Source: an optimization exercise on an open RTL-to-GDS flow (aim: small area). Production flows keep margins and buffers that such runs may drop.
RTL that was checked went through simulation tests only; none was proved equivalent to the original.
The series may have gaps, and a smaller design here may also do less where the tests do not look.
No functional check of the RTL was part of runs 3 to 5.
Power and IR drop assume default switching activity.

File: design/flow/config.mk
export PLATFORM = sky130hd
export DESIGN_NAME = cic32
export DESIGN_NICKNAME = cic32
export VERILOG_FILES = /design/flow/design.v
export SDC_FILE = /design/flow/constraint.sdc
export NUM_CORES = 4
export LEC_CHECK = 0
export CAP_MARGIN = 20
export CORE_MARGIN = 2
export CORE_UTILIZATION = 40
export CTS_BUF_LIST = sky130_fd_sc_hd__clkbuf_4 sky130_fd_sc_hd__clkbuf_8
export SETUP_SLACK_MARGIN = 0.05
export SLEW_MARGIN = 20
File: design/flow/constraint.sdc
create_clock -name core_clock -period 2.6 [get_ports {i_clk_high}]
set_input_delay 0.5200 -clock core_clock [delete_from_list [all_inputs] [get_ports {i_clk_high}]]
set_output_delay 0.5200 -clock core_clock [all_outputs]
set_load 0.01 [all_outputs]
File: design/flow/design.v
module cic32
    (
        input i_clk_high,
        input i_reset,
        input [7:0] i_signal,
        output reg o_clk_low,
        output [9:0] o_signal
    );
    reg [4:0] r_counter;
    reg [2:0] r_frames;             
    wire      w_last = (r_counter == 5'd31);
    always @(posedge i_clk_high or posedge i_reset)
        if (i_reset) begin
            r_counter <= 5'd0;
            o_clk_low <= 1'b0;
            r_frames  <= 3'd0;
        end else begin
            r_counter <= r_counter + 5'd1;
            o_clk_low <= w_last;
            if (w_last && r_frames != 3'd5)
                r_frames <= r_frames + 3'd1;
        end
    reg [25:0] r_int0;
    reg [20:0] r_int1;
    reg [15:0] r_int2;
    always @(posedge i_clk_high or posedge i_reset)
        if (i_reset) begin
            r_int0 <= 26'd0;
            r_int1 <= 21'd0;
            r_int2 <= 16'd0;
        end else begin
            r_int0 <= r_int0 + {18'd0, i_signal};
            r_int1 <= r_int1 + r_int0[25:5];
            r_int2 <= r_int2 + r_int1[20:5];
        end
    reg [47:0] r_xr;
    integer i;
    always @(posedge i_clk_high) begin
        r_xr <= {r_xr[46:0], r_xr[47]};
        if (w_last)
            for (i = 0; i < 14; i = i + 1)
                r_xr[13 - i] <= r_int2[2 + i];
    end
    wire w_old = (r_frames >= 3'd3);    
    wire w_p1  = (r_counter == 5'd1);
    wire w_p3  = (r_counter == 5'd3);
    wire w_p5  = (r_counter == 5'd5);
    reg  r_k1, r_k2, r_k3, r_s1, r_s2;
    wire a1 = r_xr[14];
    wire b1 = ~(r_xr[30] & w_old);
    wire c1 = w_p1 | r_k1;
    wire s1 = a1 ^ b1 ^ c1;
    reg [63:0] r_cr;
    wire w_wr1 = (r_counter >= 5'd3) && (r_counter <= 5'd15);
    wire w_wr2 = (r_counter >= 5'd5) && (r_counter <= 5'd16);
    wire a2 = r_s1;
    wire b2 = ~(r_cr[63] & w_old);
    wire c2 = w_p3 | r_k2;
    wire s2 = a2 ^ b2 ^ c2;
    wire a3 = r_s2;
    wire b3 = ~(r_cr[15] & w_old);
    wire c3 = w_p5 | r_k3;
    wire s3 = a3 ^ b3 ^ c3;
    always @(posedge i_clk_high) begin
        r_s1 <= s1;
        r_s2 <= s2;
        r_k1 <= (a1 & b1) | (a1 & c1) | (b1 & c1);
        r_k2 <= (a2 & b2) | (a2 & c2) | (b2 & c2);
        r_k3 <= (a3 & b3) | (a3 & c3) | (b3 & c3);
        r_cr <= {r_cr[62:0], r_cr[63]};
        if (w_wr1) r_cr[0]  <= r_s1;
        if (w_wr2) r_cr[16] <= r_s2;
    end
    reg [41:0] r_or;
    wire w_wr3 = (r_counter >= 5'd7) && (r_counter <= 5'd16);
    always @(posedge i_clk_high) begin
        r_or <= {r_or[40:0], r_or[41]};
        if (w_wr3) r_or[0] <= s3;
    end
    wire w_valid = (r_frames == 3'd5);
    genvar g;
    generate
        for (g = 0; g < 10; g = g + 1) begin : g_out
            assign o_signal[g] = r_or[36 - g] & w_valid;
        end
    endgenerate
endmodule
File: design/flow/run.sh
#!/bin/bash
# synth_recipe.tcl (not shown) runs the flow's synth.tcl, then flattens the netlist and writes it again
# the make line also repeats each setting of config.mk as NAME=value (left out here)
make -C /OpenROAD-flow-scripts/flow DESIGN_CONFIG=/design/flow/config.mk WORK_HOME=/design/flow/orfs CLKGATE_MAP_FILE= SYNTH_SCRIPT=/design/flow/synth_recipe.tcl finish
run_1/layers.png
Drawn at 4 px/um.
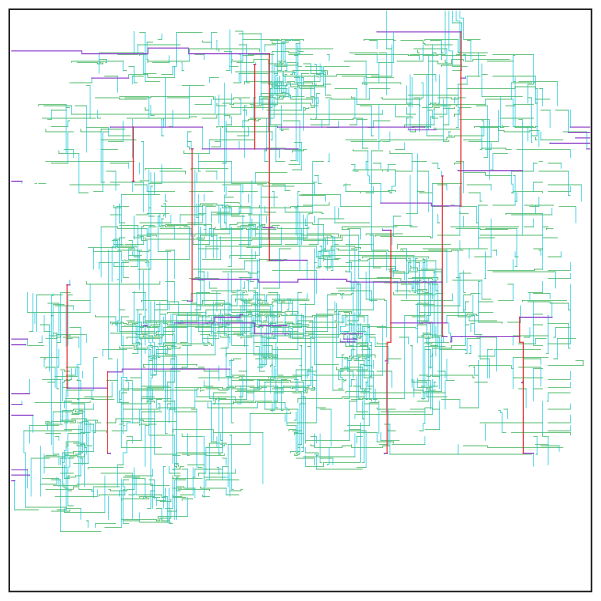
| color | layer | wire length |
|---|---|---|
| green | M1 | 6380 um |
| red | M4 | 346 um |
| cyan | M2 | 5630 um |
| purple | M3 | 510 um |
detail-routed net length per standard cell: 13.4 um
Global Route Usage Sum: 12.8%
total wire length: 12900 um

run_1/gates.png
Drawn at 3 px/um.
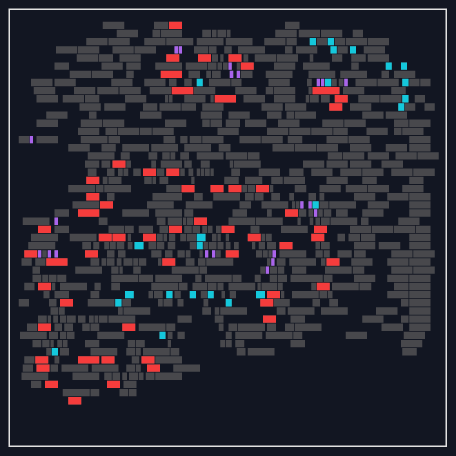
| color | family | cells | most used |
|---|---|---|---|
| cyan | and/or cells | 24 | and3_1 |
| red | fa/ha/maj cells | 57 | ha_1 |
| purple | inv cells | 21 | inv_1 |
filler-free cell count of the finished design: 964
most common library cell in the layout ignoring fill and taps: sky130_fd_sc_hd__dfxtp_1
multi-input gate share of the layout cell area: 30.9%

run_1/port_trees.png
Drawn at 3 px/um.
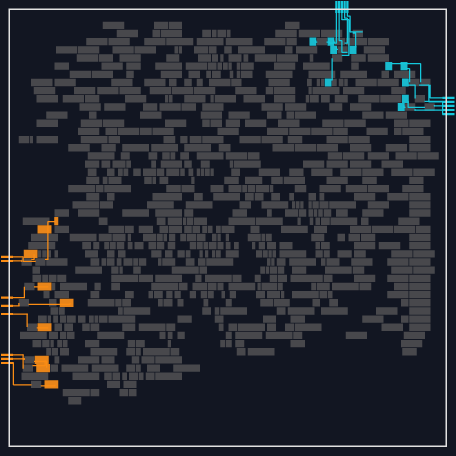
| color | port | bits | direction | edge | end cells | buffers | wire |
|---|---|---|---|---|---|---|---|
| orange | `i_signal` | 8 | input | left | 9 | 8 | 119 um |
| cyan | `o_signal` | 10 | output | 5 top, 5 right | 10 | 10 | 176 um |

==> out/qor.json, run 1 <==
{
  "routing": {
    "antenna_violating_nets_post_route": 0,
    "drcViolationCount": 0,
    "detailedRoute.firstIterationViolations": 194,
    "routed.top_layer": "met4",
    "drt_first_pass_iters": 4,
    "vias": 4607,
    "drt-met1-wl_um": 6380,
    "met2RoutedLength_um": 5630,
    "via_per_inst": 4.78,
    "met3RoutedLength_um": 510
  },
  "critical_path": {
    "critPathSlowestCell": "sky130_fd_sc_hd__clkdlybuf4s50_1",
    "required_ns": 2.08,
    "timing.setup.critical_path_class": "flip-flop to output port",
    "critPathTopFamily": "buffers and inverters",
    "critical_path.endpoint_type": "output port",
    "worst_path_largest_cell_delay_ns": 0.54,
    "crit_cells": 4,
    "worstReg2RegStart": "r_int0[5]$_DFF_PP0_",
    "critical_path.endpoint": "o_signal[5]",
    "r2r-end": "r_int1[20]$_DFF_PP0_",
    "worst-endpoint-arrival_ns": 1.92,
    "critPathMaxFanout": 12,
    "r2r_cells": 8,
    "ff2ff_setup_slack_ns": 0.26,
    "path_buf_inv": 2,
    "worstSetupStartpointType": "flip-flop",
    "cp_cell_sequence": "inv_1 > ha_4 > and3_1 > clkdlybuf4s50_1",
    "timing.critical_path.from": "r_frames[1]$_DFFE_PP0P_"
  },
  "logic_synthesis": {
    "syn_area_um2": 7980,
    "yosysTopAreaCellShare_pct": 39.9,
    "synth_cell_types": 56,
    "syn_area_per_cell_um2": 12.9,
    "postSynthCellCount": 620,
    "synth_async_sr_flop_share_pct": 31.2,
    "synth_compound_area_share_pct": 11.0,
    "list_of_most_frequent_post_synthesis_cells": "sky130_fd_sc_hd__dfxtp_1, sky130_fd_sc_hd__dfrtp_1, sky130_fd_sc_hd__ha_1",
    "synth_warn": 1,
    "number_of_enable_type_register_cells_in_the_synthesized_netlist": 0,
    "synth_flop_cell": "sky130_fd_sc_hd__dfxtp_1",
    "synth_mux_area_share_pct": 2.40,
    "yosys.area.top_type": "sky130_fd_sc_hd__dfxtp_1",
    "largest_family_of_logic_cells_by_synthesized_area": "compound AO/OA/AOI/OAI gates",
    "yosys_register_bits": 231,
    "synth_seq_area_share_pct": 62.5,
    "yosysMostFrequentCell": "sky130_fd_sc_hd__dfxtp_1",
    "yosys.area_share.xor_xnor_pct": 6.48,
    "adder_cell_share_of_the_synthesized_area_pct": 9.51,
    "netlist_top_cells_area": "sky130_fd_sc_hd__dfxtp_1, sky130_fd_sc_hd__dfrtp_1, sky130_fd_sc_hd__ha_1",
    "synth_fp_nets": 687,
    "yosys.area_share.simple_pct": 6.48
  },
  "final_layout": {
    "multi_input_gate_area_in_the_final_layout_um2": 2880,
    "final_antenna_diode_count": 0,
    "nonClockBufferCount": 28,
    "largest_reg_flops": 64,
    "fillers": 1759,
    "stdcell_area_um2": 9300,
    "non_clock_inverter_instance_count_of_the_final_layout": 21,
    "layout.area.top_class": "flip-flops and latches",
    "seq_cell_count": 231,
    "area.share.sequential_pct": 53.6,
    "comb.multi_input.count": 356,
    "final.clkbuf_count": 58,
    "seq_area_um2": 4980,
    "top_register": "r_cr",
    "layout.cells.most_common_list": "sky130_fd_sc_hd__dfxtp_1, sky130_fd_sc_hd__dfrtp_1, sky130_fd_sc_hd__ha_1",
    "synthToLayoutAreaGrowth_pct": 16.6,
    "number_of_nets_in_the_layout": 742,
    "buffer_area_share_pct": 2.93,
    "clock_area_share_pct": 8.13,
    "layout_cells_sized_above_1_pct": 15.3,
    "regs_by_ff_count": "r_cr: 64 flops, r_xr: 48 flops, r_or: 42 flops",
    "post-route-util_pct": 47.6
  },
  "timing": {
    "period_needed_ns": 2.44,
    "fin_ws_ns": 0.158,
    "timing_worst_slew_pin_value_ns": 0.510,
    "clock_skew_ns": 0.0195,
    "worst_slew_margin_relative_to_its_limit_pct": 66.0,
    "grt_setup_unrepaired": "no",
    "post-route-period-util_pct": 93.9,
    "timing_max_transition_violations_final": 0,
    "final.hold.worst_slack_ns": 0.322,
    "hold_violations": 0,
    "totalNegativeSetupSlack_ns": 0,
    "clock.fmax_mhz": 410,
    "setup_viol_count_final": 0
  },
  "hold_path": {
    "hold-path-endpoint": "r_cr[44]$_DFF_P_",
    "min_path_type": "flip-flop to flip-flop",
    "worstHoldPathCells": 0,
    "hold_path_startpoint": "r_cr[43]$_DFF_P_"
  },
  "grt": {
    "grt_util_met3_pct": 3.14,
    "grt_max_degree": 73,
    "grt_pass1_wl_um": 22400,
    "grt.busiest_layer": "met2",
    "globalRouteOverflowTotal": 0,
    "initial_antenna_violation_count": 0,
    "grt_util_met2_pct": 19.2,
    "grt_use_met1_pct": 17.7,
    "first_global_vias": 4706
  },
  "power_and_ir_drop": {
    "power_top_consumer": "registers",
    "cellLeakagePower_nw": 4.14,
    "switching_share_pct": 30.1,
    "powerDensity_nw_per_um2": 1090,
    "power.clock.total_mw": 3.09,
    "portion_of_total_power_attributed_to_combinational_logic_pct": 27.0,
    "p_comb_mw": 2.75,
    "total_switching_power_mw": 3.06,
    "clkPwrFrac_pct": 30.3,
    "finalPower_mw": 10.2,
    "relative_contribution_of_sequential_cells_to_total_power_pct": 42.7,
    "power_of_the_sequential_group_mw": 4.34,
    "p_int_mw": 7.12,
    "power.ir.vdd_worst_v": 0.000540
  },
  "outcome": {
    "run_status": "timing/DRC/antenna clean"
  },
  "flow_run": {
    "drv_cap": 0
  },
  "place": {
    "post_dp_cell_area_um2": 8530,
    "dpl_worst_slack_ns": -0.0864,
    "dp_cells": 901,
    "place.gp.congestion": 0.887,
    "detailedPlacementHpwl_um": 8470,
    "place.port_buffers": 20
  },
  "clock_network": {
    "tritoncts.num_buffers": 37,
    "clk_pin_slew_worst_paths_ns": 0.06,
    "cts-htree-levels": 2,
    "numClockSinks": 231,
    "tritoncts": "done",
    "cts_setup_buffers": 0,
    "clock_tree.buffer_depth": 3,
    "cts_hold_repair.buffers": 0,
    "cts_root_buf": "sky130_fd_sc_hd__clkbuf_8",
    "cts_resized": 2,
    "worst_skew_pair.late_latency_ns": 0.51
  },
  "die": {
    "die_w_um": 145,
    "tap_cells": 265,
    "core_region_area_um2": 19500,
    "initial_core_util_pct": 40.8,
    "die-height_um": 145,
    "boundaryPins": 21,
    "fp-row-count": 51,
    "die_area_um2": 21100
  }
}
## Run 2: what changed since run 1
--- a/design/flow/config.mk
+++ b/design/flow/config.mk
@@ -9,5 +9,4 @@
 export CORE_MARGIN = 2
 export CORE_UTILIZATION = 40
-export CTS_BUF_LIST = sky130_fd_sc_hd__clkbuf_4 sky130_fd_sc_hd__clkbuf_8
-export SETUP_SLACK_MARGIN = 0.05
+export SETUP_SLACK_MARGIN = 0.3
 export SLEW_MARGIN = 20
run_2/port_trees.png
Drawn at 3 px/um.
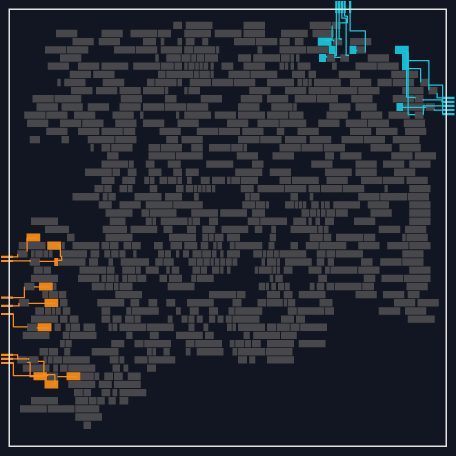
| color | port | bits | direction | edge | end cells | buffers | wire |
|---|---|---|---|---|---|---|---|
| orange | `i_signal` | 8 | input | left | 9 | 8 | 126 um |
| cyan | `o_signal` | 10 | output | 5 top, 5 right | 10 | 10 | 201 um |

run_2/clock_nets.png
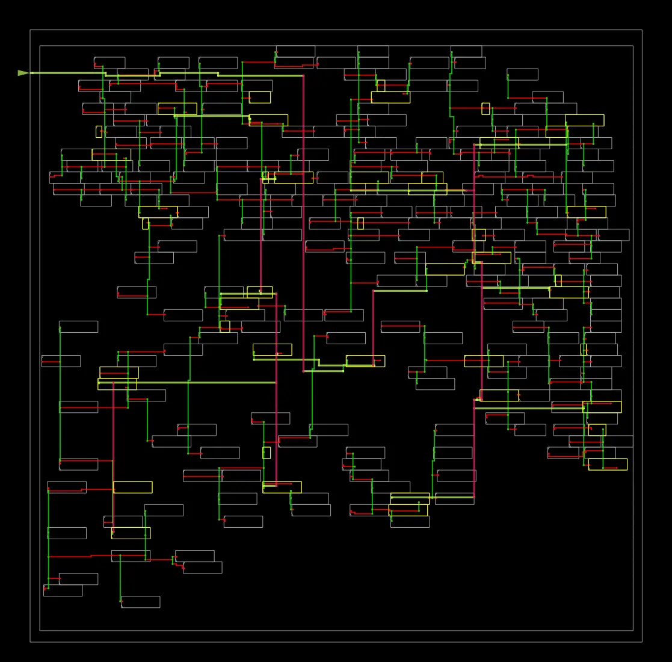
number of clock buffers in the layout: 37
number of clock buffers inserted by TritonCTS: 24
insertion delay to the later sink of the worst-skew pair: 0.51 ns

==> run 2 against run 1 <==
Against the previous run:
- utilization up 0.85 points
- still clean
- register-to-register slack better by 0.06 ns
- largest cell class unchanged
- sequential power about the same
- sequential share of layout area is 0.94 points lower
- clock power up about 10%
- synthesized area unchanged
==> out/qor.json, run 2 <==
{
  "final_layout": {
    "area.share.sequential_pct": 52.7,
    "post-route-util_pct": 48.5,
    "layout.area.top_class": "flip-flops and latches",
    "top_register": "r_cr",
    "clock_area_share_pct": 8.68,
    "seq_cell_count": 231,
    "stdcell_area_um2": 9470,
    "buffer_area_share_pct": 3.26,
    "layout.cells.most_common_list": "sky130_fd_sc_hd__dfxtp_1, sky130_fd_sc_hd__dfrtp_1, sky130_fd_sc_hd__ha_1",
    "layout_cells_sized_above_1_pct": 14.0,
    "multi_input_gate_share_of_the_layout_cell_area_pct": 31.0,
    "regs_by_ff_count": "r_cr: 64 flops, r_xr: 48 flops, r_or: 42 flops",
    "multi_input_gate_area_in_the_final_layout_um2": 2940,
    "finish.cell_count_without_fillers": 951,
    "number_of_nets_in_the_layout": 735,
    "synthToLayoutAreaGrowth_pct": 18.7,
    "layout.cells.most_common": "sky130_fd_sc_hd__dfxtp_1",
    "non_clock_inverter_instance_count_of_the_final_layout": 21,
    "nonClockBufferCount": 34,
    "fillers": 1751,
    "seq_area_um2": 4980
  },
  "logic_synthesis": {
    "largest_family_of_logic_cells_by_synthesized_area": "compound AO/OA/AOI/OAI gates",
    "syn_area_um2": 7980,
    "synth_warn": 1,
    "synth_async_sr_flop_share_pct": 31.2,
    "netlist_top_cells_area": "sky130_fd_sc_hd__dfxtp_1, sky130_fd_sc_hd__dfrtp_1, sky130_fd_sc_hd__ha_1",
    "yosysMostFrequentCell": "sky130_fd_sc_hd__dfxtp_1",
    "yosysTopAreaCellShare_pct": 39.9,
    "yosys.area.top_type": "sky130_fd_sc_hd__dfxtp_1",
    "synth_compound_area_share_pct": 11.0,
    "yosys.area_share.simple_pct": 6.48,
    "synth_flop_cell": "sky130_fd_sc_hd__dfxtp_1",
    "synth_mux_area_share_pct": 2.40,
    "number_of_enable_type_register_cells_in_the_synthesized_netlist": 0,
    "adder_cell_share_of_the_synthesized_area_pct": 9.51,
    "syn_area_per_cell_um2": 12.9,
    "synth_fp_nets": 687,
    "yosys_register_bits": 231,
    "postSynthCellCount": 620
  },
  "place": {
    "place.gp.congestion": 0.872,
    "place.port_buffers": 20,
    "dp_cells": 900,
    "dpl_worst_slack_ns": -0.174,
    "post_dp_cell_area_um2": 8530,
    "detailedPlacementHpwl_um": 8630
  },
  "routing": {
    "wire_per_inst_um": 13.5,
    "routed.top_layer": "met4",
    "met2RoutedLength_um": 5880,
    "drt_first_pass_iters": 4,
    "drcViolationCount": 0,
    "detailedRoute.firstIterationViolations": 119,
    "via_per_inst": 4.81,
    "met3RoutedLength_um": 434,
    "drt-met1-wl_um": 6140,
    "antenna_violating_nets_post_route": 0,
    "vias": 4574,
    "route.final.wire_length_um": 12800
  },
  "power_and_ir_drop": {
    "power.clock.total_mw": 3.40,
    "power_of_the_sequential_group_mw": 4.35,
    "powerDensity_nw_per_um2": 1120,
    "p_comb_mw": 2.88,
    "switching_share_pct": 29.9,
    "p_int_mw": 7.45,
    "total_switching_power_mw": 3.18,
    "cellLeakagePower_nw": 4.23,
    "finalPower_mw": 10.6,
    "clkPwrFrac_pct": 32.0,
    "power_top_consumer": "registers",
    "portion_of_total_power_attributed_to_combinational_logic_pct": 27.1,
    "relative_contribution_of_sequential_cells_to_total_power_pct": 40.9
  },
  "timing": {
    "fin_ws_ns": 0.324,
    "grt_setup_unrepaired": "yes",
    "setup_viol_count_final": 0,
    "final.hold.worst_slack_ns": 0.321,
    "totalNegativeSetupSlack_ns": 0,
    "period_needed_ns": 2.28,
    "timing_worst_slew_pin_value_ns": 0.657,
    "clock_skew_ns": 0.0120,
    "hold_violations": 0,
    "post-route-period-util_pct": 87.5,
    "worst_slew_margin_relative_to_its_limit_pct": 56.1
  },
  "critical_path": {
    "critPathMaxFanout": 3,
    "required_ns": 2.99,
    "path_buf_inv": 0,
    "ff2ff_setup_slack_ns": 0.32,
    "critPathTopFamily": "compound AO/OA/AOI/OAI gates",
    "critPathSlowestCell": "sky130_fd_sc_hd__dfrtp_1",
    "worstSetupStartpointType": "flip-flop",
    "r2r_cells": 8,
    "critical_path.endpoint_type": "flip-flop",
    "timing.critical_path.from": "r_int0[5]$_DFF_PP0_",
    "r2r-end": "r_int1[20]$_DFF_PP0_",
    "cp_cell_sequence": "ha_4 > fa_2 > a211oi_2 > o21ai_2 > o2111ai_4 > a21oi_4 > a221oi_2 > xnor2_1",
    "critical_path.endpoint": "r_int1[20]$_DFF_PP0_",
    "crit_cells": 8,
    "worst_path_largest_cell_delay_ns": 0.42,
    "worst-endpoint-arrival_ns": 2.66
  },
  "hold_path": {
    "hold-path-endpoint": "r_xr[42]$_DFF_P_",
    "min_path_type": "flip-flop to flip-flop",
    "hold_path_startpoint": "r_xr[41]$_DFF_P_"
  },
  "grt": {
    "grt_pass1_wl_um": 22000,
    "grt_util_met2_pct": 19.8,
    "grt_max_degree": 37,
    "grt_util_met3_pct": 2.67,
    "globalRouteOverflowTotal": 0,
    "global_route.usage.total_pct": 12.3,
    "grt_use_met1_pct": 16.5,
    "first_global_vias": 4647
  },
  "die": {
    "tap_cells": 265,
    "initial_core_util_pct": 40.8,
    "die-height_um": 145,
    "boundaryPins": 21,
    "die_w_um": 145,
    "core_region_area_um2": 19500,
    "fp-row-count": 51
  },
  "clock_network": {
    "clk_pin_slew_worst_paths_ns": 0.06,
    "cts_root_buf": "sky130_fd_sc_hd__clkbuf_16",
    "clock_tree.buffer_depth": 3,
    "cts_setup_buffers": 2,
    "cts-htree-levels": 1,
    "numClockSinks": 231,
    "tritoncts": "done",
    "cts_resized": 16,
    "cts_hold_repair.buffers": 0
  },
  "outcome": {
    "run_status": "timing/DRC/antenna clean"
  },
  "flow_run": {
    "drv_cap": 0
  }
}
run_2/ff_map.png
Drawn at 4 px/um. Other sequential cells in the stronger gray, the rest of the logic in the fainter gray.
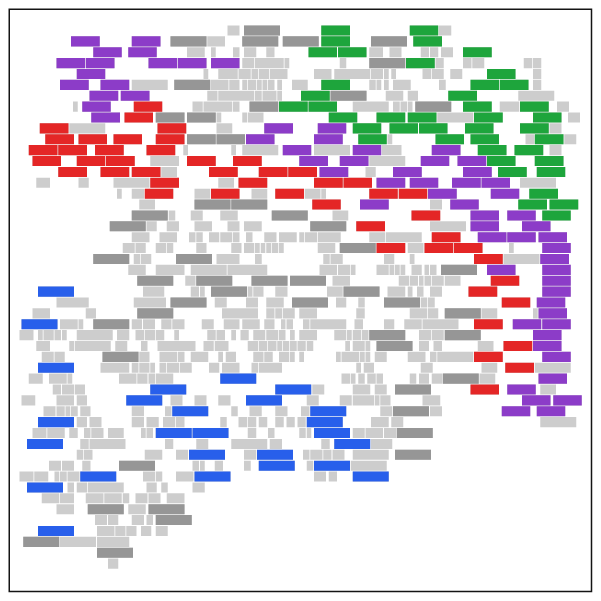
| color | name in the netlist | placed flops |
|---|---|---|
| purple | `r_cr` | 64 |
| green | `r_or` | 42 |
| blue | `r_int0` | 26 |
| red | `r_xr` | 48 |
not colored: 51

## Run 3: what changed since run 2
--- a/design/flow/design.v
+++ b/design/flow/design.v
@@ -44,7 +44,7 @@
     wire w_old = (r_frames >= 3'd3);    
     wire w_p1  = (r_counter == 5'd1);
+    wire w_p2  = (r_counter == 5'd2);
     wire w_p3  = (r_counter == 5'd3);
-    wire w_p5  = (r_counter == 5'd5);
-    reg  r_k1, r_k2, r_k3, r_s1, r_s2;
+    reg  r_k1, r_k2, r_k3;
     wire a1 = r_xr[14];
     wire b1 = ~(r_xr[30] & w_old);
@@ -52,26 +52,24 @@
     wire s1 = a1 ^ b1 ^ c1;
     reg [63:0] r_cr;
-    wire w_wr1 = (r_counter >= 5'd3) && (r_counter <= 5'd15);
-    wire w_wr2 = (r_counter >= 5'd5) && (r_counter <= 5'd16);
-    wire a2 = r_s1;
+    wire w_wr1 = (r_counter >= 5'd2) && (r_counter <= 5'd14);
+    wire w_wr2 = (r_counter >= 5'd3) && (r_counter <= 5'd14);
+    wire a2 = s1;
     wire b2 = ~(r_cr[63] & w_old);
-    wire c2 = w_p3 | r_k2;
+    wire c2 = w_p2 | r_k2;
     wire s2 = a2 ^ b2 ^ c2;
-    wire a3 = r_s2;
+    wire a3 = s2;
     wire b3 = ~(r_cr[15] & w_old);
-    wire c3 = w_p5 | r_k3;
+    wire c3 = w_p3 | r_k3;
     wire s3 = a3 ^ b3 ^ c3;
     always @(posedge i_clk_high) begin
-        r_s1 <= s1;
-        r_s2 <= s2;
         r_k1 <= (a1 & b1) | (a1 & c1) | (b1 & c1);
         r_k2 <= (a2 & b2) | (a2 & c2) | (b2 & c2);
         r_k3 <= (a3 & b3) | (a3 & c3) | (b3 & c3);
         r_cr <= {r_cr[62:0], r_cr[63]};
-        if (w_wr1) r_cr[0]  <= r_s1;
-        if (w_wr2) r_cr[16] <= r_s2;
+        if (w_wr1) r_cr[0]  <= s1;
+        if (w_wr2) r_cr[16] <= s2;
     end
     reg [41:0] r_or;
-    wire w_wr3 = (r_counter >= 5'd7) && (r_counter <= 5'd16);
+    wire w_wr3 = (r_counter >= 5'd5) && (r_counter <= 5'd14);
     always @(posedge i_clk_high) begin
         r_or <= {r_or[40:0], r_or[41]};
@@ -82,5 +80,5 @@
     generate
         for (g = 0; g < 10; g = g + 1) begin : g_out
-            assign o_signal[g] = r_or[36 - g] & w_valid;
+            assign o_signal[g] = r_or[38 - g] & w_valid;
         end
     endgenerate
run_3/ff_map.png
Drawn at 4 px/um. Other sequential cells in the stronger gray, the rest of the logic in the fainter gray.
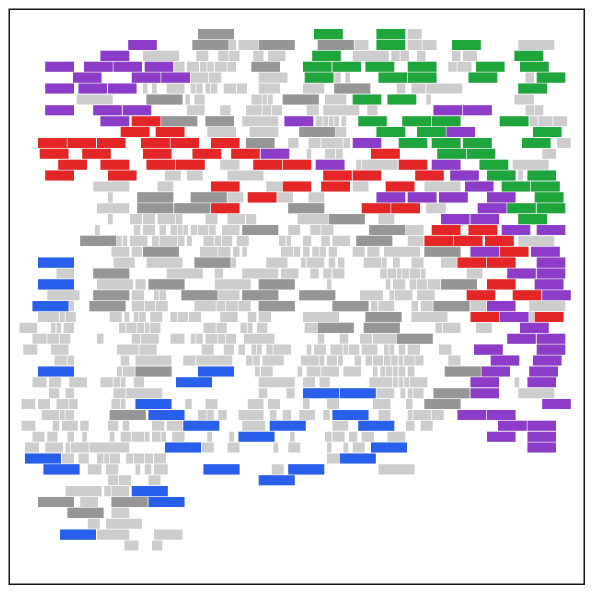
sequential cell area share: 52.2%
FF+latch area: 4940 um2
power of the sequential group: 4.37 mW
Finished Core Util: 50.2%

run_3/clock_nets.png
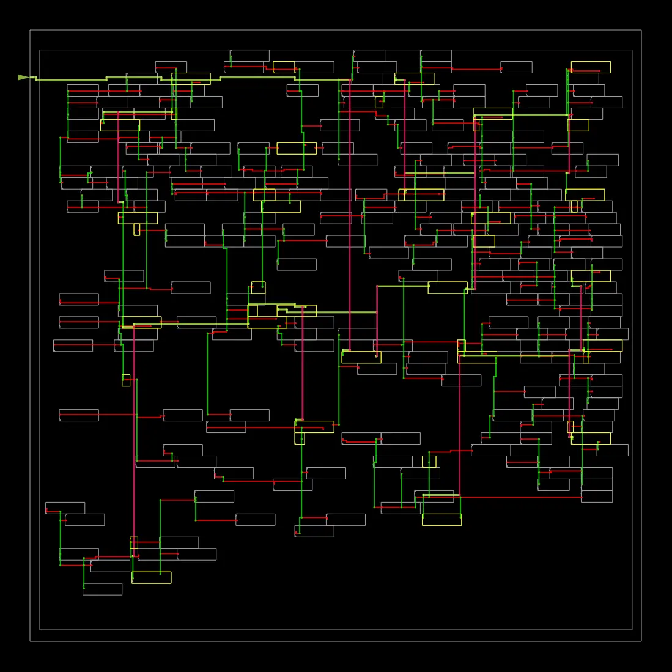
power dissipated in the clock network: 3.05 mW
num sequential: 229
clk sinks: 229

==> run 3 against run 2 <==
Against the previous run:
- now fails the layout checks on negative setup slack
- utilization is 1.7 points higher
- synthesized cell count is 1.8% lower
- clock skew is 0.00055 ns lower
- sequential power hardly changed
==> out/qor.json, run 3 <==
{
  "outcome": {
    "run_status": "failed layout checks",
    "violatedChecks": "negative setup slack"
  },
  "clock_network": {
    "tritoncts.num_buffers": 23,
    "cts_hold_repair.buffers": 0,
    "clk_pin_slew_worst_paths_ns": 0.06,
    "cts_root_buf": "sky130_fd_sc_hd__clkbuf_16",
    "worst_skew_pair.late_latency_ns": 0.50,
    "cts_resized": 12
  },
  "logic_synthesis": {
    "adder_cell_share_of_the_synthesized_area_pct": 9.59,
    "yosysMostFrequentCell": "sky130_fd_sc_hd__dfxtp_1",
    "largest_family_of_logic_cells_by_synthesized_area": "adder cells",
    "yosys.area_share.xor_xnor_pct": 6.65,
    "synth_seq_area_share_pct": 63.6,
    "syn_area_um2": 7770,
    "number_of_enable_type_register_cells_in_the_synthesized_netlist": 0,
    "synth_mux_area_share_pct": 2.46,
    "yosys.area.top_type": "sky130_fd_sc_hd__dfxtp_1",
    "synth_warn": 1,
    "netlist_top_cells_area": "sky130_fd_sc_hd__dfxtp_1, sky130_fd_sc_hd__dfrtp_1, sky130_fd_sc_hd__ha_1",
    "synth_fp_nets": 675,
    "synth_async_sr_flop_share_pct": 31.4
  },
  "final_layout": {
    "largest_reg_flops": 64,
    "layout.area.top_class": "flip-flops and latches",
    "final.clkbuf_count": 34,
    "top_register": "r_cr",
    "layout_cells_sized_above_1_pct": 19.0,
    "regs_by_ff_count": "r_cr: 64 flops, r_xr: 48 flops, r_or: 42 flops",
    "synthToLayoutAreaGrowth_pct": 21.9,
    "finish.cell_count_without_fillers": 953,
    "layout.cells.most_common": "sky130_fd_sc_hd__dfxtp_1",
    "fillers": 1689,
    "final_antenna_diode_count": 0,
    "comb.multi_input.count": 351,
    "number_of_nets_in_the_layout": 742
  },
  "routing": {
    "met3RoutedLength_um": 431,
    "vias": 4515,
    "drt_first_pass_iters": 5,
    "drcViolationCount": 0,
    "route.final.wire_length_um": 12800,
    "wire_per_inst_um": 13.4,
    "detailedRoute.firstIterationViolations": 203,
    "routed.top_layer": "met4"
  },
  "timing": {
    "fin_ws_ns": -0.248,
    "setup_viol_count_final": 1,
    "hold_violations": 0,
    "clock_skew_ns": 0.0115,
    "timing_worst_slew_pin_value_ns": 0.412,
    "period_needed_ns": 2.85,
    "timing_max_transition_violations_final": 0,
    "worst_slew_margin_relative_to_its_limit_pct": 72.5,
    "grt_setup_unrepaired": "yes"
  },
  "critical_path": {
    "critical_path.endpoint": "r_or[0]$_DFF_P_",
    "crit_cells": 8,
    "required_ns": 2.99,
    "worstSetupStartpointType": "flip-flop",
    "ff2ff_setup_slack_ns": -0.25,
    "worstReg2RegStart": "r_frames[1]$_DFFE_PP0P_",
    "worst-endpoint-arrival_ns": 3.24,
    "timing.critical_path.from": "r_frames[1]$_DFFE_PP0P_",
    "critPathSlowestCell": "sky130_fd_sc_hd__fa_1",
    "r2r_cells": 8,
    "worst_path_largest_cell_delay_ns": 0.54,
    "cp_cell_sequence": "ha_2 > ha_4 > a211o_1 > nand2_2 > fa_1 > fa_1 > fa_1 > mux2_4",
    "critPathTopFamily": "adder cells"
  },
  "grt": {
    "grt_max_degree": 73,
    "grt_use_met1_pct": 17.5,
    "grt_pass1_wl_um": 21800,
    "grt_util_met3_pct": 2.50
  },
  "die": {
    "core_region_area_um2": 18900,
    "initial_core_util_pct": 41.1,
    "fp-row-count": 50,
    "die-height_um": 143
  },
  "power_and_ir_drop": {
    "power_top_consumer": "registers",
    "finalPower_mw": 10.5,
    "portion_of_total_power_attributed_to_combinational_logic_pct": 29.4,
    "p_comb_mw": 3.09,
    "powerDensity_nw_per_um2": 1110,
    "clkPwrFrac_pct": 29.0
  },
  "hold_path": {
    "worstHoldPathCells": 2,
    "hold-path-endpoint": "r_int0[0]$_DFF_PP0_",
    "hold_path_startpoint": "i_signal[0]"
  },
  "place": {
    "dpl_worst_slack_ns": -0.319,
    "detailedPlacementHpwl_um": 8170,
    "post_dp_cell_area_um2": 8420
  }
}
run_3/port_trees.png
Drawn at 3 px/um.
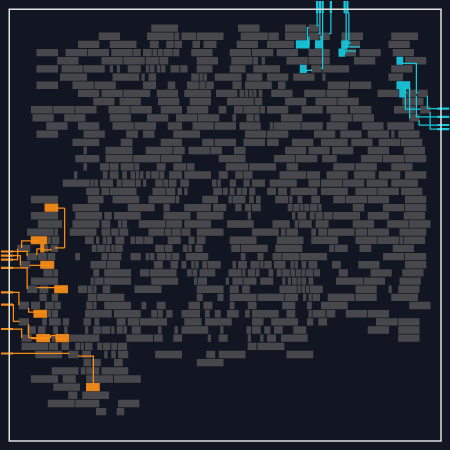
I/O Buffers: 20
Ports: 21

## Run 4: what changed since run 3
--- a/design/flow/config.mk
+++ b/design/flow/config.mk
@@ -6,7 +6,9 @@
 export NUM_CORES = 4
 export LEC_CHECK = 0
+export ABC_AREA = 1
 export CAP_MARGIN = 20
 export CORE_MARGIN = 2
 export CORE_UTILIZATION = 40
-export SETUP_SLACK_MARGIN = 0.3
+export CTS_BUF_LIST = sky130_fd_sc_hd__clkbuf_4 sky130_fd_sc_hd__clkbuf_8
+export SETUP_SLACK_MARGIN = 0.0
 export SLEW_MARGIN = 20
run_4/layers.png
Drawn at 4 px/um.
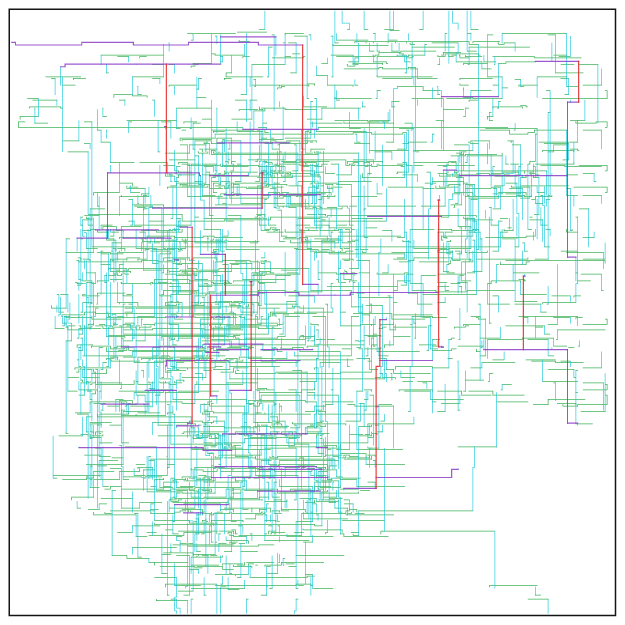
| color | layer | wire length |
|---|---|---|
| red | M4 | 389 um |
| cyan | M2 | 6900 um |
| green | M1 | 8270 um |
| purple | M3 | 817 um |

run_4/clock_nets.png
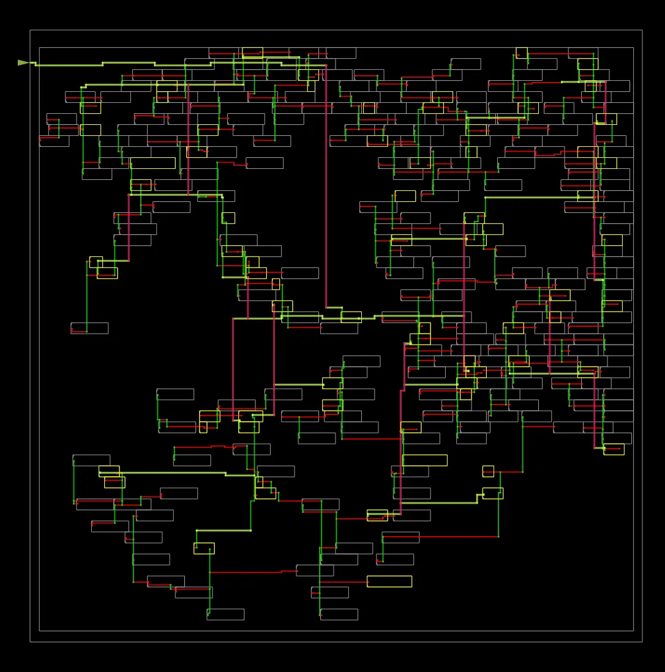
number of clock buffers inserted by TritonCTS: 39
power dissipated in the clock network: 3.61 mW

==> run 4 against run 3 <==
Against the previous run:
- first-iteration DRC count rose by 79%
- critical path depth rose by 2
- global-route usage up 2.5 points
- still fails the layout checks on negative setup slack
- largest cell class unchanged
- register-to-register slack better by 0.22 ns
==> out/qor.json, run 4 <==
{
  "outcome": {
    "run_status": "failed layout checks",
    "violatedChecks": "negative setup slack"
  },
  "hold_path": {
    "worstHoldPathCells": 0
  },
  "final_layout": {
    "number_of_nets_in_the_layout": 1060,
    "final_antenna_diode_count": 0,
    "seq_cell_count": 229,
    "layout_cells_sized_above_1_pct": 11.5,
    "seq_area_um2": 4940,
    "final.clkbuf_count": 58,
    "layout.cells.most_common": "sky130_fd_sc_hd__nand2_1",
    "largest_reg_flops": 64,
    "top_register": "r_cr",
    "regs_by_ff_count": "r_cr: 64 flops, r_xr: 48 flops, r_or: 42 flops"
  },
  "logic_synthesis": {
    "synth_flop_cell": "sky130_fd_sc_hd__dfxtp_1",
    "syn_area_um2": 8670,
    "synth_warn": 1,
    "yosysMostFrequentCell": "sky130_fd_sc_hd__nand2_1",
    "synth_mux_area_share_pct": 1.82,
    "yosys.area_share.xor_xnor_pct": 3.13,
    "yosys.area.top_type": "sky130_fd_sc_hd__dfxtp_1",
    "list_of_most_frequent_post_synthesis_cells": "sky130_fd_sc_hd__nand2_1, sky130_fd_sc_hd__dfxtp_1, sky130_fd_sc_hd__inv_1",
    "synth_async_sr_flop_share_pct": 31.4,
    "yosys_register_bits": 229,
    "number_of_enable_type_register_cells_in_the_synthesized_netlist": 0,
    "synth_seq_area_share_pct": 57.0,
    "yosys.area_share.simple_pct": 20.4,
    "synth_fp_nets": 990,
    "adder_cell_share_of_the_synthesized_area_pct": 8.60,
    "synth_cell_types": 32,
    "largest_family_of_logic_cells_by_synthesized_area": "simple AND/OR/NAND/NOR gates"
  },
  "grt": {
    "first_global_vias": 5739,
    "grt_use_met1_pct": 22.0,
    "grt.busiest_layer": "met2",
    "grt_pass1_wl_um": 27900,
    "initial_antenna_violation_count": 0,
    "grt_util_met2_pct": 23.1,
    "grt_util_met3_pct": 3.31
  },
  "routing": {
    "drcViolationCount": 0,
    "met2RoutedLength_um": 6900,
    "drt-met1-wl_um": 8270,
    "routed.top_layer": "met4",
    "via_per_inst": 4.58,
    "detailedRoute.firstIterationViolations": 363
  },
  "timing": {
    "clock.fmax_mhz": 380,
    "post-route-period-util_pct": 101,
    "fin_ws_ns": -0.0299,
    "totalNegativeSetupSlack_ns": -0.0299,
    "hold_violations": 0,
    "setup_viol_count_final": 1,
    "worst_slew_margin_relative_to_its_limit_pct": 64.3,
    "period_needed_ns": 2.63,
    "clock_skew_ns": 0.0284,
    "timing_worst_slew_pin_value_ns": 0.531
  },
  "die": {
    "die_area_um2": 22900,
    "die_w_um": 151
  },
  "place": {
    "place.port_buffers": 20,
    "post_dp_cell_area_um2": 9290,
    "dp_cells": 1226
  },
  "power_and_ir_drop": {
    "total_switching_power_mw": 3.71,
    "switching_share_pct": 33.5,
    "power_top_consumer": "registers",
    "finalPower_mw": 11.1,
    "power_of_the_sequential_group_mw": 4.43,
    "portion_of_total_power_attributed_to_combinational_logic_pct": 27.5,
    "relative_contribution_of_sequential_cells_to_total_power_pct": 40.0
  },
  "critical_path": {
    "required_ns": 3.07,
    "r2r_cells": 10,
    "worst_path_largest_cell_delay_ns": 0.51,
    "worstSetupStartpointType": "flip-flop",
    "ff2ff_setup_slack_ns": -0.03,
    "critPathSlowestCell": "sky130_fd_sc_hd__fa_1",
    "crit_cells": 10
  },
  "clock_network": {
    "numClockSinks": 229,
    "tritoncts": "done",
    "clock_tree.buffer_depth": 3,
    "clk_pin_slew_worst_paths_ns": 0.06
  }
}
run_4/ff_map.png
Drawn at 4 px/um. Other sequential cells in the stronger gray, the rest of the logic in the fainter gray.
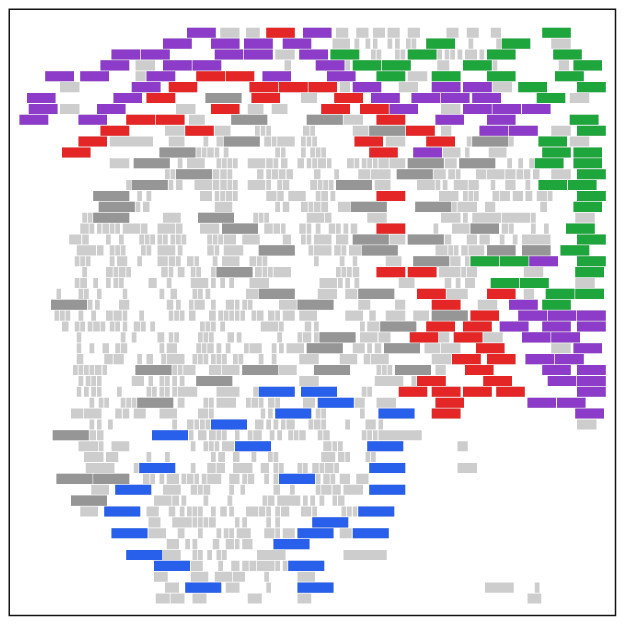
| color | name in the netlist | placed flops |
|---|---|---|
| purple | `r_cr` | 64 |
| green | `r_or` | 42 |
| red | `r_xr` | 48 |
| blue | `r_int0` | 26 |
not colored: 49
sequential cell area share: 48.4%
Finished Core Util: 48.3%

## Run 5: what changed since run 4
==> design/flow/design.v (replaced) <==
module cic32
    (
        input i_clk_high,
        input i_reset,
        input [7:0] i_signal,
        output reg o_clk_low,
        output [9:0] o_signal
    );
    localparam hold   = 1'b0;
    localparam sample = 1'b1;
    reg [1:0] r_main_ST;
    reg [4:0] r_counter;
    reg [7:0] r_signal_in;
    reg [25:0] r_intergrator_0;
    reg [20:0] r_intergrator_1;
    reg [15:0] r_intergrator_2;
    reg [13:0] r_intergrator_2_decimation_1;
    reg [13:0] r_intergrator_2_decimation_2;
    reg [13:0] r_comb_0;
    reg [13:0] r_comb_1;
    reg [12:0] r_comb_1_decimation_1;
    reg [12:0] r_comb_1_decimation_2;
    reg [12:0] r_comb_2;
    reg [11:0] r_comb_2_decimation_1;
    reg [11:0] r_comb_2_decimation_2;
    reg [11:0] r_comb_3;
    always @(posedge i_clk_high or posedge i_reset)
        begin
            if(i_reset)
                begin
                    r_counter <= 5'b0;
                    r_main_ST <= hold;
                    o_clk_low <= 1'b0;
                end
            else
                begin
                    if (r_counter == 5'd31)
                        begin
                            r_counter <= 5'b0;
                            r_main_ST <= sample;
                            o_clk_low <= 1'b1;
                        end
                    else
                        begin
                            r_counter <= r_counter + 1;
                            r_main_ST <= hold;
                            o_clk_low <= 1'b0;
                        end
                end
        end
    always @(posedge i_clk_high or posedge i_reset)
        if (i_reset)
        begin
            r_signal_in     <= 8'b0;
            r_intergrator_0 <= 26'b0;
            r_intergrator_1 <= 21'b0;
            r_intergrator_2 <= 16'b0;
        end
        else
        begin
            r_signal_in     <= i_signal;
            r_intergrator_0 <= r_intergrator_0 + r_signal_in;
            r_intergrator_1 <= r_intergrator_1 + r_intergrator_0[25:5];
            r_intergrator_2 <= r_intergrator_2 + r_intergrator_1[20:5];
        end
    always @(posedge i_clk_high or posedge i_reset)
        if (i_reset)
        begin
            r_comb_0 <= 14'b0;
            r_intergrator_2_decimation_1 <= 14'b0;
            r_intergrator_2_decimation_2 <= 14'b0;
            r_comb_1 <= 14'b0;
            r_comb_1_decimation_1 <= 13'b0;
            r_comb_1_decimation_2 <= 13'b0;
            r_comb_2 <= 13'b0;
            r_comb_2_decimation_1 <= 12'b0;
            r_comb_2_decimation_2 <= 12'b0;
            r_comb_3 <= 12'b0;
        end
        else
        begin
            if (r_main_ST == sample)
                begin
                    r_comb_0 <= r_intergrator_2[15:2];
                    r_intergrator_2_decimation_1 <= r_comb_0;
                    r_intergrator_2_decimation_2 <= r_intergrator_2_decimation_1;
                    r_comb_1 <= r_comb_0 - r_intergrator_2_decimation_2;
                    r_comb_1_decimation_1 <= r_comb_1[13:1];
                    r_comb_1_decimation_2 <= r_comb_1_decimation_1;
                    r_comb_2 <= r_comb_1[13:1] - r_comb_1_decimation_2;
                    r_comb_2_decimation_1 <= r_comb_2[12:1];
                    r_comb_2_decimation_2 <= r_comb_2_decimation_1;
                    r_comb_3 <= r_comb_2[12:1] - r_comb_2_decimation_2;
                end
        end
    assign o_signal = r_comb_3[11:2];
endmodule
==> design/flow/config.mk (replaced) <==
export PLATFORM = sky130hd
export DESIGN_NAME = cic32
export DESIGN_NICKNAME = cic32
export VERILOG_FILES = /design/flow/design.v
export SDC_FILE = /design/flow/constraint.sdc
export NUM_CORES = 4
export LEC_CHECK = 0
export CAP_MARGIN = 20
export CORE_MARGIN = 2
export CORE_UTILIZATION = 40
export SETUP_SLACK_MARGIN = 0.3
export SLEW_MARGIN = 20
run_5/ff_map.png
Drawn at 3 px/um. Other sequential cells in the stronger gray, the rest of the logic in the fainter gray.
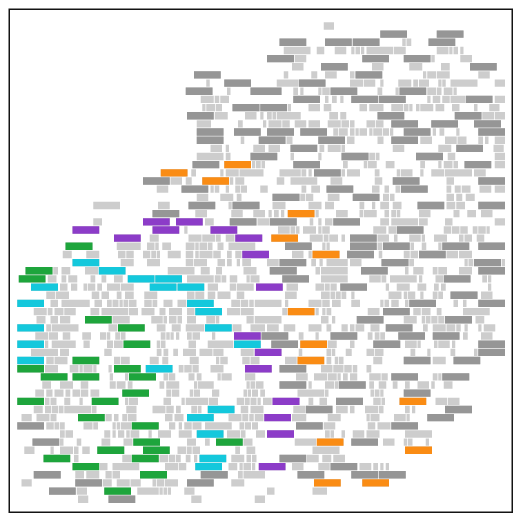
| color | name in the netlist | placed flops |
|---|---|---|
| purple | `r_intergrator_2` | 16 |
| orange | `r_intergrator_2_decimation_2` | 14 |
| cyan | `r_intergrator_1` | 21 |
| green | `r_intergrator_0` | 26 |
not colored: 127
sequential cell area share: 41.6%
Finished Core Util: 47.0%
power of the sequential group: 3.88 mW
FF+latch area: 5110 um2

run_5/clock_nets.png
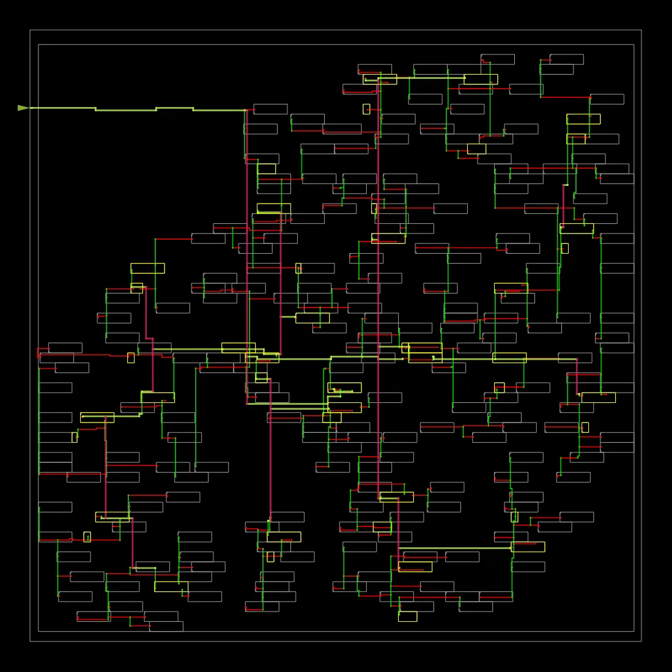
number of clock buffers in the layout: 34
insertion delay to the later sink of the worst-skew pair: 0.52 ns
power dissipated in the clock network: 3.25 mW
worst clock skew: 0.0207 ns
clk sinks: 204

==> run 5 against run 4 <==
Against the previous run:
- now clean on timing, DRC and antenna
- worst hold slack better by 0.080 ns
- critical path depth is 2 lower
- first-iteration DRC count fell by 21%
- cell count is 5.6% higher
- critical endpoint is now r_intergrator_1[12]$_DFF_PP0_
- non-clock buffer count rose by 13
- wire length increased by 17%
- sequential power decreased by 12%
- worst setup slack better by 0.36 ns
- combinational power is 16% higher
- register-to-register slack improved by 0.36 ns
- clock-buffer cell count is 24 lower
==> out/qor.json, run 5 <==
{
  "outcome": {
    "run_status": "timing/DRC/antenna clean"
  },
  "clock_network": {
    "cts-htree-levels": 1,
    "cts_hold_repair.buffers": 0,
    "cts_root_buf": "sky130_fd_sc_hd__clkbuf_16",
    "tritoncts.num_buffers": 25,
    "clk_pin_slew_worst_paths_ns": 0.06,
    "clock_tree.buffer_depth": 3,
    "cts_resized": 5,
    "cts_setup_buffers": 2,
    "tritoncts": "done"
  },
  "critical_path": {
    "r2r_cells": 8,
    "critPathMaxFanout": 4,
    "worstReg2RegStart": "r_intergrator_0[5]$_DFF_PP0_",
    "critical_path.endpoint": "r_intergrator_1[12]$_DFF_PP0_",
    "worst_path_largest_cell_delay_ns": 0.40,
    "worst-endpoint-arrival_ns": 2.65,
    "r2r-end": "r_intergrator_1[12]$_DFF_PP0_",
    "worstSetupStartpointType": "flip-flop",
    "timing.critical_path.from": "r_intergrator_0[5]$_DFF_PP0_",
    "required_ns": 2.98,
    "critPathTopFamily": "compound AO/OA/AOI/OAI gates",
    "path_buf_inv": 1,
    "critical_path.endpoint_type": "flip-flop",
    "cp_cell_sequence": "ha_4 > fa_2 > a21o_1 > a221oi_4 > o21ai_4 > a31o_4 > buf_4 > xor2_1",
    "ff2ff_setup_slack_ns": 0.33,
    "critPathSlowestCell": "sky130_fd_sc_hd__dfrtp_1",
    "crit_cells": 8,
    "timing.setup.critical_path_class": "flip-flop to flip-flop"
  },
  "grt": {
    "grt.busiest_layer": "met2",
    "grt_util_met3_pct": 2.10,
    "globalRouteOverflowTotal": 0,
    "grt_util_met2_pct": 24.5,
    "first_global_vias": 7093,
    "grt_pass1_wl_um": 33600,
    "grt_use_met1_pct": 18.5,
    "global_route.usage.total_pct": 14.1,
    "grt_max_degree": 122,
    "initial_antenna_violation_count": 0
  },
  "die": {
    "tap_cells": 335,
    "die_w_um": 167,
    "fp-row-count": 59,
    "die-height_um": 167,
    "boundaryPins": 21,
    "initial_core_util_pct": 40.7,
    "die_area_um2": 27900,
    "core_region_area_um2": 26100
  },
  "timing": {
    "final.hold.worst_slack_ns": 0.394,
    "fin_ws_ns": 0.328,
    "grt_setup_unrepaired": "yes",
    "clock.fmax_mhz": 440,
    "hold_violations": 0,
    "period_needed_ns": 2.27,
    "worst_slew_margin_relative_to_its_limit_pct": 59.1,
    "post-route-period-util_pct": 87.4,
    "timing_max_transition_violations_final": 0,
    "totalNegativeSetupSlack_ns": 0,
    "setup_viol_count_final": 0,
    "timing_worst_slew_pin_value_ns": 0.604
  },
  "place": {
    "place.gp.congestion": 0.813,
    "detailedPlacementHpwl_um": 13400,
    "dp_cells": 1320,
    "place.port_buffers": 20,
    "dpl_worst_slack_ns": 0.193,
    "post_dp_cell_area_um2": 11400
  },
  "logic_synthesis": {
    "number_of_enable_type_register_cells_in_the_synthesized_netlist": 0,
    "netlist_top_cells_area": "sky130_fd_sc_hd__dfrtp_1, sky130_fd_sc_hd__ha_1, sky130_fd_sc_hd__mux2_2",
    "yosys.area_share.xor_xnor_pct": 6.42,
    "largest_family_of_logic_cells_by_synthesized_area": "compound AO/OA/AOI/OAI gates",
    "syn_area_per_cell_um2": 10.9,
    "postSynthCellCount": 974,
    "yosysMostFrequentCell": "sky130_fd_sc_hd__dfrtp_1",
    "yosys_register_bits": 204,
    "yosys.area.top_type": "sky130_fd_sc_hd__dfrtp_1",
    "synth_flop_cell": "sky130_fd_sc_hd__dfrtp_1",
    "list_of_most_frequent_post_synthesis_cells": "sky130_fd_sc_hd__dfrtp_1, sky130_fd_sc_hd__ha_1, sky130_fd_sc_hd__mux2_2, sky130_fd_sc_hd__nand2_1, sky130_fd_sc_hd__o21ai_0",
    "synth_warn": 1,
    "yosys.area_share.simple_pct": 9.90,
    "synth_mux_area_share_pct": 7.71,
    "synth_fp_nets": 1067,
    "syn_area_um2": 10600,
    "yosysTopAreaCellShare_pct": 47.9,
    "synth_compound_area_share_pct": 15.0,
    "synth_seq_area_share_pct": 47.9,
    "adder_cell_share_of_the_synthesized_area_pct": 10.1,
    "synth_async_sr_flop_share_pct": 100,
    "synth_cell_types": 66
  },
  "final_layout": {
    "stdcell_area_um2": 12300,
    "nonClockBufferCount": 45,
    "synthToLayoutAreaGrowth_pct": 15.4,
    "multi_input_gate_area_in_the_final_layout_um2": 5310,
    "fillers": 2449,
    "top_register": "r_intergrator_0",
    "multi_input_gate_share_of_the_layout_cell_area_pct": 43.2,
    "layout_cells_sized_above_1_pct": 16.4,
    "largest_reg_flops": 26,
    "number_of_nets_in_the_layout": 1112,
    "non_clock_inverter_instance_count_of_the_final_layout": 57,
    "clock_area_share_pct": 6.39,
    "comb.multi_input.count": 686,
    "layout.cells.most_common_list": "sky130_fd_sc_hd__dfrtp_1, sky130_fd_sc_hd__ha_1, sky130_fd_sc_hd__mux2_2, sky130_fd_sc_hd__nand2_1, sky130_fd_sc_hd__o21ai_0",
    "layout.area.top_class": "multi-input combinational cells",
    "seq_cell_count": 204,
    "regs_by_ff_count": "r_intergrator_0: 26 flops, r_intergrator_1: 21 flops, r_intergrator_2: 16 flops",
    "buffer_area_share_pct": 3.67,
    "final_antenna_diode_count": 0
  },
  "routing": {
    "route.final.wire_length_um": 19200,
    "via_per_inst": 5.24,
    "wire_per_inst_um": 14.0,
    "vias": 7184,
    "met2RoutedLength_um": 9240,
    "met3RoutedLength_um": 456,
    "detailedRoute.firstIterationViolations": 287,
    "drt-met1-wl_um": 9140,
    "antenna_violating_nets_post_route": 0,
    "drt_first_pass_iters": 15,
    "drcViolationCount": 0,
    "routed.top_layer": "met4"
  },
  "power_and_ir_drop": {
    "power_top_consumer": "registers",
    "finalPower_mw": 10.7,
    "p_int_mw": 7.17,
    "p_comb_mw": 3.54,
    "cellLeakagePower_nw": 5.85,
    "clkPwrFrac_pct": 30.5,
    "power.ir.vdd_worst_v": 0.000759,
    "switching_share_pct": 32.8,
    "relative_contribution_of_sequential_cells_to_total_power_pct": 36.4,
    "total_switching_power_mw": 3.50,
    "portion_of_total_power_attributed_to_combinational_logic_pct": 33.2,
    "powerDensity_nw_per_um2": 868
  },
  "flow_run": {
    "drv_cap": 0
  },
  "hold_path": {
    "min_path_type": "input pin to asynchronous set/reset pin"
  }
}
run_5/gates.png
Drawn at 3 px/um.
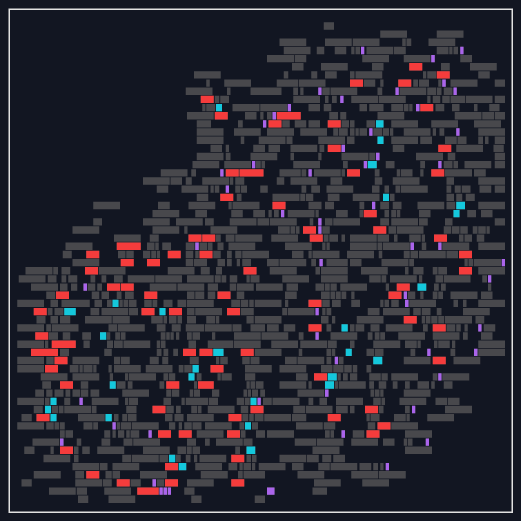
| color | family | cells | most used |
|---|---|---|---|
| cyan | and/or cells | 30 | and3_1 |
| purple | inv cells | 57 | inv_1 |
| red | fa/ha/maj cells | 83 | ha_1 |
filler-free cell count of the finished design: 1372
most common library cell in the layout ignoring fill and taps: sky130_fd_sc_hd__dfrtp_1

==> run 6: a larger rewrite; changed files in full <==
==> design/flow/design.v <==
module cic32
    (
        input i_clk_high,
        input i_reset,
        input [7:0] i_signal,
        output reg o_clk_low,
        output [9:0] o_signal
    );
    reg [4:0] r_counter;
    reg [2:0] r_frames;             
    wire      w_last = (r_counter == 5'd31);
    always @(posedge i_clk_high or posedge i_reset)
        if (i_reset) begin
            r_counter <= 5'd0;
            o_clk_low <= 1'b0;
            r_frames  <= 3'd0;
        end else begin
            r_counter <= r_counter + 5'd1;
            o_clk_low <= w_last;
            if (w_last && r_frames != 3'd5)
                r_frames <= r_frames + 3'd1;
        end
    reg [25:0] r_int0;
    reg [20:0] r_int1;
    reg [15:0] r_int2;
    reg r_c0_8;    
    reg r_c0_13;    
    reg r_c0_18;    
    reg r_c0_23;    
    reg r_c1_3;    
    reg r_c1_8;    
    reg r_c1_13;    
    reg r_c1_18;    
    reg r_c2_3;    
    reg r_c2_8;    
    reg r_c2_13;    
    wire [25:0] w_in0 = {18'd0, i_signal};
    wire [20:0] w_in1 = r_int0[25:5];
    wire [15:0] w_in2 = r_int1[20:5];
    wire [25:0] w_s0;
    wire [25:0] w_k0;    
    assign w_s0[0] = r_int0[0] ^ w_in0[0];
    assign w_k0[0] = r_int0[0] & w_in0[0];
    assign w_s0[1] = r_int0[1] ^ w_in0[1] ^ w_k0[0];
    assign w_k0[1] = (r_int0[1] & w_in0[1]) | (r_int0[1] & w_k0[0]) | (w_in0[1] & w_k0[0]);
    assign w_s0[2] = r_int0[2] ^ w_in0[2] ^ w_k0[1];
    assign w_k0[2] = (r_int0[2] & w_in0[2]) | (r_int0[2] & w_k0[1]) | (w_in0[2] & w_k0[1]);
    assign w_s0[3] = r_int0[3] ^ w_in0[3] ^ w_k0[2];
    assign w_k0[3] = (r_int0[3] & w_in0[3]) | (r_int0[3] & w_k0[2]) | (w_in0[3] & w_k0[2]);
    assign w_s0[4] = r_int0[4] ^ w_in0[4] ^ w_k0[3];
    assign w_k0[4] = (r_int0[4] & w_in0[4]) | (r_int0[4] & w_k0[3]) | (w_in0[4] & w_k0[3]);
    assign w_s0[5] = r_int0[5] ^ w_in0[5] ^ w_k0[4];
    assign w_k0[5] = (r_int0[5] & w_in0[5]) | (r_int0[5] & w_k0[4]) | (w_in0[5] & w_k0[4]);
    assign w_s0[6] = r_int0[6] ^ w_in0[6] ^ w_k0[5];
    assign w_k0[6] = (r_int0[6] & w_in0[6]) | (r_int0[6] & w_k0[5]) | (w_in0[6] & w_k0[5]);
    assign w_s0[7] = r_int0[7] ^ w_in0[7] ^ w_k0[6];
    assign w_k0[7] = (r_int0[7] & w_in0[7]) | (r_int0[7] & w_k0[6]) | (w_in0[7] & w_k0[6]);
    assign w_s0[8] = r_int0[8] ^ r_c0_8;
    assign w_k0[8] = r_int0[8] & r_c0_8;
    assign w_s0[9] = r_int0[9] ^ w_k0[8];
    assign w_k0[9] = r_int0[9] & w_k0[8];
    assign w_s0[10] = r_int0[10] ^ w_k0[9];
    assign w_k0[10] = r_int0[10] & w_k0[9];
    assign w_s0[11] = r_int0[11] ^ w_k0[10];
    assign w_k0[11] = r_int0[11] & w_k0[10];
    assign w_s0[12] = r_int0[12] ^ w_k0[11];
    assign w_k0[12] = r_int0[12] & w_k0[11];
    assign w_s0[13] = r_int0[13] ^ r_c0_13;
    assign w_k0[13] = r_int0[13] & r_c0_13;
    assign w_s0[14] = r_int0[14] ^ w_k0[13];
    assign w_k0[14] = r_int0[14] & w_k0[13];
    assign w_s0[15] = r_int0[15] ^ w_k0[14];
    assign w_k0[15] = r_int0[15] & w_k0[14];
    assign w_s0[16] = r_int0[16] ^ w_k0[15];
    assign w_k0[16] = r_int0[16] & w_k0[15];
    assign w_s0[17] = r_int0[17] ^ w_k0[16];
    assign w_k0[17] = r_int0[17] & w_k0[16];
    assign w_s0[18] = r_int0[18] ^ r_c0_18;
    assign w_k0[18] = r_int0[18] & r_c0_18;
    assign w_s0[19] = r_int0[19] ^ w_k0[18];
    assign w_k0[19] = r_int0[19] & w_k0[18];
    assign w_s0[20] = r_int0[20] ^ w_k0[19];
    assign w_k0[20] = r_int0[20] & w_k0[19];
    assign w_s0[21] = r_int0[21] ^ w_k0[20];
    assign w_k0[21] = r_int0[21] & w_k0[20];
    assign w_s0[22] = r_int0[22] ^ w_k0[21];
    assign w_k0[22] = r_int0[22] & w_k0[21];
    assign w_s0[23] = r_int0[23] ^ r_c0_23;
    assign w_k0[23] = r_int0[23] & r_c0_23;
    assign w_s0[24] = r_int0[24] ^ w_k0[23];
    assign w_k0[24] = r_int0[24] & w_k0[23];
    assign w_s0[25] = r_int0[25] ^ w_k0[24];
    assign w_k0[25] = r_int0[25] & w_k0[24];
    wire [20:0] w_s1;
    wire [20:0] w_k1;    
    assign w_s1[0] = r_int1[0] ^ w_in1[0];
    assign w_k1[0] = r_int1[0] & w_in1[0];
    assign w_s1[1] = r_int1[1] ^ w_in1[1] ^ w_k1[0];
    assign w_k1[1] = (r_int1[1] & w_in1[1]) | (r_int1[1] & w_k1[0]) | (w_in1[1] & w_k1[0]);
    assign w_s1[2] = r_int1[2] ^ w_in1[2] ^ w_k1[1];
    assign w_k1[2] = (r_int1[2] & w_in1[2]) | (r_int1[2] & w_k1[1]) | (w_in1[2] & w_k1[1]);
    assign w_s1[3] = r_int1[3] ^ w_in1[3] ^ r_c1_3;
    assign w_k1[3] = (r_int1[3] & w_in1[3]) | (r_int1[3] & r_c1_3) | (w_in1[3] & r_c1_3);
    assign w_s1[4] = r_int1[4] ^ w_in1[4] ^ w_k1[3];
    assign w_k1[4] = (r_int1[4] & w_in1[4]) | (r_int1[4] & w_k1[3]) | (w_in1[4] & w_k1[3]);
    assign w_s1[5] = r_int1[5] ^ w_in1[5] ^ w_k1[4];
    assign w_k1[5] = (r_int1[5] & w_in1[5]) | (r_int1[5] & w_k1[4]) | (w_in1[5] & w_k1[4]);
    assign w_s1[6] = r_int1[6] ^ w_in1[6] ^ w_k1[5];
    assign w_k1[6] = (r_int1[6] & w_in1[6]) | (r_int1[6] & w_k1[5]) | (w_in1[6] & w_k1[5]);
    assign w_s1[7] = r_int1[7] ^ w_in1[7] ^ w_k1[6];
    assign w_k1[7] = (r_int1[7] & w_in1[7]) | (r_int1[7] & w_k1[6]) | (w_in1[7] & w_k1[6]);
    assign w_s1[8] = r_int1[8] ^ w_in1[8] ^ r_c1_8;
    assign w_k1[8] = (r_int1[8] & w_in1[8]) | (r_int1[8] & r_c1_8) | (w_in1[8] & r_c1_8);
    assign w_s1[9] = r_int1[9] ^ w_in1[9] ^ w_k1[8];
    assign w_k1[9] = (r_int1[9] & w_in1[9]) | (r_int1[9] & w_k1[8]) | (w_in1[9] & w_k1[8]);
    assign w_s1[10] = r_int1[10] ^ w_in1[10] ^ w_k1[9];
    assign w_k1[10] = (r_int1[10] & w_in1[10]) | (r_int1[10] & w_k1[9]) | (w_in1[10] & w_k1[9]);
    assign w_s1[11] = r_int1[11] ^ w_in1[11] ^ w_k1[10];
    assign w_k1[11] = (r_int1[11] & w_in1[11]) | (r_int1[11] & w_k1[10]) | (w_in1[11] & w_k1[10]);
    assign w_s1[12] = r_int1[12] ^ w_in1[12] ^ w_k1[11];
    assign w_k1[12] = (r_int1[12] & w_in1[12]) | (r_int1[12] & w_k1[11]) | (w_in1[12] & w_k1[11]);
    assign w_s1[13] = r_int1[13] ^ w_in1[13] ^ r_c1_13;
    assign w_k1[13] = (r_int1[13] & w_in1[13]) | (r_int1[13] & r_c1_13) | (w_in1[13] & r_c1_13);
    assign w_s1[14] = r_int1[14] ^ w_in1[14] ^ w_k1[13];
    assign w_k1[14] = (r_int1[14] & w_in1[14]) | (r_int1[14] & w_k1[13]) | (w_in1[14] & w_k1[13]);
    assign w_s1[15] = r_int1[15] ^ w_in1[15] ^ w_k1[14];
    assign w_k1[15] = (r_int1[15] & w_in1[15]) | (r_int1[15] & w_k1[14]) | (w_in1[15] & w_k1[14]);
    assign w_s1[16] = r_int1[16] ^ w_in1[16] ^ w_k1[15];
    assign w_k1[16] = (r_int1[16] & w_in1[16]) | (r_int1[16] & w_k1[15]) | (w_in1[16] & w_k1[15]);
    assign w_s1[17] = r_int1[17] ^ w_in1[17] ^ w_k1[16];
    assign w_k1[17] = (r_int1[17] & w_in1[17]) | (r_int1[17] & w_k1[16]) | (w_in1[17] & w_k1[16]);
    assign w_s1[18] = r_int1[18] ^ w_in1[18] ^ r_c1_18;
    assign w_k1[18] = (r_int1[18] & w_in1[18]) | (r_int1[18] & r_c1_18) | (w_in1[18] & r_c1_18);
    assign w_s1[19] = r_int1[19] ^ w_in1[19] ^ w_k1[18];
    assign w_k1[19] = (r_int1[19] & w_in1[19]) | (r_int1[19] & w_k1[18]) | (w_in1[19] & w_k1[18]);
    assign w_s1[20] = r_int1[20] ^ w_in1[20] ^ w_k1[19];
    assign w_k1[20] = (r_int1[20] & w_in1[20]) | (r_int1[20] & w_k1[19]) | (w_in1[20] & w_k1[19]);
    wire [15:0] w_s2;
    wire [15:0] w_k2;    
    assign w_s2[0] = r_int2[0] ^ w_in2[0];
    assign w_k2[0] = r_int2[0] & w_in2[0];
    assign w_s2[1] = r_int2[1] ^ w_in2[1] ^ w_k2[0];
    assign w_k2[1] = (r_int2[1] & w_in2[1]) | (r_int2[1] & w_k2[0]) | (w_in2[1] & w_k2[0]);
    assign w_s2[2] = r_int2[2] ^ w_in2[2] ^ w_k2[1];
    assign w_k2[2] = (r_int2[2] & w_in2[2]) | (r_int2[2] & w_k2[1]) | (w_in2[2] & w_k2[1]);
    assign w_s2[3] = r_int2[3] ^ w_in2[3] ^ r_c2_3;
    assign w_k2[3] = (r_int2[3] & w_in2[3]) | (r_int2[3] & r_c2_3) | (w_in2[3] & r_c2_3);
    assign w_s2[4] = r_int2[4] ^ w_in2[4] ^ w_k2[3];
    assign w_k2[4] = (r_int2[4] & w_in2[4]) | (r_int2[4] & w_k2[3]) | (w_in2[4] & w_k2[3]);
    assign w_s2[5] = r_int2[5] ^ w_in2[5] ^ w_k2[4];
    assign w_k2[5] = (r_int2[5] & w_in2[5]) | (r_int2[5] & w_k2[4]) | (w_in2[5] & w_k2[4]);
    assign w_s2[6] = r_int2[6] ^ w_in2[6] ^ w_k2[5];
    assign w_k2[6] = (r_int2[6] & w_in2[6]) | (r_int2[6] & w_k2[5]) | (w_in2[6] & w_k2[5]);
    assign w_s2[7] = r_int2[7] ^ w_in2[7] ^ w_k2[6];
    assign w_k2[7] = (r_int2[7] & w_in2[7]) | (r_int2[7] & w_k2[6]) | (w_in2[7] & w_k2[6]);
    assign w_s2[8] = r_int2[8] ^ w_in2[8] ^ r_c2_8;
    assign w_k2[8] = (r_int2[8] & w_in2[8]) | (r_int2[8] & r_c2_8) | (w_in2[8] & r_c2_8);
    assign w_s2[9] = r_int2[9] ^ w_in2[9] ^ w_k2[8];
    assign w_k2[9] = (r_int2[9] & w_in2[9]) | (r_int2[9] & w_k2[8]) | (w_in2[9] & w_k2[8]);
    assign w_s2[10] = r_int2[10] ^ w_in2[10] ^ w_k2[9];
    assign w_k2[10] = (r_int2[10] & w_in2[10]) | (r_int2[10] & w_k2[9]) | (w_in2[10] & w_k2[9]);
    assign w_s2[11] = r_int2[11] ^ w_in2[11] ^ w_k2[10];
    assign w_k2[11] = (r_int2[11] & w_in2[11]) | (r_int2[11] & w_k2[10]) | (w_in2[11] & w_k2[10]);
    assign w_s2[12] = r_int2[12] ^ w_in2[12] ^ w_k2[11];
    assign w_k2[12] = (r_int2[12] & w_in2[12]) | (r_int2[12] & w_k2[11]) | (w_in2[12] & w_k2[11]);
    assign w_s2[13] = r_int2[13] ^ w_in2[13] ^ r_c2_13;
    assign w_k2[13] = (r_int2[13] & w_in2[13]) | (r_int2[13] & r_c2_13) | (w_in2[13] & r_c2_13);
    assign w_s2[14] = r_int2[14] ^ w_in2[14] ^ w_k2[13];
    assign w_k2[14] = (r_int2[14] & w_in2[14]) | (r_int2[14] & w_k2[13]) | (w_in2[14] & w_k2[13]);
    assign w_s2[15] = r_int2[15] ^ w_in2[15] ^ w_k2[14];
    assign w_k2[15] = (r_int2[15] & w_in2[15]) | (r_int2[15] & w_k2[14]) | (w_in2[15] & w_k2[14]);
    always @(posedge i_clk_high or posedge i_reset)
        if (i_reset) begin
            r_int0 <= 26'd0;
            r_c0_8 <= 1'b0;
            r_c0_13 <= 1'b0;
            r_c0_18 <= 1'b0;
            r_c0_23 <= 1'b0;
            r_int1 <= 21'd0;
            r_c1_3 <= 1'b0;
            r_c1_8 <= 1'b0;
            r_c1_13 <= 1'b0;
            r_c1_18 <= 1'b0;
            r_int2 <= 16'd0;
            r_c2_3 <= 1'b0;
            r_c2_8 <= 1'b0;
            r_c2_13 <= 1'b0;
        end else begin
            {r_c0_8, r_int0[7:0]} <= {1'b0, r_int0[7:0]} + {1'b0, w_in0[7:0]} + 1'b0;
            r_int0[12:8] <= w_s0[12:8];
            r_c0_13 <= w_k0[12];
            r_int0[17:13] <= w_s0[17:13];
            r_c0_18 <= w_k0[17];
            r_int0[22:18] <= w_s0[22:18];
            r_c0_23 <= w_k0[22];
            r_int0[25:23] <= w_s0[25:23];
            r_int1[2:0] <= w_s1[2:0];
            r_c1_3 <= w_k1[2];
            r_int1[7:3] <= w_s1[7:3];
            r_c1_8 <= w_k1[7];
            r_int1[12:8] <= w_s1[12:8];
            r_c1_13 <= w_k1[12];
            r_int1[17:13] <= w_s1[17:13];
            r_c1_18 <= w_k1[17];
            r_int1[20:18] <= w_s1[20:18];
            r_int2[2:0] <= w_s2[2:0];
            r_c2_3 <= w_k2[2];
            r_int2[7:3] <= w_s2[7:3];
            r_c2_8 <= w_k2[7];
            r_int2[12:8] <= w_s2[12:8];
            r_c2_13 <= w_k2[12];
            r_int2[15:13] <= w_s2[15:13];
        end
    reg [47:0] r_xr;
    always @(posedge i_clk_high) begin
        r_xr <= {r_xr[46:0], r_xr[47]};
        if (r_counter == 5'd0) begin
            r_xr[14] <= r_int2[2];
        end
        if (r_counter == 5'd1) begin
            r_xr[14] <= r_int2[3];
            r_xr[13] <= r_int2[4];
            r_xr[12] <= r_int2[5];
            r_xr[11] <= r_int2[6];
            r_xr[10] <= r_int2[7];
        end
        if (r_counter == 5'd2) begin
            r_xr[10] <= r_int2[8];
            r_xr[9] <= r_int2[9];
            r_xr[8] <= r_int2[10];
            r_xr[7] <= r_int2[11];
            r_xr[6] <= r_int2[12];
        end
        if (r_counter == 5'd3) begin
            r_xr[6] <= r_int2[13];
            r_xr[5] <= r_int2[14];
            r_xr[4] <= r_int2[15];
        end
    end
    wire w_old = (r_frames >= 3'd3);    
    wire w_p1  = (r_counter == 5'd1);
    wire w_p3  = (r_counter == 5'd3);
    wire w_p5  = (r_counter == 5'd5);
    reg  r_k1, r_k2, r_k3, r_s1, r_s2;
    wire a1 = r_xr[14];
    wire b1 = ~(r_xr[30] & w_old);
    wire c1 = w_p1 | r_k1;
    wire s1 = a1 ^ b1 ^ c1;
    reg [63:0] r_cr;
    wire w_wr1 = (r_counter >= 5'd3) && (r_counter <= 5'd15);
    wire w_wr2 = (r_counter >= 5'd5) && (r_counter <= 5'd16);
    wire a2 = r_s1;
    wire b2 = ~(r_cr[63] & w_old);
    wire c2 = w_p3 | r_k2;
    wire s2 = a2 ^ b2 ^ c2;
    wire a3 = r_s2;
    wire b3 = ~(r_cr[15] & w_old);
    wire c3 = w_p5 | r_k3;
    wire s3 = a3 ^ b3 ^ c3;
    always @(posedge i_clk_high) begin
        r_s1 <= s1;
        r_s2 <= s2;
        r_k1 <= (a1 & b1) | (a1 & c1) | (b1 & c1);
        r_k2 <= (a2 & b2) | (a2 & c2) | (b2 & c2);
        r_k3 <= (a3 & b3) | (a3 & c3) | (b3 & c3);
        r_cr <= {r_cr[62:0], r_cr[63]};
        if (w_wr1) r_cr[0]  <= r_s1;
        if (w_wr2) r_cr[16] <= r_s2;
    end
    reg [41:0] r_or;
    wire w_wr3 = (r_counter >= 5'd7) && (r_counter <= 5'd16);
    always @(posedge i_clk_high) begin
        r_or <= {r_or[40:0], r_or[41]};
        if (w_wr3) r_or[0] <= s3;
    end
    wire w_valid = (r_frames == 3'd5);
    genvar g;
    generate
        for (g = 0; g < 10; g = g + 1) begin : g_out
            assign o_signal[g] = r_or[36 - g] & w_valid;
        end
    endgenerate
endmodule
==> design/flow/config.mk <==
export PLATFORM = sky130hd
export DESIGN_NAME = cic32
export DESIGN_NICKNAME = cic32
export VERILOG_FILES = /design/flow/design.v
export SDC_FILE = /design/flow/constraint.sdc
export NUM_CORES = 4
export LEC_CHECK = 0
export CAP_MARGIN = 20
export CORE_MARGIN = 2
export CORE_UTILIZATION = 40
export CTS_BUF_LIST = sky130_fd_sc_hd__clkbuf_4 sky130_fd_sc_hd__clkbuf_8
export SETUP_SLACK_MARGIN = 0.05
export SLEW_MARGIN = 20
run_6/port_trees.png
Drawn at 3 px/um.
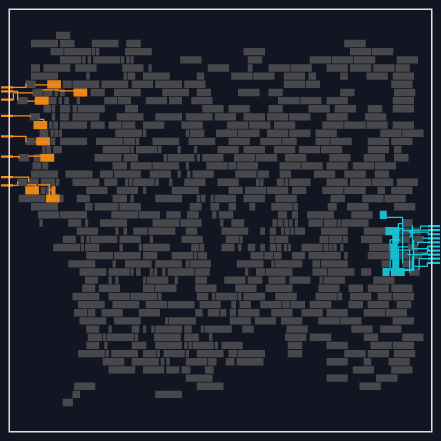
| color | port | bits | direction | edge | end cells | buffers | wire |
|---|---|---|---|---|---|---|---|
| cyan | `o_signal` | 10 | output | right | 10 | 10 | 161 um |
| orange | `i_signal` | 8 | input | left | 9 | 8 | 106 um |

run_6/gates.png
Drawn at 3 px/um.
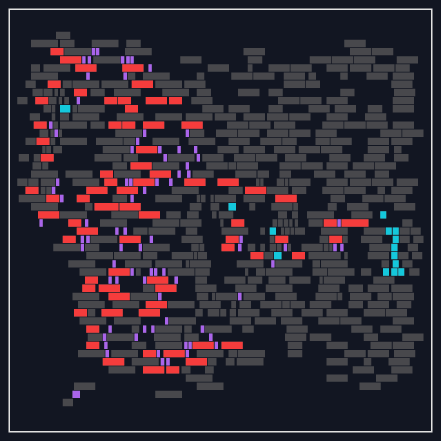
| color | family | cells | most used |
|---|---|---|---|
| purple | inv cells | 80 | inv_1 |
| red | fa/ha/maj cells | 73 | fa_1 |
| cyan | and/or cells | 14 | and3_1 |
most common library cell in the layout ignoring fill and taps: sky130_fd_sc_hd__dfxtp_1
filler-free cell count of the finished design: 817

==> run 6 against run 5 <==
Against the previous run:
- fmax is 6.5% lower
- via count is 52% lower
- clock-buffer cell count is 28 higher
- clock power is 2% higher
- register-to-register slack worse by 0.16 ns
- critical path type is now flip-flop to output port
- largest power group unchanged
- highest routed layer unchanged
==> out/qor.json, run 6 <==
{
  "outcome": {
    "run_status": "timing/DRC/antenna clean"
  },
  "power_and_ir_drop": {
    "p_int_mw": 6.81,
    "power_of_the_sequential_group_mw": 4.61,
    "power.ir.vdd_worst_v": 0.000488,
    "p_comb_mw": 1.14,
    "cellLeakagePower_nw": 4.13,
    "portion_of_total_power_attributed_to_combinational_logic_pct": 12.6,
    "switching_share_pct": 25.0,
    "finalPower_mw": 9.07,
    "relative_contribution_of_sequential_cells_to_total_power_pct": 50.8,
    "clkPwrFrac_pct": 36.6
  },
  "routing": {
    "via_per_inst": 4.18,
    "met2RoutedLength_um": 4200,
    "drt-met1-wl_um": 4420,
    "route.final.wire_length_um": 9330,
    "drt_first_pass_iters": 4,
    "routed.top_layer": "met4",
    "detailedRoute.firstIterationViolations": 132,
    "drcViolationCount": 0
  },
  "final_layout": {
    "comb.multi_input.count": 175,
    "non_clock_inverter_instance_count_of_the_final_layout": 80,
    "seq_area_um2": 5260,
    "multi_input_gate_area_in_the_final_layout_um2": 1880,
    "fillers": 1574,
    "buffer_area_share_pct": 2.51,
    "largest_reg_flops": 64,
    "layout.cells.most_common_list": "sky130_fd_sc_hd__dfxtp_1, sky130_fd_sc_hd__dfrtp_1, sky130_fd_sc_hd__inv_1",
    "top_register": "r_cr",
    "synthToLayoutAreaGrowth_pct": 17.9,
    "area.share.sequential_pct": 60.0,
    "stdcell_area_um2": 8770,
    "clock_area_share_pct": 9.43,
    "regs_by_ff_count": "r_cr: 64 flops, r_xr: 48 flops, r_or: 42 flops",
    "layout_cells_sized_above_1_pct": 15.1,
    "number_of_nets_in_the_layout": 642
  },
  "clock_network": {
    "tritoncts.num_buffers": 39,
    "clk_pin_slew_worst_paths_ns": 0.06,
    "cts-htree-levels": 2,
    "cts_root_buf": "sky130_fd_sc_hd__clkbuf_8",
    "clock_tree.buffer_depth": 3,
    "cts_setup_buffers": 0,
    "cts_resized": 1
  },
  "die": {
    "die-height_um": 140,
    "fp-row-count": 49,
    "tap_cells": 229,
    "boundaryPins": 21
  },
  "logic_synthesis": {
    "synth_warn": 1,
    "netlist_top_cells_area": "sky130_fd_sc_hd__dfxtp_1, sky130_fd_sc_hd__dfrtp_1, sky130_fd_sc_hd__fa_1",
    "synth_mux_area_share_pct": 1.65,
    "synth_seq_area_share_pct": 70.7,
    "synth_async_sr_flop_share_pct": 34.3,
    "synth_cell_types": 34,
    "synth_compound_area_share_pct": 2.20,
    "syn_area_per_cell_um2": 14.8,
    "adder_cell_share_of_the_synthesized_area_pct": 16.0,
    "yosys.area.top_type": "sky130_fd_sc_hd__dfxtp_1",
    "list_of_most_frequent_post_synthesis_cells": "sky130_fd_sc_hd__dfxtp_1, sky130_fd_sc_hd__dfrtp_1, sky130_fd_sc_hd__inv_1",
    "synth_fp_nets": 584,
    "largest_family_of_logic_cells_by_synthesized_area": "adder cells",
    "yosys_register_bits": 242,
    "yosysTopAreaCellShare_pct": 42.8
  },
  "grt": {
    "global_route.usage.total_pct": 10.6,
    "initial_antenna_violation_count": 0,
    "grt_pass1_wl_um": 17100,
    "grt_util_met2_pct": 16.3,
    "grt_use_met1_pct": 13.6,
    "globalRouteOverflowTotal": 0,
    "first_global_vias": 3826
  },
  "hold_path": {
    "worstHoldPathCells": 0
  },
  "critical_path": {
    "worstReg2RegStart": "r_int1[8]$_DFF_PP0_",
    "path_buf_inv": 2,
    "crit_cells": 4,
    "timing.critical_path.from": "r_frames[1]$_DFFE_PP0P_",
    "r2r-end": "r_int2[7]$_DFF_PP0_",
    "worst-endpoint-arrival_ns": 1.91,
    "critical_path.endpoint": "o_signal[9]",
    "cp_cell_sequence": "inv_1 > ha_4 > and3_1 > clkdlybuf4s50_1",
    "ff2ff_setup_slack_ns": 0.17
  },
  "timing": {
    "grt_setup_unrepaired": "no",
    "fin_ws_ns": 0.169,
    "totalNegativeSetupSlack_ns": 0,
    "timing_worst_slew_pin_value_ns": 0.459,
    "hold_violations": 0,
    "worst_slew_margin_relative_to_its_limit_pct": 69.2,
    "setup_viol_count_final": 0
  },
  "flow_run": {
    "drv_cap": 0
  },
  "place": {
    "place.gp.congestion": 0.769,
    "place.port_buffers": 20
  }
}
run_6/clock_nets.png
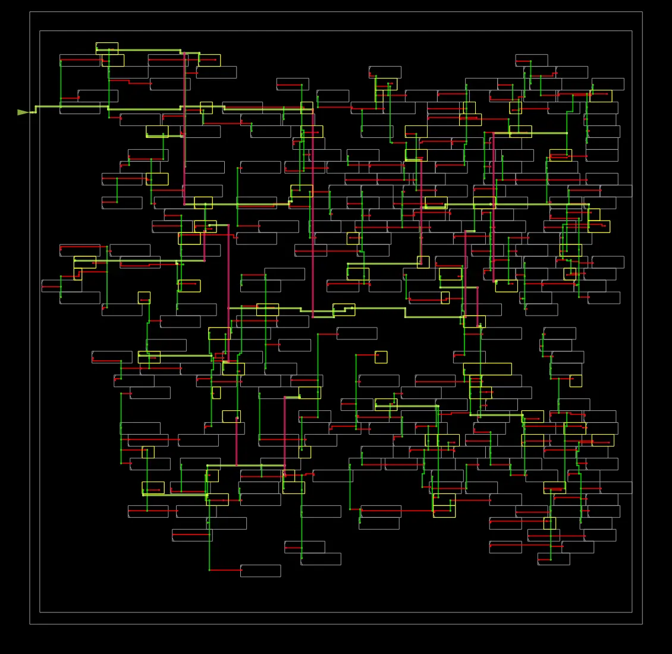
power dissipated in the clock network: 3.32 mW
clk sinks: 242
worst clock skew: 0.0227 ns
number of clock buffers in the layout: 62

## Run 7: what changed since run 6
==> design/flow/flow/run.sh (new file) <==
#!/bin/bash
export CTS_ARGS="-sink_clustering_enable -repair_clock_nets -dont_use_dummy_load -sink_clustering_size 30 -sink_clustering_max_diameter 100 -buf_list {sky130_fd_sc_hd__clkbuf_16}"
bash standard.sh > standard.log 2>&1
==> design/flow/standard.sh (new file) <==
#!/bin/bash
# synth_recipe.tcl (not shown) runs the flow's synth.tcl, then flattens the netlist and writes it again
# the make line also repeats each setting of config.mk as NAME=value (left out here)
make -C /OpenROAD-flow-scripts/flow DESIGN_CONFIG=/design/flow/config.mk WORK_HOME=/design/flow/orfs CLKGATE_MAP_FILE= SYNTH_SCRIPT=/design/flow/synth_recipe.tcl "${@:-finish}"
removed: design/flow/run.sh
run_7/port_trees.png
Drawn at 3 px/um.
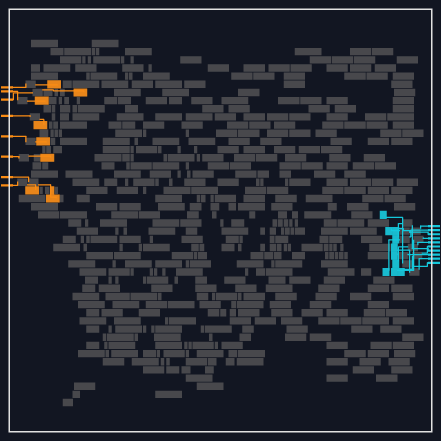

run_7/clock_nets.png
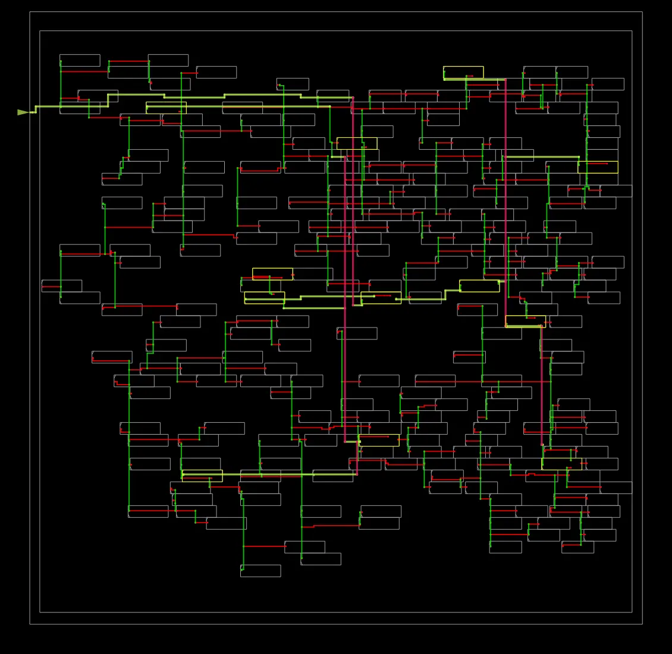
number of clock buffers in the layout: 12
number of clock buffers inserted by TritonCTS: 12
insertion delay to the later sink of the worst-skew pair: 0.47 ns
power dissipated in the clock network: 1.86 mW

==> run 7 against run 6 <==
Against the previous run:
- still clean on timing, DRC and antenna
- global-route usage is 0.94 points lower
- sequential share of layout area is 3.8 points higher
- clock-buffer cell count is 50 lower
- critical endpoint is now r_int2[12]$_DFF_PP0_
- largest cell class unchanged
==> out/qor.json, run 7 <==
{
  "critical_path": {
    "timing.critical_path.from": "r_int1[13]$_DFF_PP0_",
    "critical_path.endpoint_type": "flip-flop",
    "critPathTopFamily": "adder cells",
    "required_ns": 3.02,
    "critPathMaxFanout": 2,
    "r2r_cells": 9,
    "worst_path_largest_cell_delay_ns": 0.42,
    "worstSetupStartpointType": "flip-flop"
  },
  "routing": {
    "drt_first_pass_iters": 4,
    "antenna_violating_nets_post_route": 0,
    "drcViolationCount": 0,
    "met3RoutedLength_um": 347,
    "via_per_inst": 4.25,
    "routed.top_layer": "met4",
    "met2RoutedLength_um": 3800,
    "wire_per_inst_um": 11.2,
    "route.final.wire_length_um": 8550
  },
  "clock_network": {
    "clock_tree.buffer_depth": 3,
    "numClockSinks": 242,
    "cts_root_buf": "sky130_fd_sc_hd__clkbuf_16",
    "clk_pin_slew_worst_paths_ns": 0.10
  },
  "logic_synthesis": {
    "largest_family_of_logic_cells_by_synthesized_area": "adder cells",
    "postSynthCellCount": 501,
    "yosys.area_share.xor_xnor_pct": 1.65,
    "synth_fp_nets": 584,
    "synth_seq_area_share_pct": 70.7,
    "yosys.area.top_type": "sky130_fd_sc_hd__dfxtp_1",
    "yosys.area_share.simple_pct": 3.50,
    "yosysMostFrequentCell": "sky130_fd_sc_hd__dfxtp_1",
    "list_of_most_frequent_post_synthesis_cells": "sky130_fd_sc_hd__dfxtp_1, sky130_fd_sc_hd__dfrtp_1, sky130_fd_sc_hd__inv_1",
    "synth_mux_area_share_pct": 1.65,
    "syn_area_per_cell_um2": 14.8,
    "syn_area_um2": 7440,
    "synth_async_sr_flop_share_pct": 34.3
  },
  "grt": {
    "grt_pass1_wl_um": 15700,
    "grt_use_met1_pct": 13.4,
    "initial_antenna_violation_count": 0,
    "first_global_vias": 3423,
    "global_route.usage.total_pct": 9.65,
    "grt_util_met3_pct": 2.50,
    "grt_util_met2_pct": 15.0,
    "globalRouteOverflowTotal": 0,
    "grt.busiest_layer": "met2",
    "grt_max_degree": 84
  },
  "timing": {
    "clock_skew_ns": 0.0724,
    "fin_ws_ns": 0.172,
    "hold_violations": 0,
    "setup_viol_count_final": 0,
    "totalNegativeSetupSlack_ns": 0,
    "worst_slew_margin_relative_to_its_limit_pct": 69.2,
    "timing_max_transition_violations_final": 0,
    "period_needed_ns": 2.43,
    "post-route-period-util_pct": 93.4
  },
  "final_layout": {
    "clock_area_share_pct": 3.64,
    "post-route-util_pct": 45.6,
    "multi_input_gate_area_in_the_final_layout_um2": 1880,
    "non_clock_inverter_instance_count_of_the_final_layout": 80,
    "layout.cells.most_common": "sky130_fd_sc_hd__dfxtp_1",
    "layout_cells_sized_above_1_pct": 6.03,
    "seq_cell_count": 242,
    "area.share.sequential_pct": 63.7,
    "fillers": 1605,
    "buffer_area_share_pct": 2.76,
    "nonClockBufferCount": 22,
    "layout.area.top_class": "flip-flops and latches",
    "number_of_nets_in_the_layout": 616,
    "synthToLayoutAreaGrowth_pct": 11.0
  },
  "power_and_ir_drop": {
    "total_switching_power_mw": 1.90,
    "portion_of_total_power_attributed_to_combinational_logic_pct": 15.1,
    "power_of_the_sequential_group_mw": 4.59,
    "finalPower_mw": 7.59,
    "powerDensity_nw_per_um2": 920,
    "clkPwrFrac_pct": 24.4,
    "switching_share_pct": 25.1
  },
  "place": {
    "place.gp.congestion": 0.769,
    "dpl_worst_slack_ns": 0.122,
    "post_dp_cell_area_um2": 7930,
    "detailedPlacementHpwl_um": 5720
  },
  "die": {
    "die-height_um": 140,
    "die_area_um2": 19700,
    "core_region_area_um2": 18100,
    "fp-row-count": 49
  },
  "outcome": {
    "run_status": "timing/DRC/antenna clean"
  },
  "hold_path": {
    "hold_path_startpoint": "r_xr[23]$_DFF_P_",
    "min_path_type": "flip-flop to flip-flop"
  }
}
run_7/gates.png
Drawn at 3 px/um.
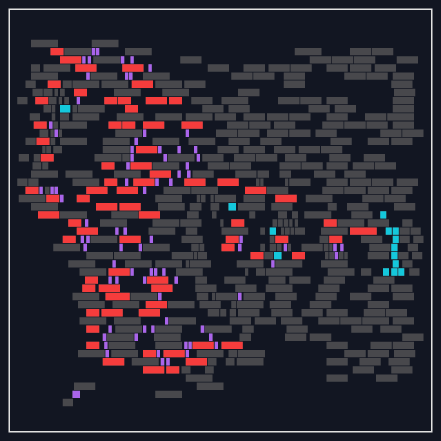
multi-input gate share of the layout cell area: 22.7%
filler-free cell count of the finished design: 760

## Run 8: what changed since run 7
==> design/flow/flow/run.sh (replaced) <==
#!/bin/bash
export CTS_ARGS="-sink_clustering_enable -repair_clock_nets -dont_use_dummy_load -sink_clustering_size 20 -sink_clustering_max_diameter 80 -buf_list {sky130_fd_sc_hd__clkbuf_8}"
bash standard.sh > standard.log 2>&1
run_8/layers.png
Drawn at 4 px/um.
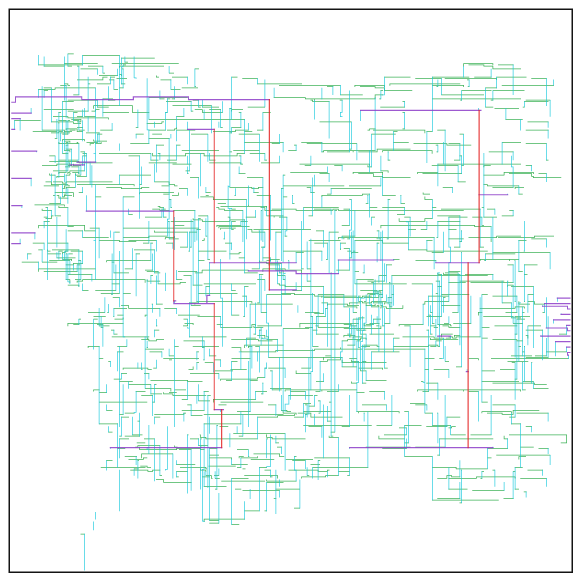
| color | layer | wire length |
|---|---|---|
| red | M4 | 224 um |
| purple | M3 | 373 um |
| cyan | M2 | 3760 um |
| green | M1 | 4290 um |

run_8/gates.png
Drawn at 3 px/um.
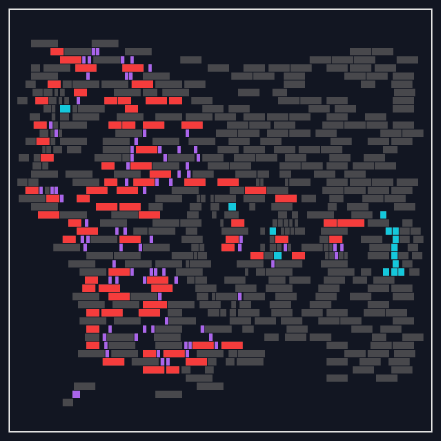
| color | family | cells | most used |
|---|---|---|---|
| red | fa/ha/maj cells | 73 | fa_1 |
| purple | inv cells | 80 | inv_1 |
| cyan | and/or cells | 14 | and3_1 |
filler-free cell count of the finished design: 765
multi-input gate share of the layout cell area: 22.9%

==> run 8 against run 7 <==
Against the previous run:
- via count increased by 0.22%
- synthesized area stayed put
- non-clock buffer count grew 1
- worst hold slack better by 0.013 ns
- global-route usage rose by 0.096 points
- wire length grew 1.2%
- critical path depth is the same
- combinational power is essentially flat
- flip-flop and latch count stayed put
- first-iteration DRC count shrank 5.4%
- synthesized cell count unchanged
- highest routed layer unchanged
==> out/qor.json, run 8 <==
{
  "outcome": {
    "run_status": "timing/DRC/antenna clean"
  },
  "logic_synthesis": {
    "postSynthCellCount": 501,
    "syn_area_um2": 7440,
    "yosys.area_share.simple_pct": 3.50,
    "yosysTopAreaCellShare_pct": 42.8,
    "synth_mux_area_share_pct": 1.65,
    "syn_area_per_cell_um2": 14.8,
    "yosys_register_bits": 242,
    "adder_cell_share_of_the_synthesized_area_pct": 16.0,
    "synth_flop_cell": "sky130_fd_sc_hd__dfxtp_1",
    "number_of_enable_type_register_cells_in_the_synthesized_netlist": 0,
    "synth_compound_area_share_pct": 2.20,
    "netlist_top_cells_area": "sky130_fd_sc_hd__dfxtp_1, sky130_fd_sc_hd__dfrtp_1, sky130_fd_sc_hd__fa_1",
    "synth_warn": 1,
    "synth_cell_types": 34,
    "yosys.area.top_type": "sky130_fd_sc_hd__dfxtp_1",
    "yosysMostFrequentCell": "sky130_fd_sc_hd__dfxtp_1",
    "synth_fp_nets": 584,
    "list_of_most_frequent_post_synthesis_cells": "sky130_fd_sc_hd__dfxtp_1, sky130_fd_sc_hd__dfrtp_1, sky130_fd_sc_hd__inv_1",
    "largest_family_of_logic_cells_by_synthesized_area": "adder cells",
    "synth_seq_area_share_pct": 70.7,
    "synth_async_sr_flop_share_pct": 34.3
  },
  "final_layout": {
    "layout_cells_sized_above_1_pct": 6.90,
    "seq_area_um2": 5260,
    "fillers": 1619,
    "clock_area_share_pct": 2.69,
    "layout.cells.most_common_list": "sky130_fd_sc_hd__dfxtp_1, sky130_fd_sc_hd__dfrtp_1, sky130_fd_sc_hd__inv_1",
    "synthToLayoutAreaGrowth_pct": 9.99,
    "comb.multi_input.count": 175,
    "area.share.sequential_pct": 64.3,
    "top_register": "r_cr",
    "seq_cell_count": 242,
    "post-route-util_pct": 45.2,
    "multi_input_gate_area_in_the_final_layout_um2": 1880,
    "buffer_area_share_pct": 2.88,
    "layout.cells.most_common": "sky130_fd_sc_hd__dfxtp_1",
    "nonClockBufferCount": 23,
    "largest_reg_flops": 64,
    "non_clock_inverter_instance_count_of_the_final_layout": 80,
    "final_antenna_diode_count": 0,
    "number_of_nets_in_the_layout": 621,
    "stdcell_area_um2": 8180,
    "final.clkbuf_count": 16,
    "regs_by_ff_count": "r_cr: 64 flops, r_xr: 48 flops, r_or: 42 flops"
  },
  "critical_path": {
    "required_ns": 3.04,
    "critPathTopFamily": "adder cells",
    "critPathMaxFanout": 2,
    "crit_cells": 9,
    "r2r-end": "r_int2[7]$_DFF_PP0_",
    "r2r_cells": 9,
    "worst_path_largest_cell_delay_ns": 0.40,
    "critPathSlowestCell": "sky130_fd_sc_hd__dfrtp_1",
    "worst-endpoint-arrival_ns": 2.87,
    "critical_path.endpoint": "r_int2[7]$_DFF_PP0_",
    "ff2ff_setup_slack_ns": 0.16,
    "timing.critical_path.from": "r_int2[3]$_DFF_PP0_",
    "worstReg2RegStart": "r_int2[3]$_DFF_PP0_",
    "timing.setup.critical_path_class": "flip-flop to flip-flop",
    "cp_cell_sequence": "inv_1 > fa_1 > inv_1 > fa_1 > fa_1 > fa_1 > inv_1 > fa_1 > inv_1",
    "worstSetupStartpointType": "flip-flop",
    "critical_path.endpoint_type": "flip-flop",
    "path_buf_inv": 4
  },
  "grt": {
    "initial_antenna_violation_count": 0,
    "grt_max_degree": 84,
    "grt_util_met2_pct": 15.1,
    "global_route.usage.total_pct": 9.75,
    "grt_pass1_wl_um": 15900,
    "grt_use_met1_pct": 13.5,
    "grt.busiest_layer": "met2",
    "grt_util_met3_pct": 2.74,
    "first_global_vias": 3435
  },
  "place": {
    "dpl_worst_slack_ns": 0.122,
    "detailedPlacementHpwl_um": 5720,
    "place.port_buffers": 20,
    "place.gp.congestion": 0.769,
    "post_dp_cell_area_um2": 7930,
    "dp_cells": 747
  },
  "routing": {
    "via_per_inst": 4.23,
    "met3RoutedLength_um": 372,
    "vias": 3234,
    "drt_first_pass_iters": 4,
    "routed.top_layer": "met4",
    "drt-met1-wl_um": 4290,
    "detailedRoute.firstIterationViolations": 88,
    "wire_per_inst_um": 11.3,
    "drcViolationCount": 0,
    "route.final.wire_length_um": 8650
  },
  "clock_network": {
    "tritoncts.num_buffers": 16,
    "cts-htree-levels": 1,
    "cts_resized": 1,
    "worst_skew_pair.late_latency_ns": 0.49,
    "tritoncts": "done",
    "cts_setup_buffers": 0,
    "cts_hold_repair.buffers": 0,
    "numClockSinks": 242,
    "cts_root_buf": "sky130_fd_sc_hd__clkbuf_8"
  },
  "timing": {
    "clock_skew_ns": 0.0477,
    "setup_viol_count_final": 0,
    "fin_ws_ns": 0.165,
    "grt_setup_unrepaired": "no",
    "post-route-period-util_pct": 93.7,
    "worst_slew_margin_relative_to_its_limit_pct": 69.2,
    "timing_max_transition_violations_final": 0,
    "clock.fmax_mhz": 411,
    "period_needed_ns": 2.44,
    "timing_worst_slew_pin_value_ns": 0.459,
    "final.hold.worst_slack_ns": 0.334
  },
  "power_and_ir_drop": {
    "portion_of_total_power_attributed_to_combinational_logic_pct": 15.8,
    "power.clock.total_mw": 1.57,
    "p_int_mw": 5.43,
    "clkPwrFrac_pct": 21.5,
    "powerDensity_nw_per_um2": 895,
    "power.ir.vdd_worst_v": 0.000421,
    "switching_share_pct": 25.9,
    "finalPower_mw": 7.32,
    "power_top_consumer": "registers",
    "p_comb_mw": 1.16,
    "relative_contribution_of_sequential_cells_to_total_power_pct": 62.7
  },
  "die": {
    "die_area_um2": 19700,
    "initial_core_util_pct": 41.1,
    "fp-row-count": 49,
    "boundaryPins": 21,
    "die-height_um": 140,
    "core_region_area_um2": 18100,
    "tap_cells": 229,
    "die_w_um": 140
  },
  "flow_run": {
    "drv_cap": 0
  },
  "hold_path": {
    "hold-path-endpoint": "r_cr[19]$_DFF_P_",
    "hold_path_startpoint": "r_cr[18]$_DFF_P_",
    "min_path_type": "flip-flop to flip-flop"
  }
}
run_8/ff_map.png
Drawn at 4 px/um. Other sequential cells in the stronger gray, the rest of the logic in the fainter gray.
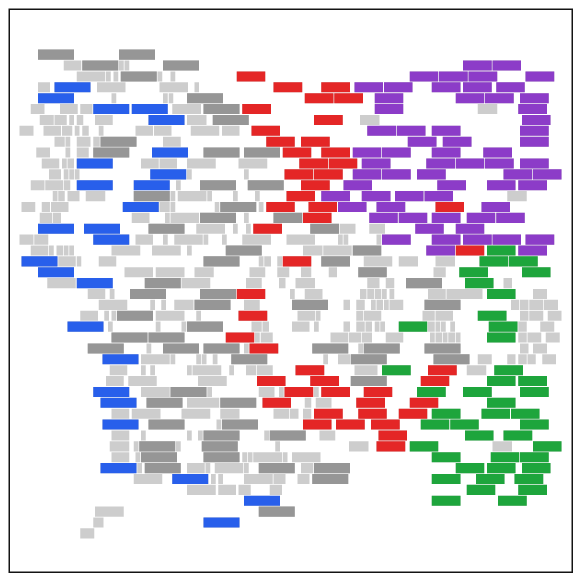
| color | name in the netlist | placed flops |
|---|---|---|
| blue | `r_int0` | 26 |
| purple | `r_cr` | 64 |
| red | `r_xr` | 48 |
| green | `r_or` | 42 |
not colored: 62

## Run 9: what changed since run 8
==> design/flow/flow/run.sh (replaced) <==
#!/bin/bash
# The standard layout with three changes:
#  - after the standard synthesis, full adders that Yosys mapped with all
#    inputs and outputs inverted are flipped (fa is self-dual) so the inverters
#    cancel (flow/fa_polarity.py; registers are not touched);
#  - CTS adds no dummy loads and clusters up to 20 sinks per leaf buffer;
#  - ports are buffered with buf_2 instead of delay cells.
set -euo pipefail
export CTS_ARGS="-sink_clustering_enable -repair_clock_nets -dont_use_dummy_load -sink_clustering_size 20 -sink_clustering_max_diameter 80 -buf_list {sky130_fd_sc_hd__clkbuf_8}"
export BUFFER_PORTS_ARGS="-buffer_cell sky130_fd_sc_hd__buf_2"
bash standard.sh synth > synth.log 2>&1
R=orfs/results/sky130hd/cic32/base
cp $R/1_2_yosys.v standard_synth.v
python3 flow/fa_polarity.py standard_synth.v $R/1_2_yosys.v > fa_polarity.log 2>&1
rm -f $R/1_synth.odb $R/1_synth.sdc
bash standard.sh > layout.log 2>&1
==> design/flow/flow/fa_polarity.py (new file) <==
#!/usr/bin/env python3
"""Remove inverters around full adders in a Yosys netlist.

Yosys's extract_fa sometimes maps a full adder as fa(~a, ~b, ~c) followed by
inverters on SUM and COUT. A full adder is self-dual (fa(~a,~b,~c) gives
~SUM, ~COUT), so such a cell can take the uninverted inputs and the inverters
move to its outputs, where they often cancel against the next cell's input
inverters. This pass flips a full adder whenever that lowers the number of
inverters, then removes double inversions and unused inverters. Registers are
left untouched.

usage: fa_polarity.py IN.v OUT.v
"""
import re
import sys

OUTPINS = {'Y', 'X', 'Q', 'Q_N', 'SUM', 'COUT', 'HI', 'LO'}
INV = 'sky130_fd_sc_hd__inv_1'

src = open(sys.argv[1]).read()
cell_re = re.compile(r'^(\s*)(sky130_fd_sc_hd__\w+)\s+(\S+)\s*\((.*?)\);\s*$', re.S | re.M)
pin_re = re.compile(r'\.(\w+)\(\s*([^()]*?)\s*\)')

cells = {}
order = []
for m in cell_re.finditer(src):
    typ, name, body = m.group(2), m.group(3), m.group(4)
    pins = {p: n for p, n in pin_re.findall(body)}
    cells[name] = [typ, pins]
    order.append(name)
first = cell_re.search(src).start()
last_end = [m.end() for m in cell_re.finditer(src)][-1]
head, tail = src[:first], src[last_end:]

# nets that must stay as they are: ports and anything used in assigns
keep = set()
for line in (head + tail).splitlines():
    line = line.strip()
    if line.startswith('assign'):
        for tok in re.findall(r'(\\\S+\s|[A-Za-z_][\w$]*(?:\[\d+\])?)', line[6:]):
            keep.add(tok.strip())
    if line.startswith(('input', 'output', 'inout')):
        nm = line.rstrip(';').split()[-1]
        keep.add(nm)
# port buses: keep every bit
portnames = set(re.findall(r'^\s*(?:input|output|inout)\s+(?:\[[^\]]*\]\s*)?(\S+?);', head + tail, re.M))

def is_kept(net):
    base = net.split('[')[0].strip()
    return net in keep or base in portnames or base in keep

newnets = []
cnt = [0]

def newnet():
    cnt[0] += 1
    n = '_fapol%d_' % cnt[0]
    newnets.append(n)
    return n

def build():
    drv, loads = {}, {}
    for name, (typ, pins) in cells.items():
        for p, n in pins.items():
            if p in OUTPINS:
                drv[n] = (name, p)
            else:
                loads.setdefault(n, []).append((name, p))
    return drv, loads

def cleanup():
    changed = True
    while changed:
        changed = False
        drv, loads = build()
        for name in list(cells):
            if name not in cells:
                continue
            typ, pins = cells[name]
            if typ != INV:
                continue
            out, inp = pins['Y'], pins['A']
            if is_kept(out):
                continue
            if not loads.get(out):
                del cells[name]
                changed = True
                continue
            d = drv.get(inp)
            if d and cells[d[0]][0] == INV:
                src_net = cells[d[0]][1]['A']
                for (c, p) in loads[out]:
                    cells[c][1][p] = src_net
                del cells[name]
                changed = True
        if changed:
            continue

def ninv():
    return sum(1 for t, _ in cells.values() if t == INV)

def flip(fa):
    typ, pins = cells[fa]
    drv, loads = build()
    for p in ('A', 'B', 'CIN'):
        d = drv.get(pins[p])
        if not d or cells[d[0]][0] != INV:
            # feed an inverter of the current input
            n = newnet()
            cells['_fapol_i%d_' % cnt[0]] = [INV, {'A': pins[p], 'Y': n}]
            pins[p] = n
        else:
            pins[p] = cells[d[0]][1]['A']
    for p in ('SUM', 'COUT'):
        old = pins[p]
        n = newnet()
        pins[p] = n
        cells['_fapol_o%d_' % cnt[0]] = [INV, {'A': n, 'Y': old}]

import copy
cleanup()
start = ninv()
improved = True
while improved:
    improved = False
    for name in list(cells):
        if name not in cells or not cells[name][0].startswith('sky130_fd_sc_hd__fa_'):
            continue
        saved = (copy.deepcopy(cells), list(newnets), cnt[0])
        before = ninv()
        flip(name)
        cleanup()
        if ninv() < before:
            improved = True
        else:
            cells.clear(); cells.update(saved[0]); newnets[:] = saved[1]; cnt[0] = saved[2]
sys.stderr.write('fa_polarity: inverters %d -> %d\n' % (start, ninv()))

out = []
for name, (typ, pins) in cells.items():
    body = ',\n'.join('    .%s(%s%s)' % (p, n, ' ' if n.startswith('\\') else '') for p, n in pins.items())
    out.append('  %s %s (\n%s\n  );' % (typ, name, body))
wires = ''.join('  wire %s;\n' % n for n in newnets)
open(sys.argv[2], 'w').write(head.rstrip() + '\n' + wires + '\n'.join(out) + '\n' + tail)
run_9/layers.png
Drawn at 4 px/um.
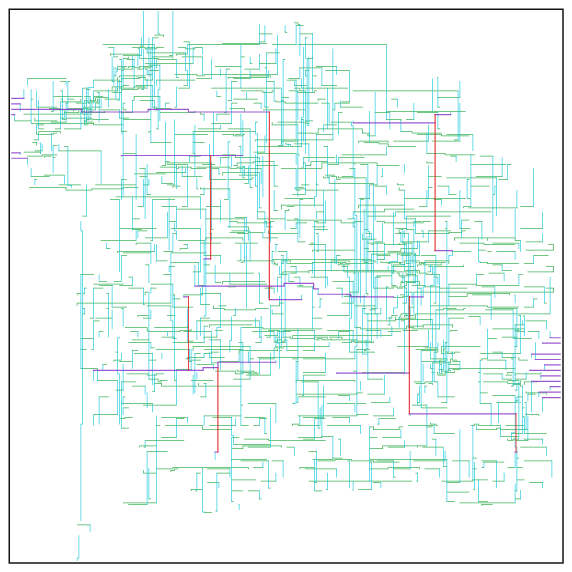
| color | layer | wire length |
|---|---|---|
| purple | M3 | 353 um |
| green | M1 | 4370 um |
| cyan | M2 | 3870 um |
| red | M4 | 185 um |

run_9/gates.png
Drawn at 3 px/um.
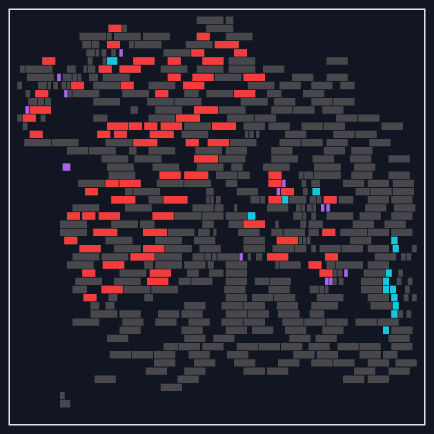
| color | family | cells | most used |
|---|---|---|---|
| red | fa/ha/maj cells | 73 | ha_1 |
| cyan | and/or cells | 14 | and3_1 |
| purple | inv cells | 13 | inv_1 |

==> run 9 against run 8 <==
Against the previous run:
- fmax fell by 2.7%
- critical path depth fell by 4
- still clean on timing, DRC and antenna
- flip-flop and latch count stayed put
- power fell by 1.2%
- clock skew rose by 0.0021 ns
- cell count shrank 8.4%
- clock power hardly changed
- critical endpoint is now r_int1[7]$_DFF_PP0_
- register-to-register slack worse by 0.07 ns
- design area shrank 3.8%
==> out/qor.json, run 9 <==
{
  "routing": {
    "wire_per_inst_um": 12.5,
    "via_per_inst": 4.33,
    "route.final.wire_length_um": 8780,
    "met2RoutedLength_um": 3870,
    "drcViolationCount": 0,
    "met3RoutedLength_um": 353,
    "detailedRoute.firstIterationViolations": 105,
    "antenna_violating_nets_post_route": 0,
    "routed.top_layer": "met4",
    "drt_first_pass_iters": 4,
    "drt-met1-wl_um": 4370,
    "vias": 3033
  },
  "critical_path": {
    "critical_path.endpoint": "r_int1[7]$_DFF_PP0_",
    "worstReg2RegStart": "r_int0[8]$_DFF_PP0_",
    "path_buf_inv": 0,
    "crit_cells": 5,
    "required_ns": 2.97,
    "critPathMaxFanout": 2,
    "timing.critical_path.from": "r_int0[8]$_DFF_PP0_",
    "cp_cell_sequence": "fa_2 > fa_2 > fa_1 > fa_1 > fa_1",
    "worstSetupStartpointType": "flip-flop",
    "worst_path_largest_cell_delay_ns": 0.43,
    "critPathSlowestCell": "sky130_fd_sc_hd__fa_1",
    "critical_path.endpoint_type": "flip-flop",
    "timing.setup.critical_path_class": "flip-flop to flip-flop",
    "critPathTopFamily": "adder cells",
    "r2r-end": "r_int1[7]$_DFF_PP0_",
    "worst-endpoint-arrival_ns": 2.87,
    "ff2ff_setup_slack_ns": 0.1,
    "r2r_cells": 5
  },
  "timing": {
    "setup_viol_count_final": 0,
    "timing_worst_slew_pin_value_ns": 0.411,
    "post-route-period-util_pct": 96.2,
    "hold_violations": 0,
    "worst_slew_margin_relative_to_its_limit_pct": 72.4,
    "timing_max_transition_violations_final": 0,
    "clock.fmax_mhz": 400,
    "totalNegativeSetupSlack_ns": 0,
    "clock_skew_ns": 0.0499,
    "final.hold.worst_slack_ns": 0.249,
    "grt_setup_unrepaired": "yes",
    "period_needed_ns": 2.50,
    "fin_ws_ns": 0.0983
  },
  "logic_synthesis": {
    "syn_area_um2": 7190,
    "synth_fp_nets": 517,
    "syn_area_per_cell_um2": 16.6,
    "synth_warn": 1,
    "postSynthCellCount": 434
  },
  "power_and_ir_drop": {
    "relative_contribution_of_sequential_cells_to_total_power_pct": 64.5,
    "power_of_the_sequential_group_mw": 4.67,
    "p_int_mw": 5.40,
    "portion_of_total_power_attributed_to_combinational_logic_pct": 13.8,
    "switching_share_pct": 25.4,
    "cellLeakagePower_nw": 3.58,
    "total_switching_power_mw": 1.84,
    "finalPower_mw": 7.24,
    "powerDensity_nw_per_um2": 919,
    "power.clock.total_mw": 1.57,
    "power.ir.vdd_worst_v": 0.000563,
    "clkPwrFrac_pct": 21.7,
    "power_top_consumer": "registers",
    "p_comb_mw": 0.996
  },
  "place": {
    "post_dp_cell_area_um2": 7590,
    "place.port_buffers": 20,
    "dp_cells": 681,
    "dpl_worst_slack_ns": -0.00694,
    "place.gp.congestion": 0.780,
    "detailedPlacementHpwl_um": 5830
  },
  "final_layout": {
    "area.share.sequential_pct": 66.8,
    "clock_area_share_pct": 2.80,
    "multi_input_gate_area_in_the_final_layout_um2": 1890,
    "comb.multi_input.count": 175,
    "top_register": "r_cr",
    "final_antenna_diode_count": 0,
    "multi_input_gate_share_of_the_layout_cell_area_pct": 24.0,
    "stdcell_area_um2": 7870,
    "non_clock_inverter_instance_count_of_the_final_layout": 13,
    "number_of_nets_in_the_layout": 557,
    "synthToLayoutAreaGrowth_pct": 9.54,
    "largest_reg_flops": 64,
    "regs_by_ff_count": "r_cr: 64 flops, r_xr: 48 flops, r_or: 42 flops",
    "seq_area_um2": 5260,
    "layout.cells.most_common": "sky130_fd_sc_hd__dfxtp_1",
    "buffer_area_share_pct": 2.03,
    "fillers": 1599,
    "layout.cells.most_common_list": "sky130_fd_sc_hd__dfxtp_1, sky130_fd_sc_hd__dfrtp_1, sky130_fd_sc_hd__ha_1",
    "nonClockBufferCount": 26,
    "layout_cells_sized_above_1_pct": 14.4,
    "finish.cell_count_without_fillers": 701,
    "post-route-util_pct": 44.3,
    "layout.area.top_class": "flip-flops and latches"
  },
  "grt": {
    "grt_use_met1_pct": 14.2,
    "grt_max_degree": 46,
    "grt_pass1_wl_um": 15900,
    "grt_util_met2_pct": 15.3,
    "globalRouteOverflowTotal": 0,
    "grt_util_met3_pct": 2.74,
    "initial_antenna_violation_count": 0,
    "grt.busiest_layer": "met2",
    "global_route.usage.total_pct": 10.0,
    "first_global_vias": 3295
  },
  "die": {
    "fp-row-count": 49,
    "die-height_um": 138,
    "tap_cells": 229,
    "core_region_area_um2": 17800,
    "boundaryPins": 21,
    "initial_core_util_pct": 40.4,
    "die_area_um2": 19100,
    "die_w_um": 138
  },
  "clock_network": {
    "tritoncts": "done",
    "cts_resized": 7,
    "numClockSinks": 242,
    "cts-htree-levels": 1,
    "cts_hold_repair.buffers": 1,
    "clock_tree.buffer_depth": 3,
    "cts_setup_buffers": 2,
    "cts_root_buf": "sky130_fd_sc_hd__clkbuf_8",
    "worst_skew_pair.late_latency_ns": 0.49,
    "clk_pin_slew_worst_paths_ns": 0.12
  },
  "hold_path": {
    "worstHoldPathCells": 2,
    "min_path_type": "input pin to flip-flop",
    "hold_path_startpoint": "i_signal[0]",
    "hold-path-endpoint": "r_int0[0]$_DFF_PP0_"
  },
  "outcome": {
    "run_status": "timing/DRC/antenna clean"
  },
  "flow_run": {
    "drv_cap": 0
  }
}
run_9/clock_nets.png
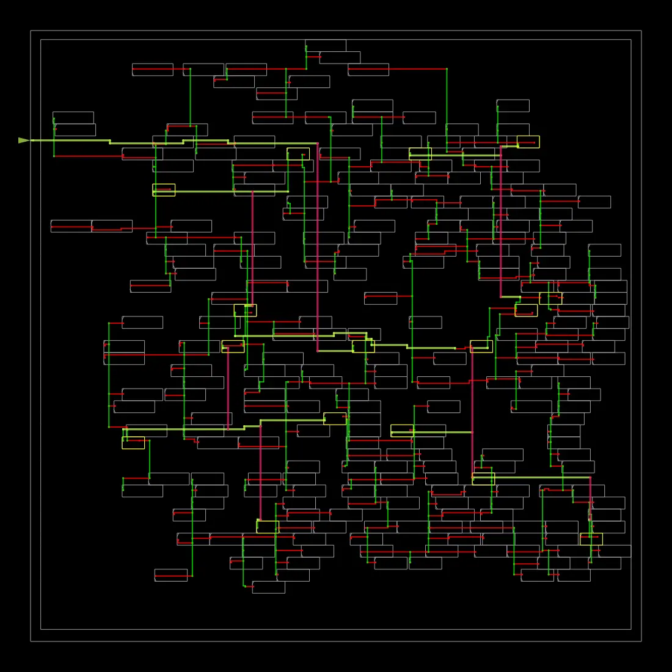
num sequential: 242
number of clock buffers inserted by TritonCTS: 16
number of clock buffers in the layout: 16

## Run 10: what changed since run 9
--- a/design/flow/design.v
+++ b/design/flow/design.v
@@ -212,7 +212,7 @@
             r_int2[15:13] <= w_s2[15:13];
         end
-    reg [47:0] r_xr;
+    reg [45:0] r_xr;
     always @(posedge i_clk_high) begin
-        r_xr <= {r_xr[46:0], r_xr[47]};
+        r_xr <= {r_xr[44:0], r_xr[45]};
         if (r_counter == 5'd0) begin
             r_xr[14] <= r_int2[2];
@@ -244,5 +244,5 @@
     reg  r_k1, r_k2, r_k3, r_s1, r_s2;
     wire a1 = r_xr[14];
-    wire b1 = ~(r_xr[30] & w_old);
+    wire b1 = ~(r_xr[32] & w_old);
     wire c1 = w_p1 | r_k1;
     wire s1 = a1 ^ b1 ^ c1;
@@ -272,5 +272,5 @@
     always @(posedge i_clk_high) begin
         r_or <= {r_or[40:0], r_or[41]};
-        if (w_wr3) r_or[0] <= s3;
+        if (w_wr3) r_or[0] <= ~s3;
     end
     wire w_valid = (r_frames == 3'd5);
@@ -278,5 +278,5 @@
     generate
         for (g = 0; g < 10; g = g + 1) begin : g_out
-            assign o_signal[g] = r_or[36 - g] & w_valid;
+            assign o_signal[g] = ~(r_or[36 - g] | ~w_valid);
         end
     endgenerate
--- a/design/flow/flow/run.sh
+++ b/design/flow/flow/run.sh
@@ -4,8 +4,8 @@
 #    inputs and outputs inverted are flipped (fa is self-dual) so the inverters
 #    cancel (flow/fa_polarity.py; registers are not touched);
-#  - CTS adds no dummy loads and clusters up to 20 sinks per leaf buffer;
+#  - CTS adds no dummy loads and clusters up to 16 sinks per leaf buffer;
 #  - ports are buffered with buf_2 instead of delay cells.
 set -euo pipefail
-export CTS_ARGS="-sink_clustering_enable -repair_clock_nets -dont_use_dummy_load -sink_clustering_size 20 -sink_clustering_max_diameter 80 -buf_list {sky130_fd_sc_hd__clkbuf_8}"
+export CTS_ARGS="-sink_clustering_enable -repair_clock_nets -dont_use_dummy_load -sink_clustering_size 16 -sink_clustering_max_diameter 70 -buf_list {sky130_fd_sc_hd__clkbuf_8}"
 export BUFFER_PORTS_ARGS="-buffer_cell sky130_fd_sc_hd__buf_2"
 bash standard.sh synth > synth.log 2>&1
--- a/design/flow/config.mk
+++ b/design/flow/config.mk
@@ -9,5 +9,4 @@
 export CORE_MARGIN = 2
 export CORE_UTILIZATION = 40
-export CTS_BUF_LIST = sky130_fd_sc_hd__clkbuf_4 sky130_fd_sc_hd__clkbuf_8
-export SETUP_SLACK_MARGIN = 0.05
+export SETUP_SLACK_MARGIN = 0.0
 export SLEW_MARGIN = 20
run_10/layers.png
Drawn at 4 px/um.
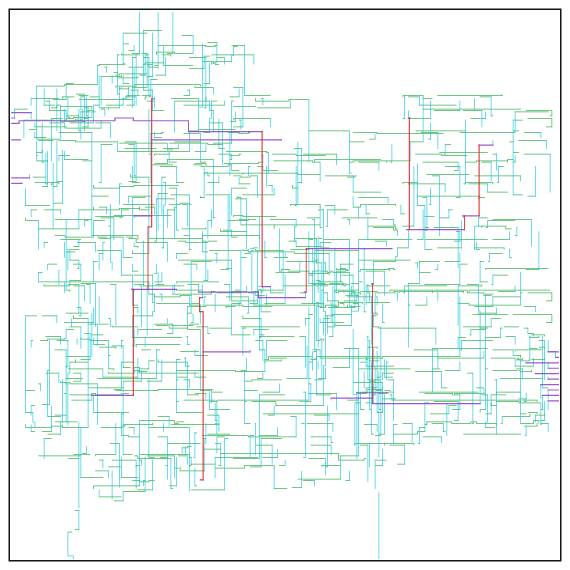
| color | layer | wire length |
|---|---|---|
| purple | M3 | 309 um |
| cyan | M2 | 3670 um |
| green | M1 | 4190 um |
| red | M4 | 249 um |

run_10/ff_map.png
Drawn at 4 px/um. Other sequential cells in the stronger gray, the rest of the logic in the fainter gray.
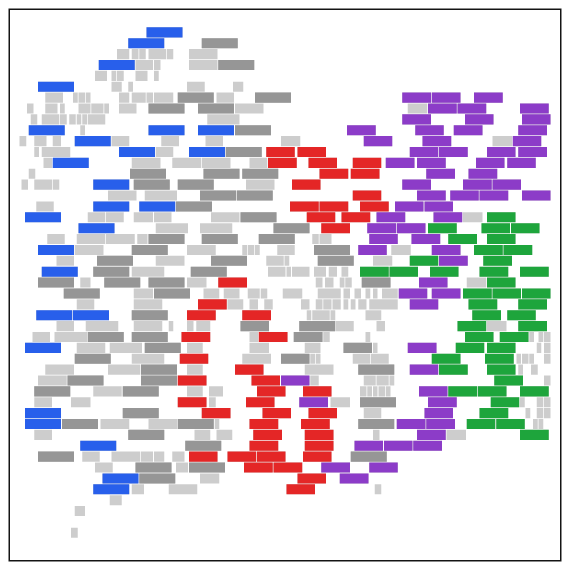
| color | name in the netlist | placed flops |
|---|---|---|
| blue | `r_int0` | 26 |
| red | `r_xr` | 46 |
| purple | `r_cr` | 64 |
| green | `r_or` | 42 |
not colored: 62

==> run 10 against run 9 <==
Against the previous run:
- still clean
- utilization rose by 0.70 points
- sequential share of layout area rose by 0.055 points
- register-to-register slack got worse by 0.03 ns
- design area fell by 0.84%
- sequential power fell by 1%
- wire length fell by 4.1%
- global-route usage fell by 0.23 points
- critical path type unchanged
- critical endpoint unchanged
==> out/qor.json, run 10 <==
{
  "outcome": {
    "run_status": "timing/DRC/antenna clean"
  },
  "final_layout": {
    "finish.cell_count_without_fillers": 693,
    "area.share.sequential_pct": 66.9,
    "layout.area.top_class": "flip-flops and latches",
    "stdcell_area_um2": 7810,
    "comb.multi_input.count": 171,
    "seq_cell_count": 240,
    "synthToLayoutAreaGrowth_pct": 9.49,
    "regs_by_ff_count": "r_cr: 64 flops, r_xr: 46 flops, r_or: 42 flops",
    "final_antenna_diode_count": 0,
    "layout_cells_sized_above_1_pct": 14.3,
    "nonClockBufferCount": 25,
    "clock_area_share_pct": 3.17,
    "non_clock_inverter_instance_count_of_the_final_layout": 14,
    "largest_reg_flops": 64,
    "fillers": 1515,
    "number_of_nets_in_the_layout": 553,
    "buffer_area_share_pct": 1.92,
    "multi_input_gate_share_of_the_layout_cell_area_pct": 23.7,
    "post-route-util_pct": 45.0,
    "layout.cells.most_common": "sky130_fd_sc_hd__dfxtp_1",
    "seq_area_um2": 5220
  },
  "die": {
    "core_region_area_um2": 17400,
    "die_w_um": 138,
    "tap_cells": 225,
    "boundaryPins": 21,
    "initial_core_util_pct": 41.1
  },
  "clock_network": {
    "numClockSinks": 240,
    "cts-htree-levels": 1,
    "cts_resized": 3,
    "cts_hold_repair.buffers": 0,
    "worst_skew_pair.late_latency_ns": 0.50,
    "tritoncts": "done",
    "clk_pin_slew_worst_paths_ns": 0.10,
    "tritoncts.num_buffers": 18,
    "cts_setup_buffers": 1
  },
  "critical_path": {
    "worstSetupStartpointType": "flip-flop",
    "cp_cell_sequence": "fa_1 > fa_2 > fa_1 > fa_1 > fa_1",
    "critPathSlowestCell": "sky130_fd_sc_hd__fa_1",
    "critPathTopFamily": "adder cells",
    "ff2ff_setup_slack_ns": 0.07,
    "r2r_cells": 5,
    "required_ns": 2.98,
    "crit_cells": 5,
    "worstReg2RegStart": "r_int0[8]$_DFF_PP0_",
    "timing.critical_path.from": "r_int0[8]$_DFF_PP0_",
    "path_buf_inv": 0,
    "critPathMaxFanout": 2
  },
  "timing": {
    "worst_slew_margin_relative_to_its_limit_pct": 58.0,
    "totalNegativeSetupSlack_ns": 0,
    "final.hold.worst_slack_ns": 0.0898,
    "timing_worst_slew_pin_value_ns": 0.628,
    "clock_skew_ns": 0.0103,
    "hold_violations": 0,
    "setup_viol_count_final": 0,
    "timing_max_transition_violations_final": 0
  },
  "routing": {
    "drcViolationCount": 0,
    "met3RoutedLength_um": 309,
    "detailedRoute.firstIterationViolations": 77,
    "route.final.wire_length_um": 8420,
    "wire_per_inst_um": 12.2,
    "drt_first_pass_iters": 4,
    "routed.top_layer": "met4",
    "drt-met1-wl_um": 4190,
    "via_per_inst": 4.29
  },
  "place": {
    "dpl_worst_slack_ns": -0.0262,
    "post_dp_cell_area_um2": 7520,
    "place.port_buffers": 20,
    "dp_cells": 673,
    "detailedPlacementHpwl_um": 5640
  },
  "logic_synthesis": {
    "postSynthCellCount": 430,
    "synth_warn": 1,
    "syn_area_per_cell_um2": 16.6,
    "syn_area_um2": 7130
  },
  "grt": {
    "first_global_vias": 3159,
    "grt.busiest_layer": "met2",
    "globalRouteOverflowTotal": 0,
    "global_route.usage.total_pct": 9.80,
    "grt_use_met1_pct": 13.8,
    "grt_max_degree": 32,
    "grt_pass1_wl_um": 14600,
    "grt_util_met3_pct": 2.50,
    "initial_antenna_violation_count": 0
  },
  "hold_path": {
    "min_path_type": "input pin to asynchronous set/reset pin"
  },
  "power_and_ir_drop": {
    "power.clock.total_mw": 1.65,
    "p_comb_mw": 0.920,
    "portion_of_total_power_attributed_to_combinational_logic_pct": 12.8,
    "power_of_the_sequential_group_mw": 4.61,
    "total_switching_power_mw": 1.78,
    "cellLeakagePower_nw": 3.52,
    "power_top_consumer": "registers",
    "p_int_mw": 5.40,
    "clkPwrFrac_pct": 23.0
  },
  "flow_run": {
    "drv_cap": 0
  }
}
run_10/gates.png
Drawn at 3 px/um.
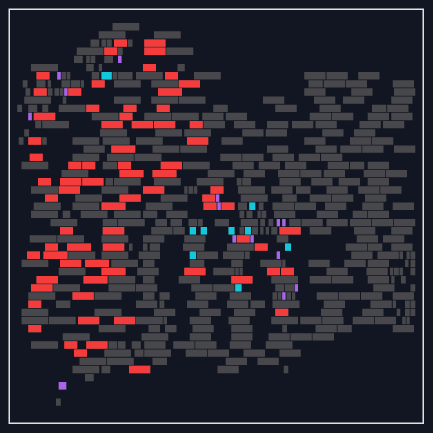
| color | family | cells | most used |
|---|---|---|---|
| cyan | and/or cells | 9 | and2_1 |
| red | fa/ha/maj cells | 73 | ha_1 |
| purple | inv cells | 14 | inv_1 |


==> gallery <==
Routed metal, one color a layer.
Drawn at 4 px/um.
Plate I
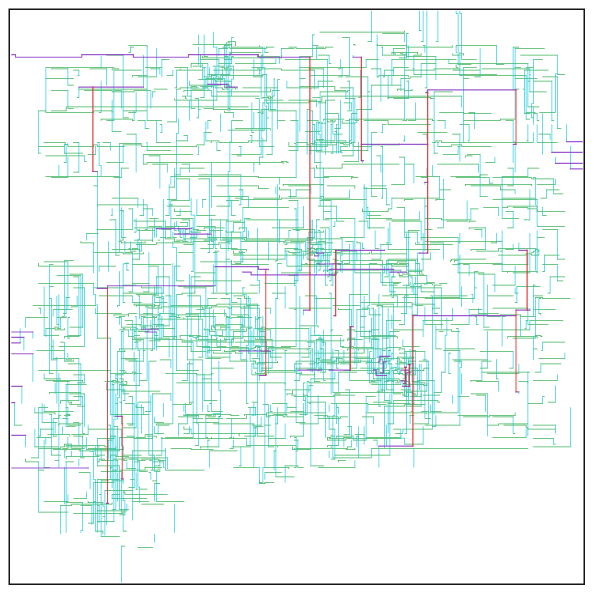
Plate II
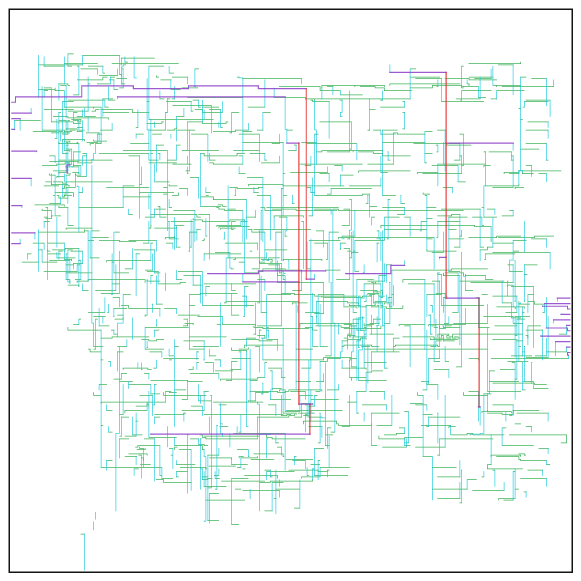
Plate III
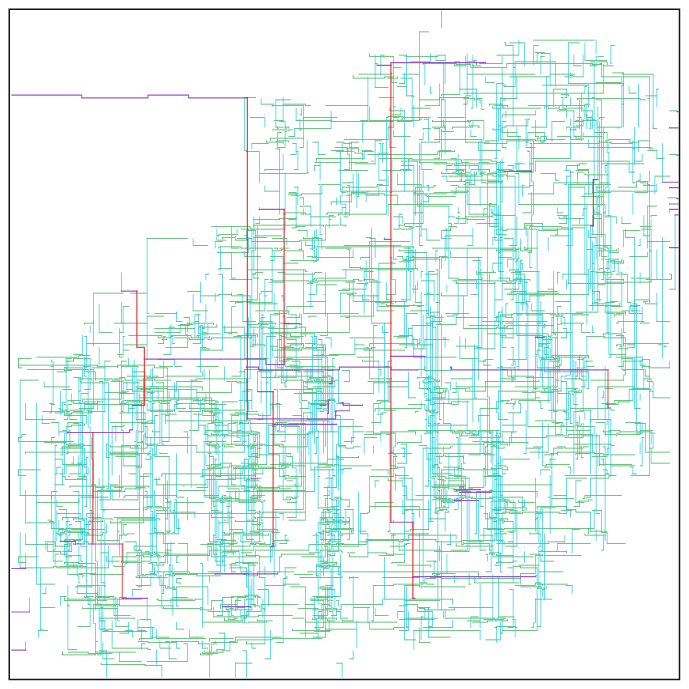
The one with the largest die is Plate III.
| from | picture |
|---|---|
| run 7 | Plate II |
| run 5 | Plate III |
| run 3 | Plate I |

Key to Plate II:
| color | layer | wire length |
|---|---|---|
| cyan | M2 | 3800 um |
| green | M1 | 4200 um |
| purple | M3 | 347 um |
| red | M4 | 204 um |


==> notes/layouts.md <==
Pictures saved along the way, in no particular order.

Nets reached from selected ports.
Drawn at 3 px/um.
shot_01.png
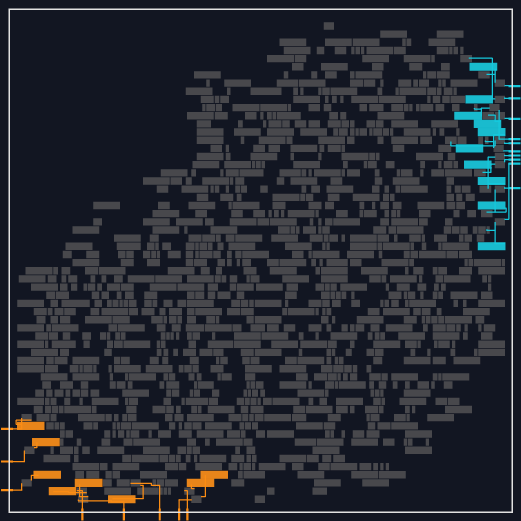
shot_02.png
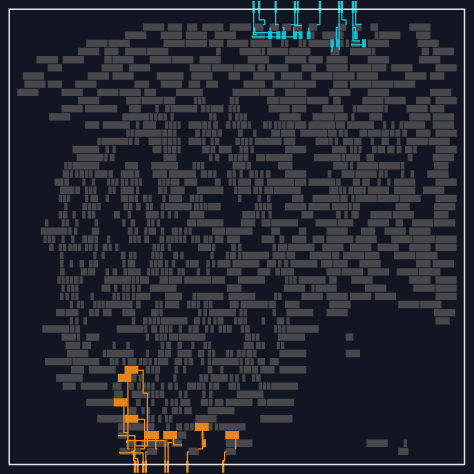
shot_03.png
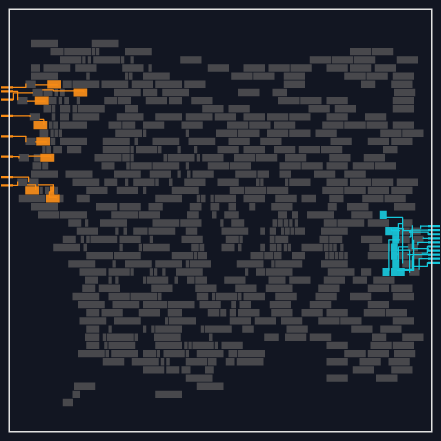
shot_04.png
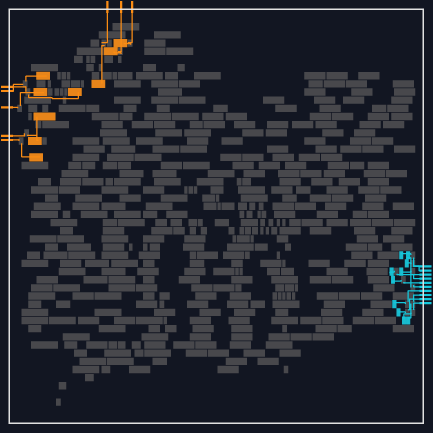
shot_05.png
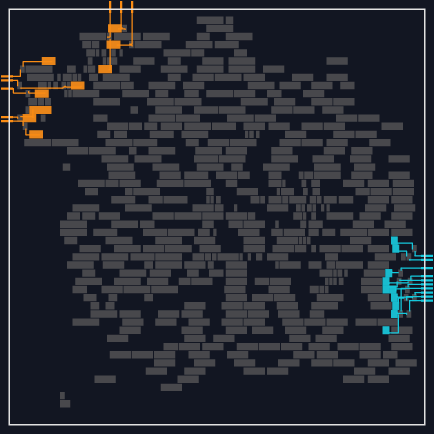
run 5: shot_01.png
run 4: shot_02.png
run 10: shot_04.png
run 8: shot_03.png
run 9: shot_05.png
- largest die: shot_01.png

Key to shot_03.png:
| color | port | bits | direction | edge | end cells | buffers | wire |
|---|---|---|---|---|---|---|---|
| orange | `i_signal` | 8 | input | left | 9 | 8 | 107 um |
| cyan | `o_signal` | 10 | output | right | 10 | 10 | 161 um |

## re-timing with driven ports
The flow's constraints put no driver on any port. The routed layouts listed below were extracted and timed again, unchanged, in two steps.
Step 1 sets driving cells, clkbuf_16 on the clock port and buf_2 on the other inputs (assumed; they add their load-dependent delay and slew).
Step 2 adds t to the input delays and takes it off the output delays; t is the mean of the earliest and latest rising clock arrival at the registers after step 1. Input paths then give back, and output paths get back, about the clock's delay inside the block.
Three values: ideal, step 1, step 2; two values: the first two.
| run | shift t [ns] | setup slack, ns | hold WS [ns] | latest minus earliest clock arrival (ns) | cell pins on the clock port's net |
|---|---|---|---|---|---|
| run 1 | 0.535 | 0.158 / 0.119 / -0.097 | 0.322 / 0.322 / 0.322 | 0.020 / 0.020 | 1 |
| run 2 | 0.554 | 0.324 / 0.324 / -0.045 | 0.321 / 0.321 / 0.321 | 0.012 / 0.012 | 1 |
| run 3 | 0.541 | -0.248 / -0.248 / -0.248 | 0.283 / 0.257 / 0.324 | 0.011 / 0.012 | 1 |
| run 4 | 0.562 | -0.030 / -0.030 / -0.030 | 0.314 / 0.314 / 0.314 | 0.030 / 0.029 | 1 |
| run 5 | 0.560 | 0.328 / 0.328 / 0.328 | 0.394 / 0.364 / 0.460 | 0.022 / 0.022 | 1 |
| run 6 | 0.547 | 0.169 / 0.132 / 0.146 | 0.311 / 0.311 / 0.311 | 0.026 / 0.026 | 1 |
| run 7 | 0.481 | 0.172 / 0.165 / 0.172 | 0.321 / 0.321 / 0.321 | 0.074 / 0.074 | 1 |
| run 8 | 0.502 | 0.165 / 0.139 / 0.165 | 0.334 / 0.334 / 0.334 | 0.049 / 0.049 | 1 |
| run 9 | 0.506 | 0.098 / 0.098 / 0.098 | 0.249 / 0.232 / 0.324 | 0.065 / 0.066 | 1 |
| run 10 | 0.528 | 0.071 / 0.071 / 0.071 | 0.090 / 0.075 / 0.329 | 0.014 / 0.014 | 1 |
Met with ideal ports but missed after step 2: setup timing in run 1 and run 2. The setup slack of run 2, which loses most, moves by 0.000 ns with the drivers and by -0.369 ns with both steps.
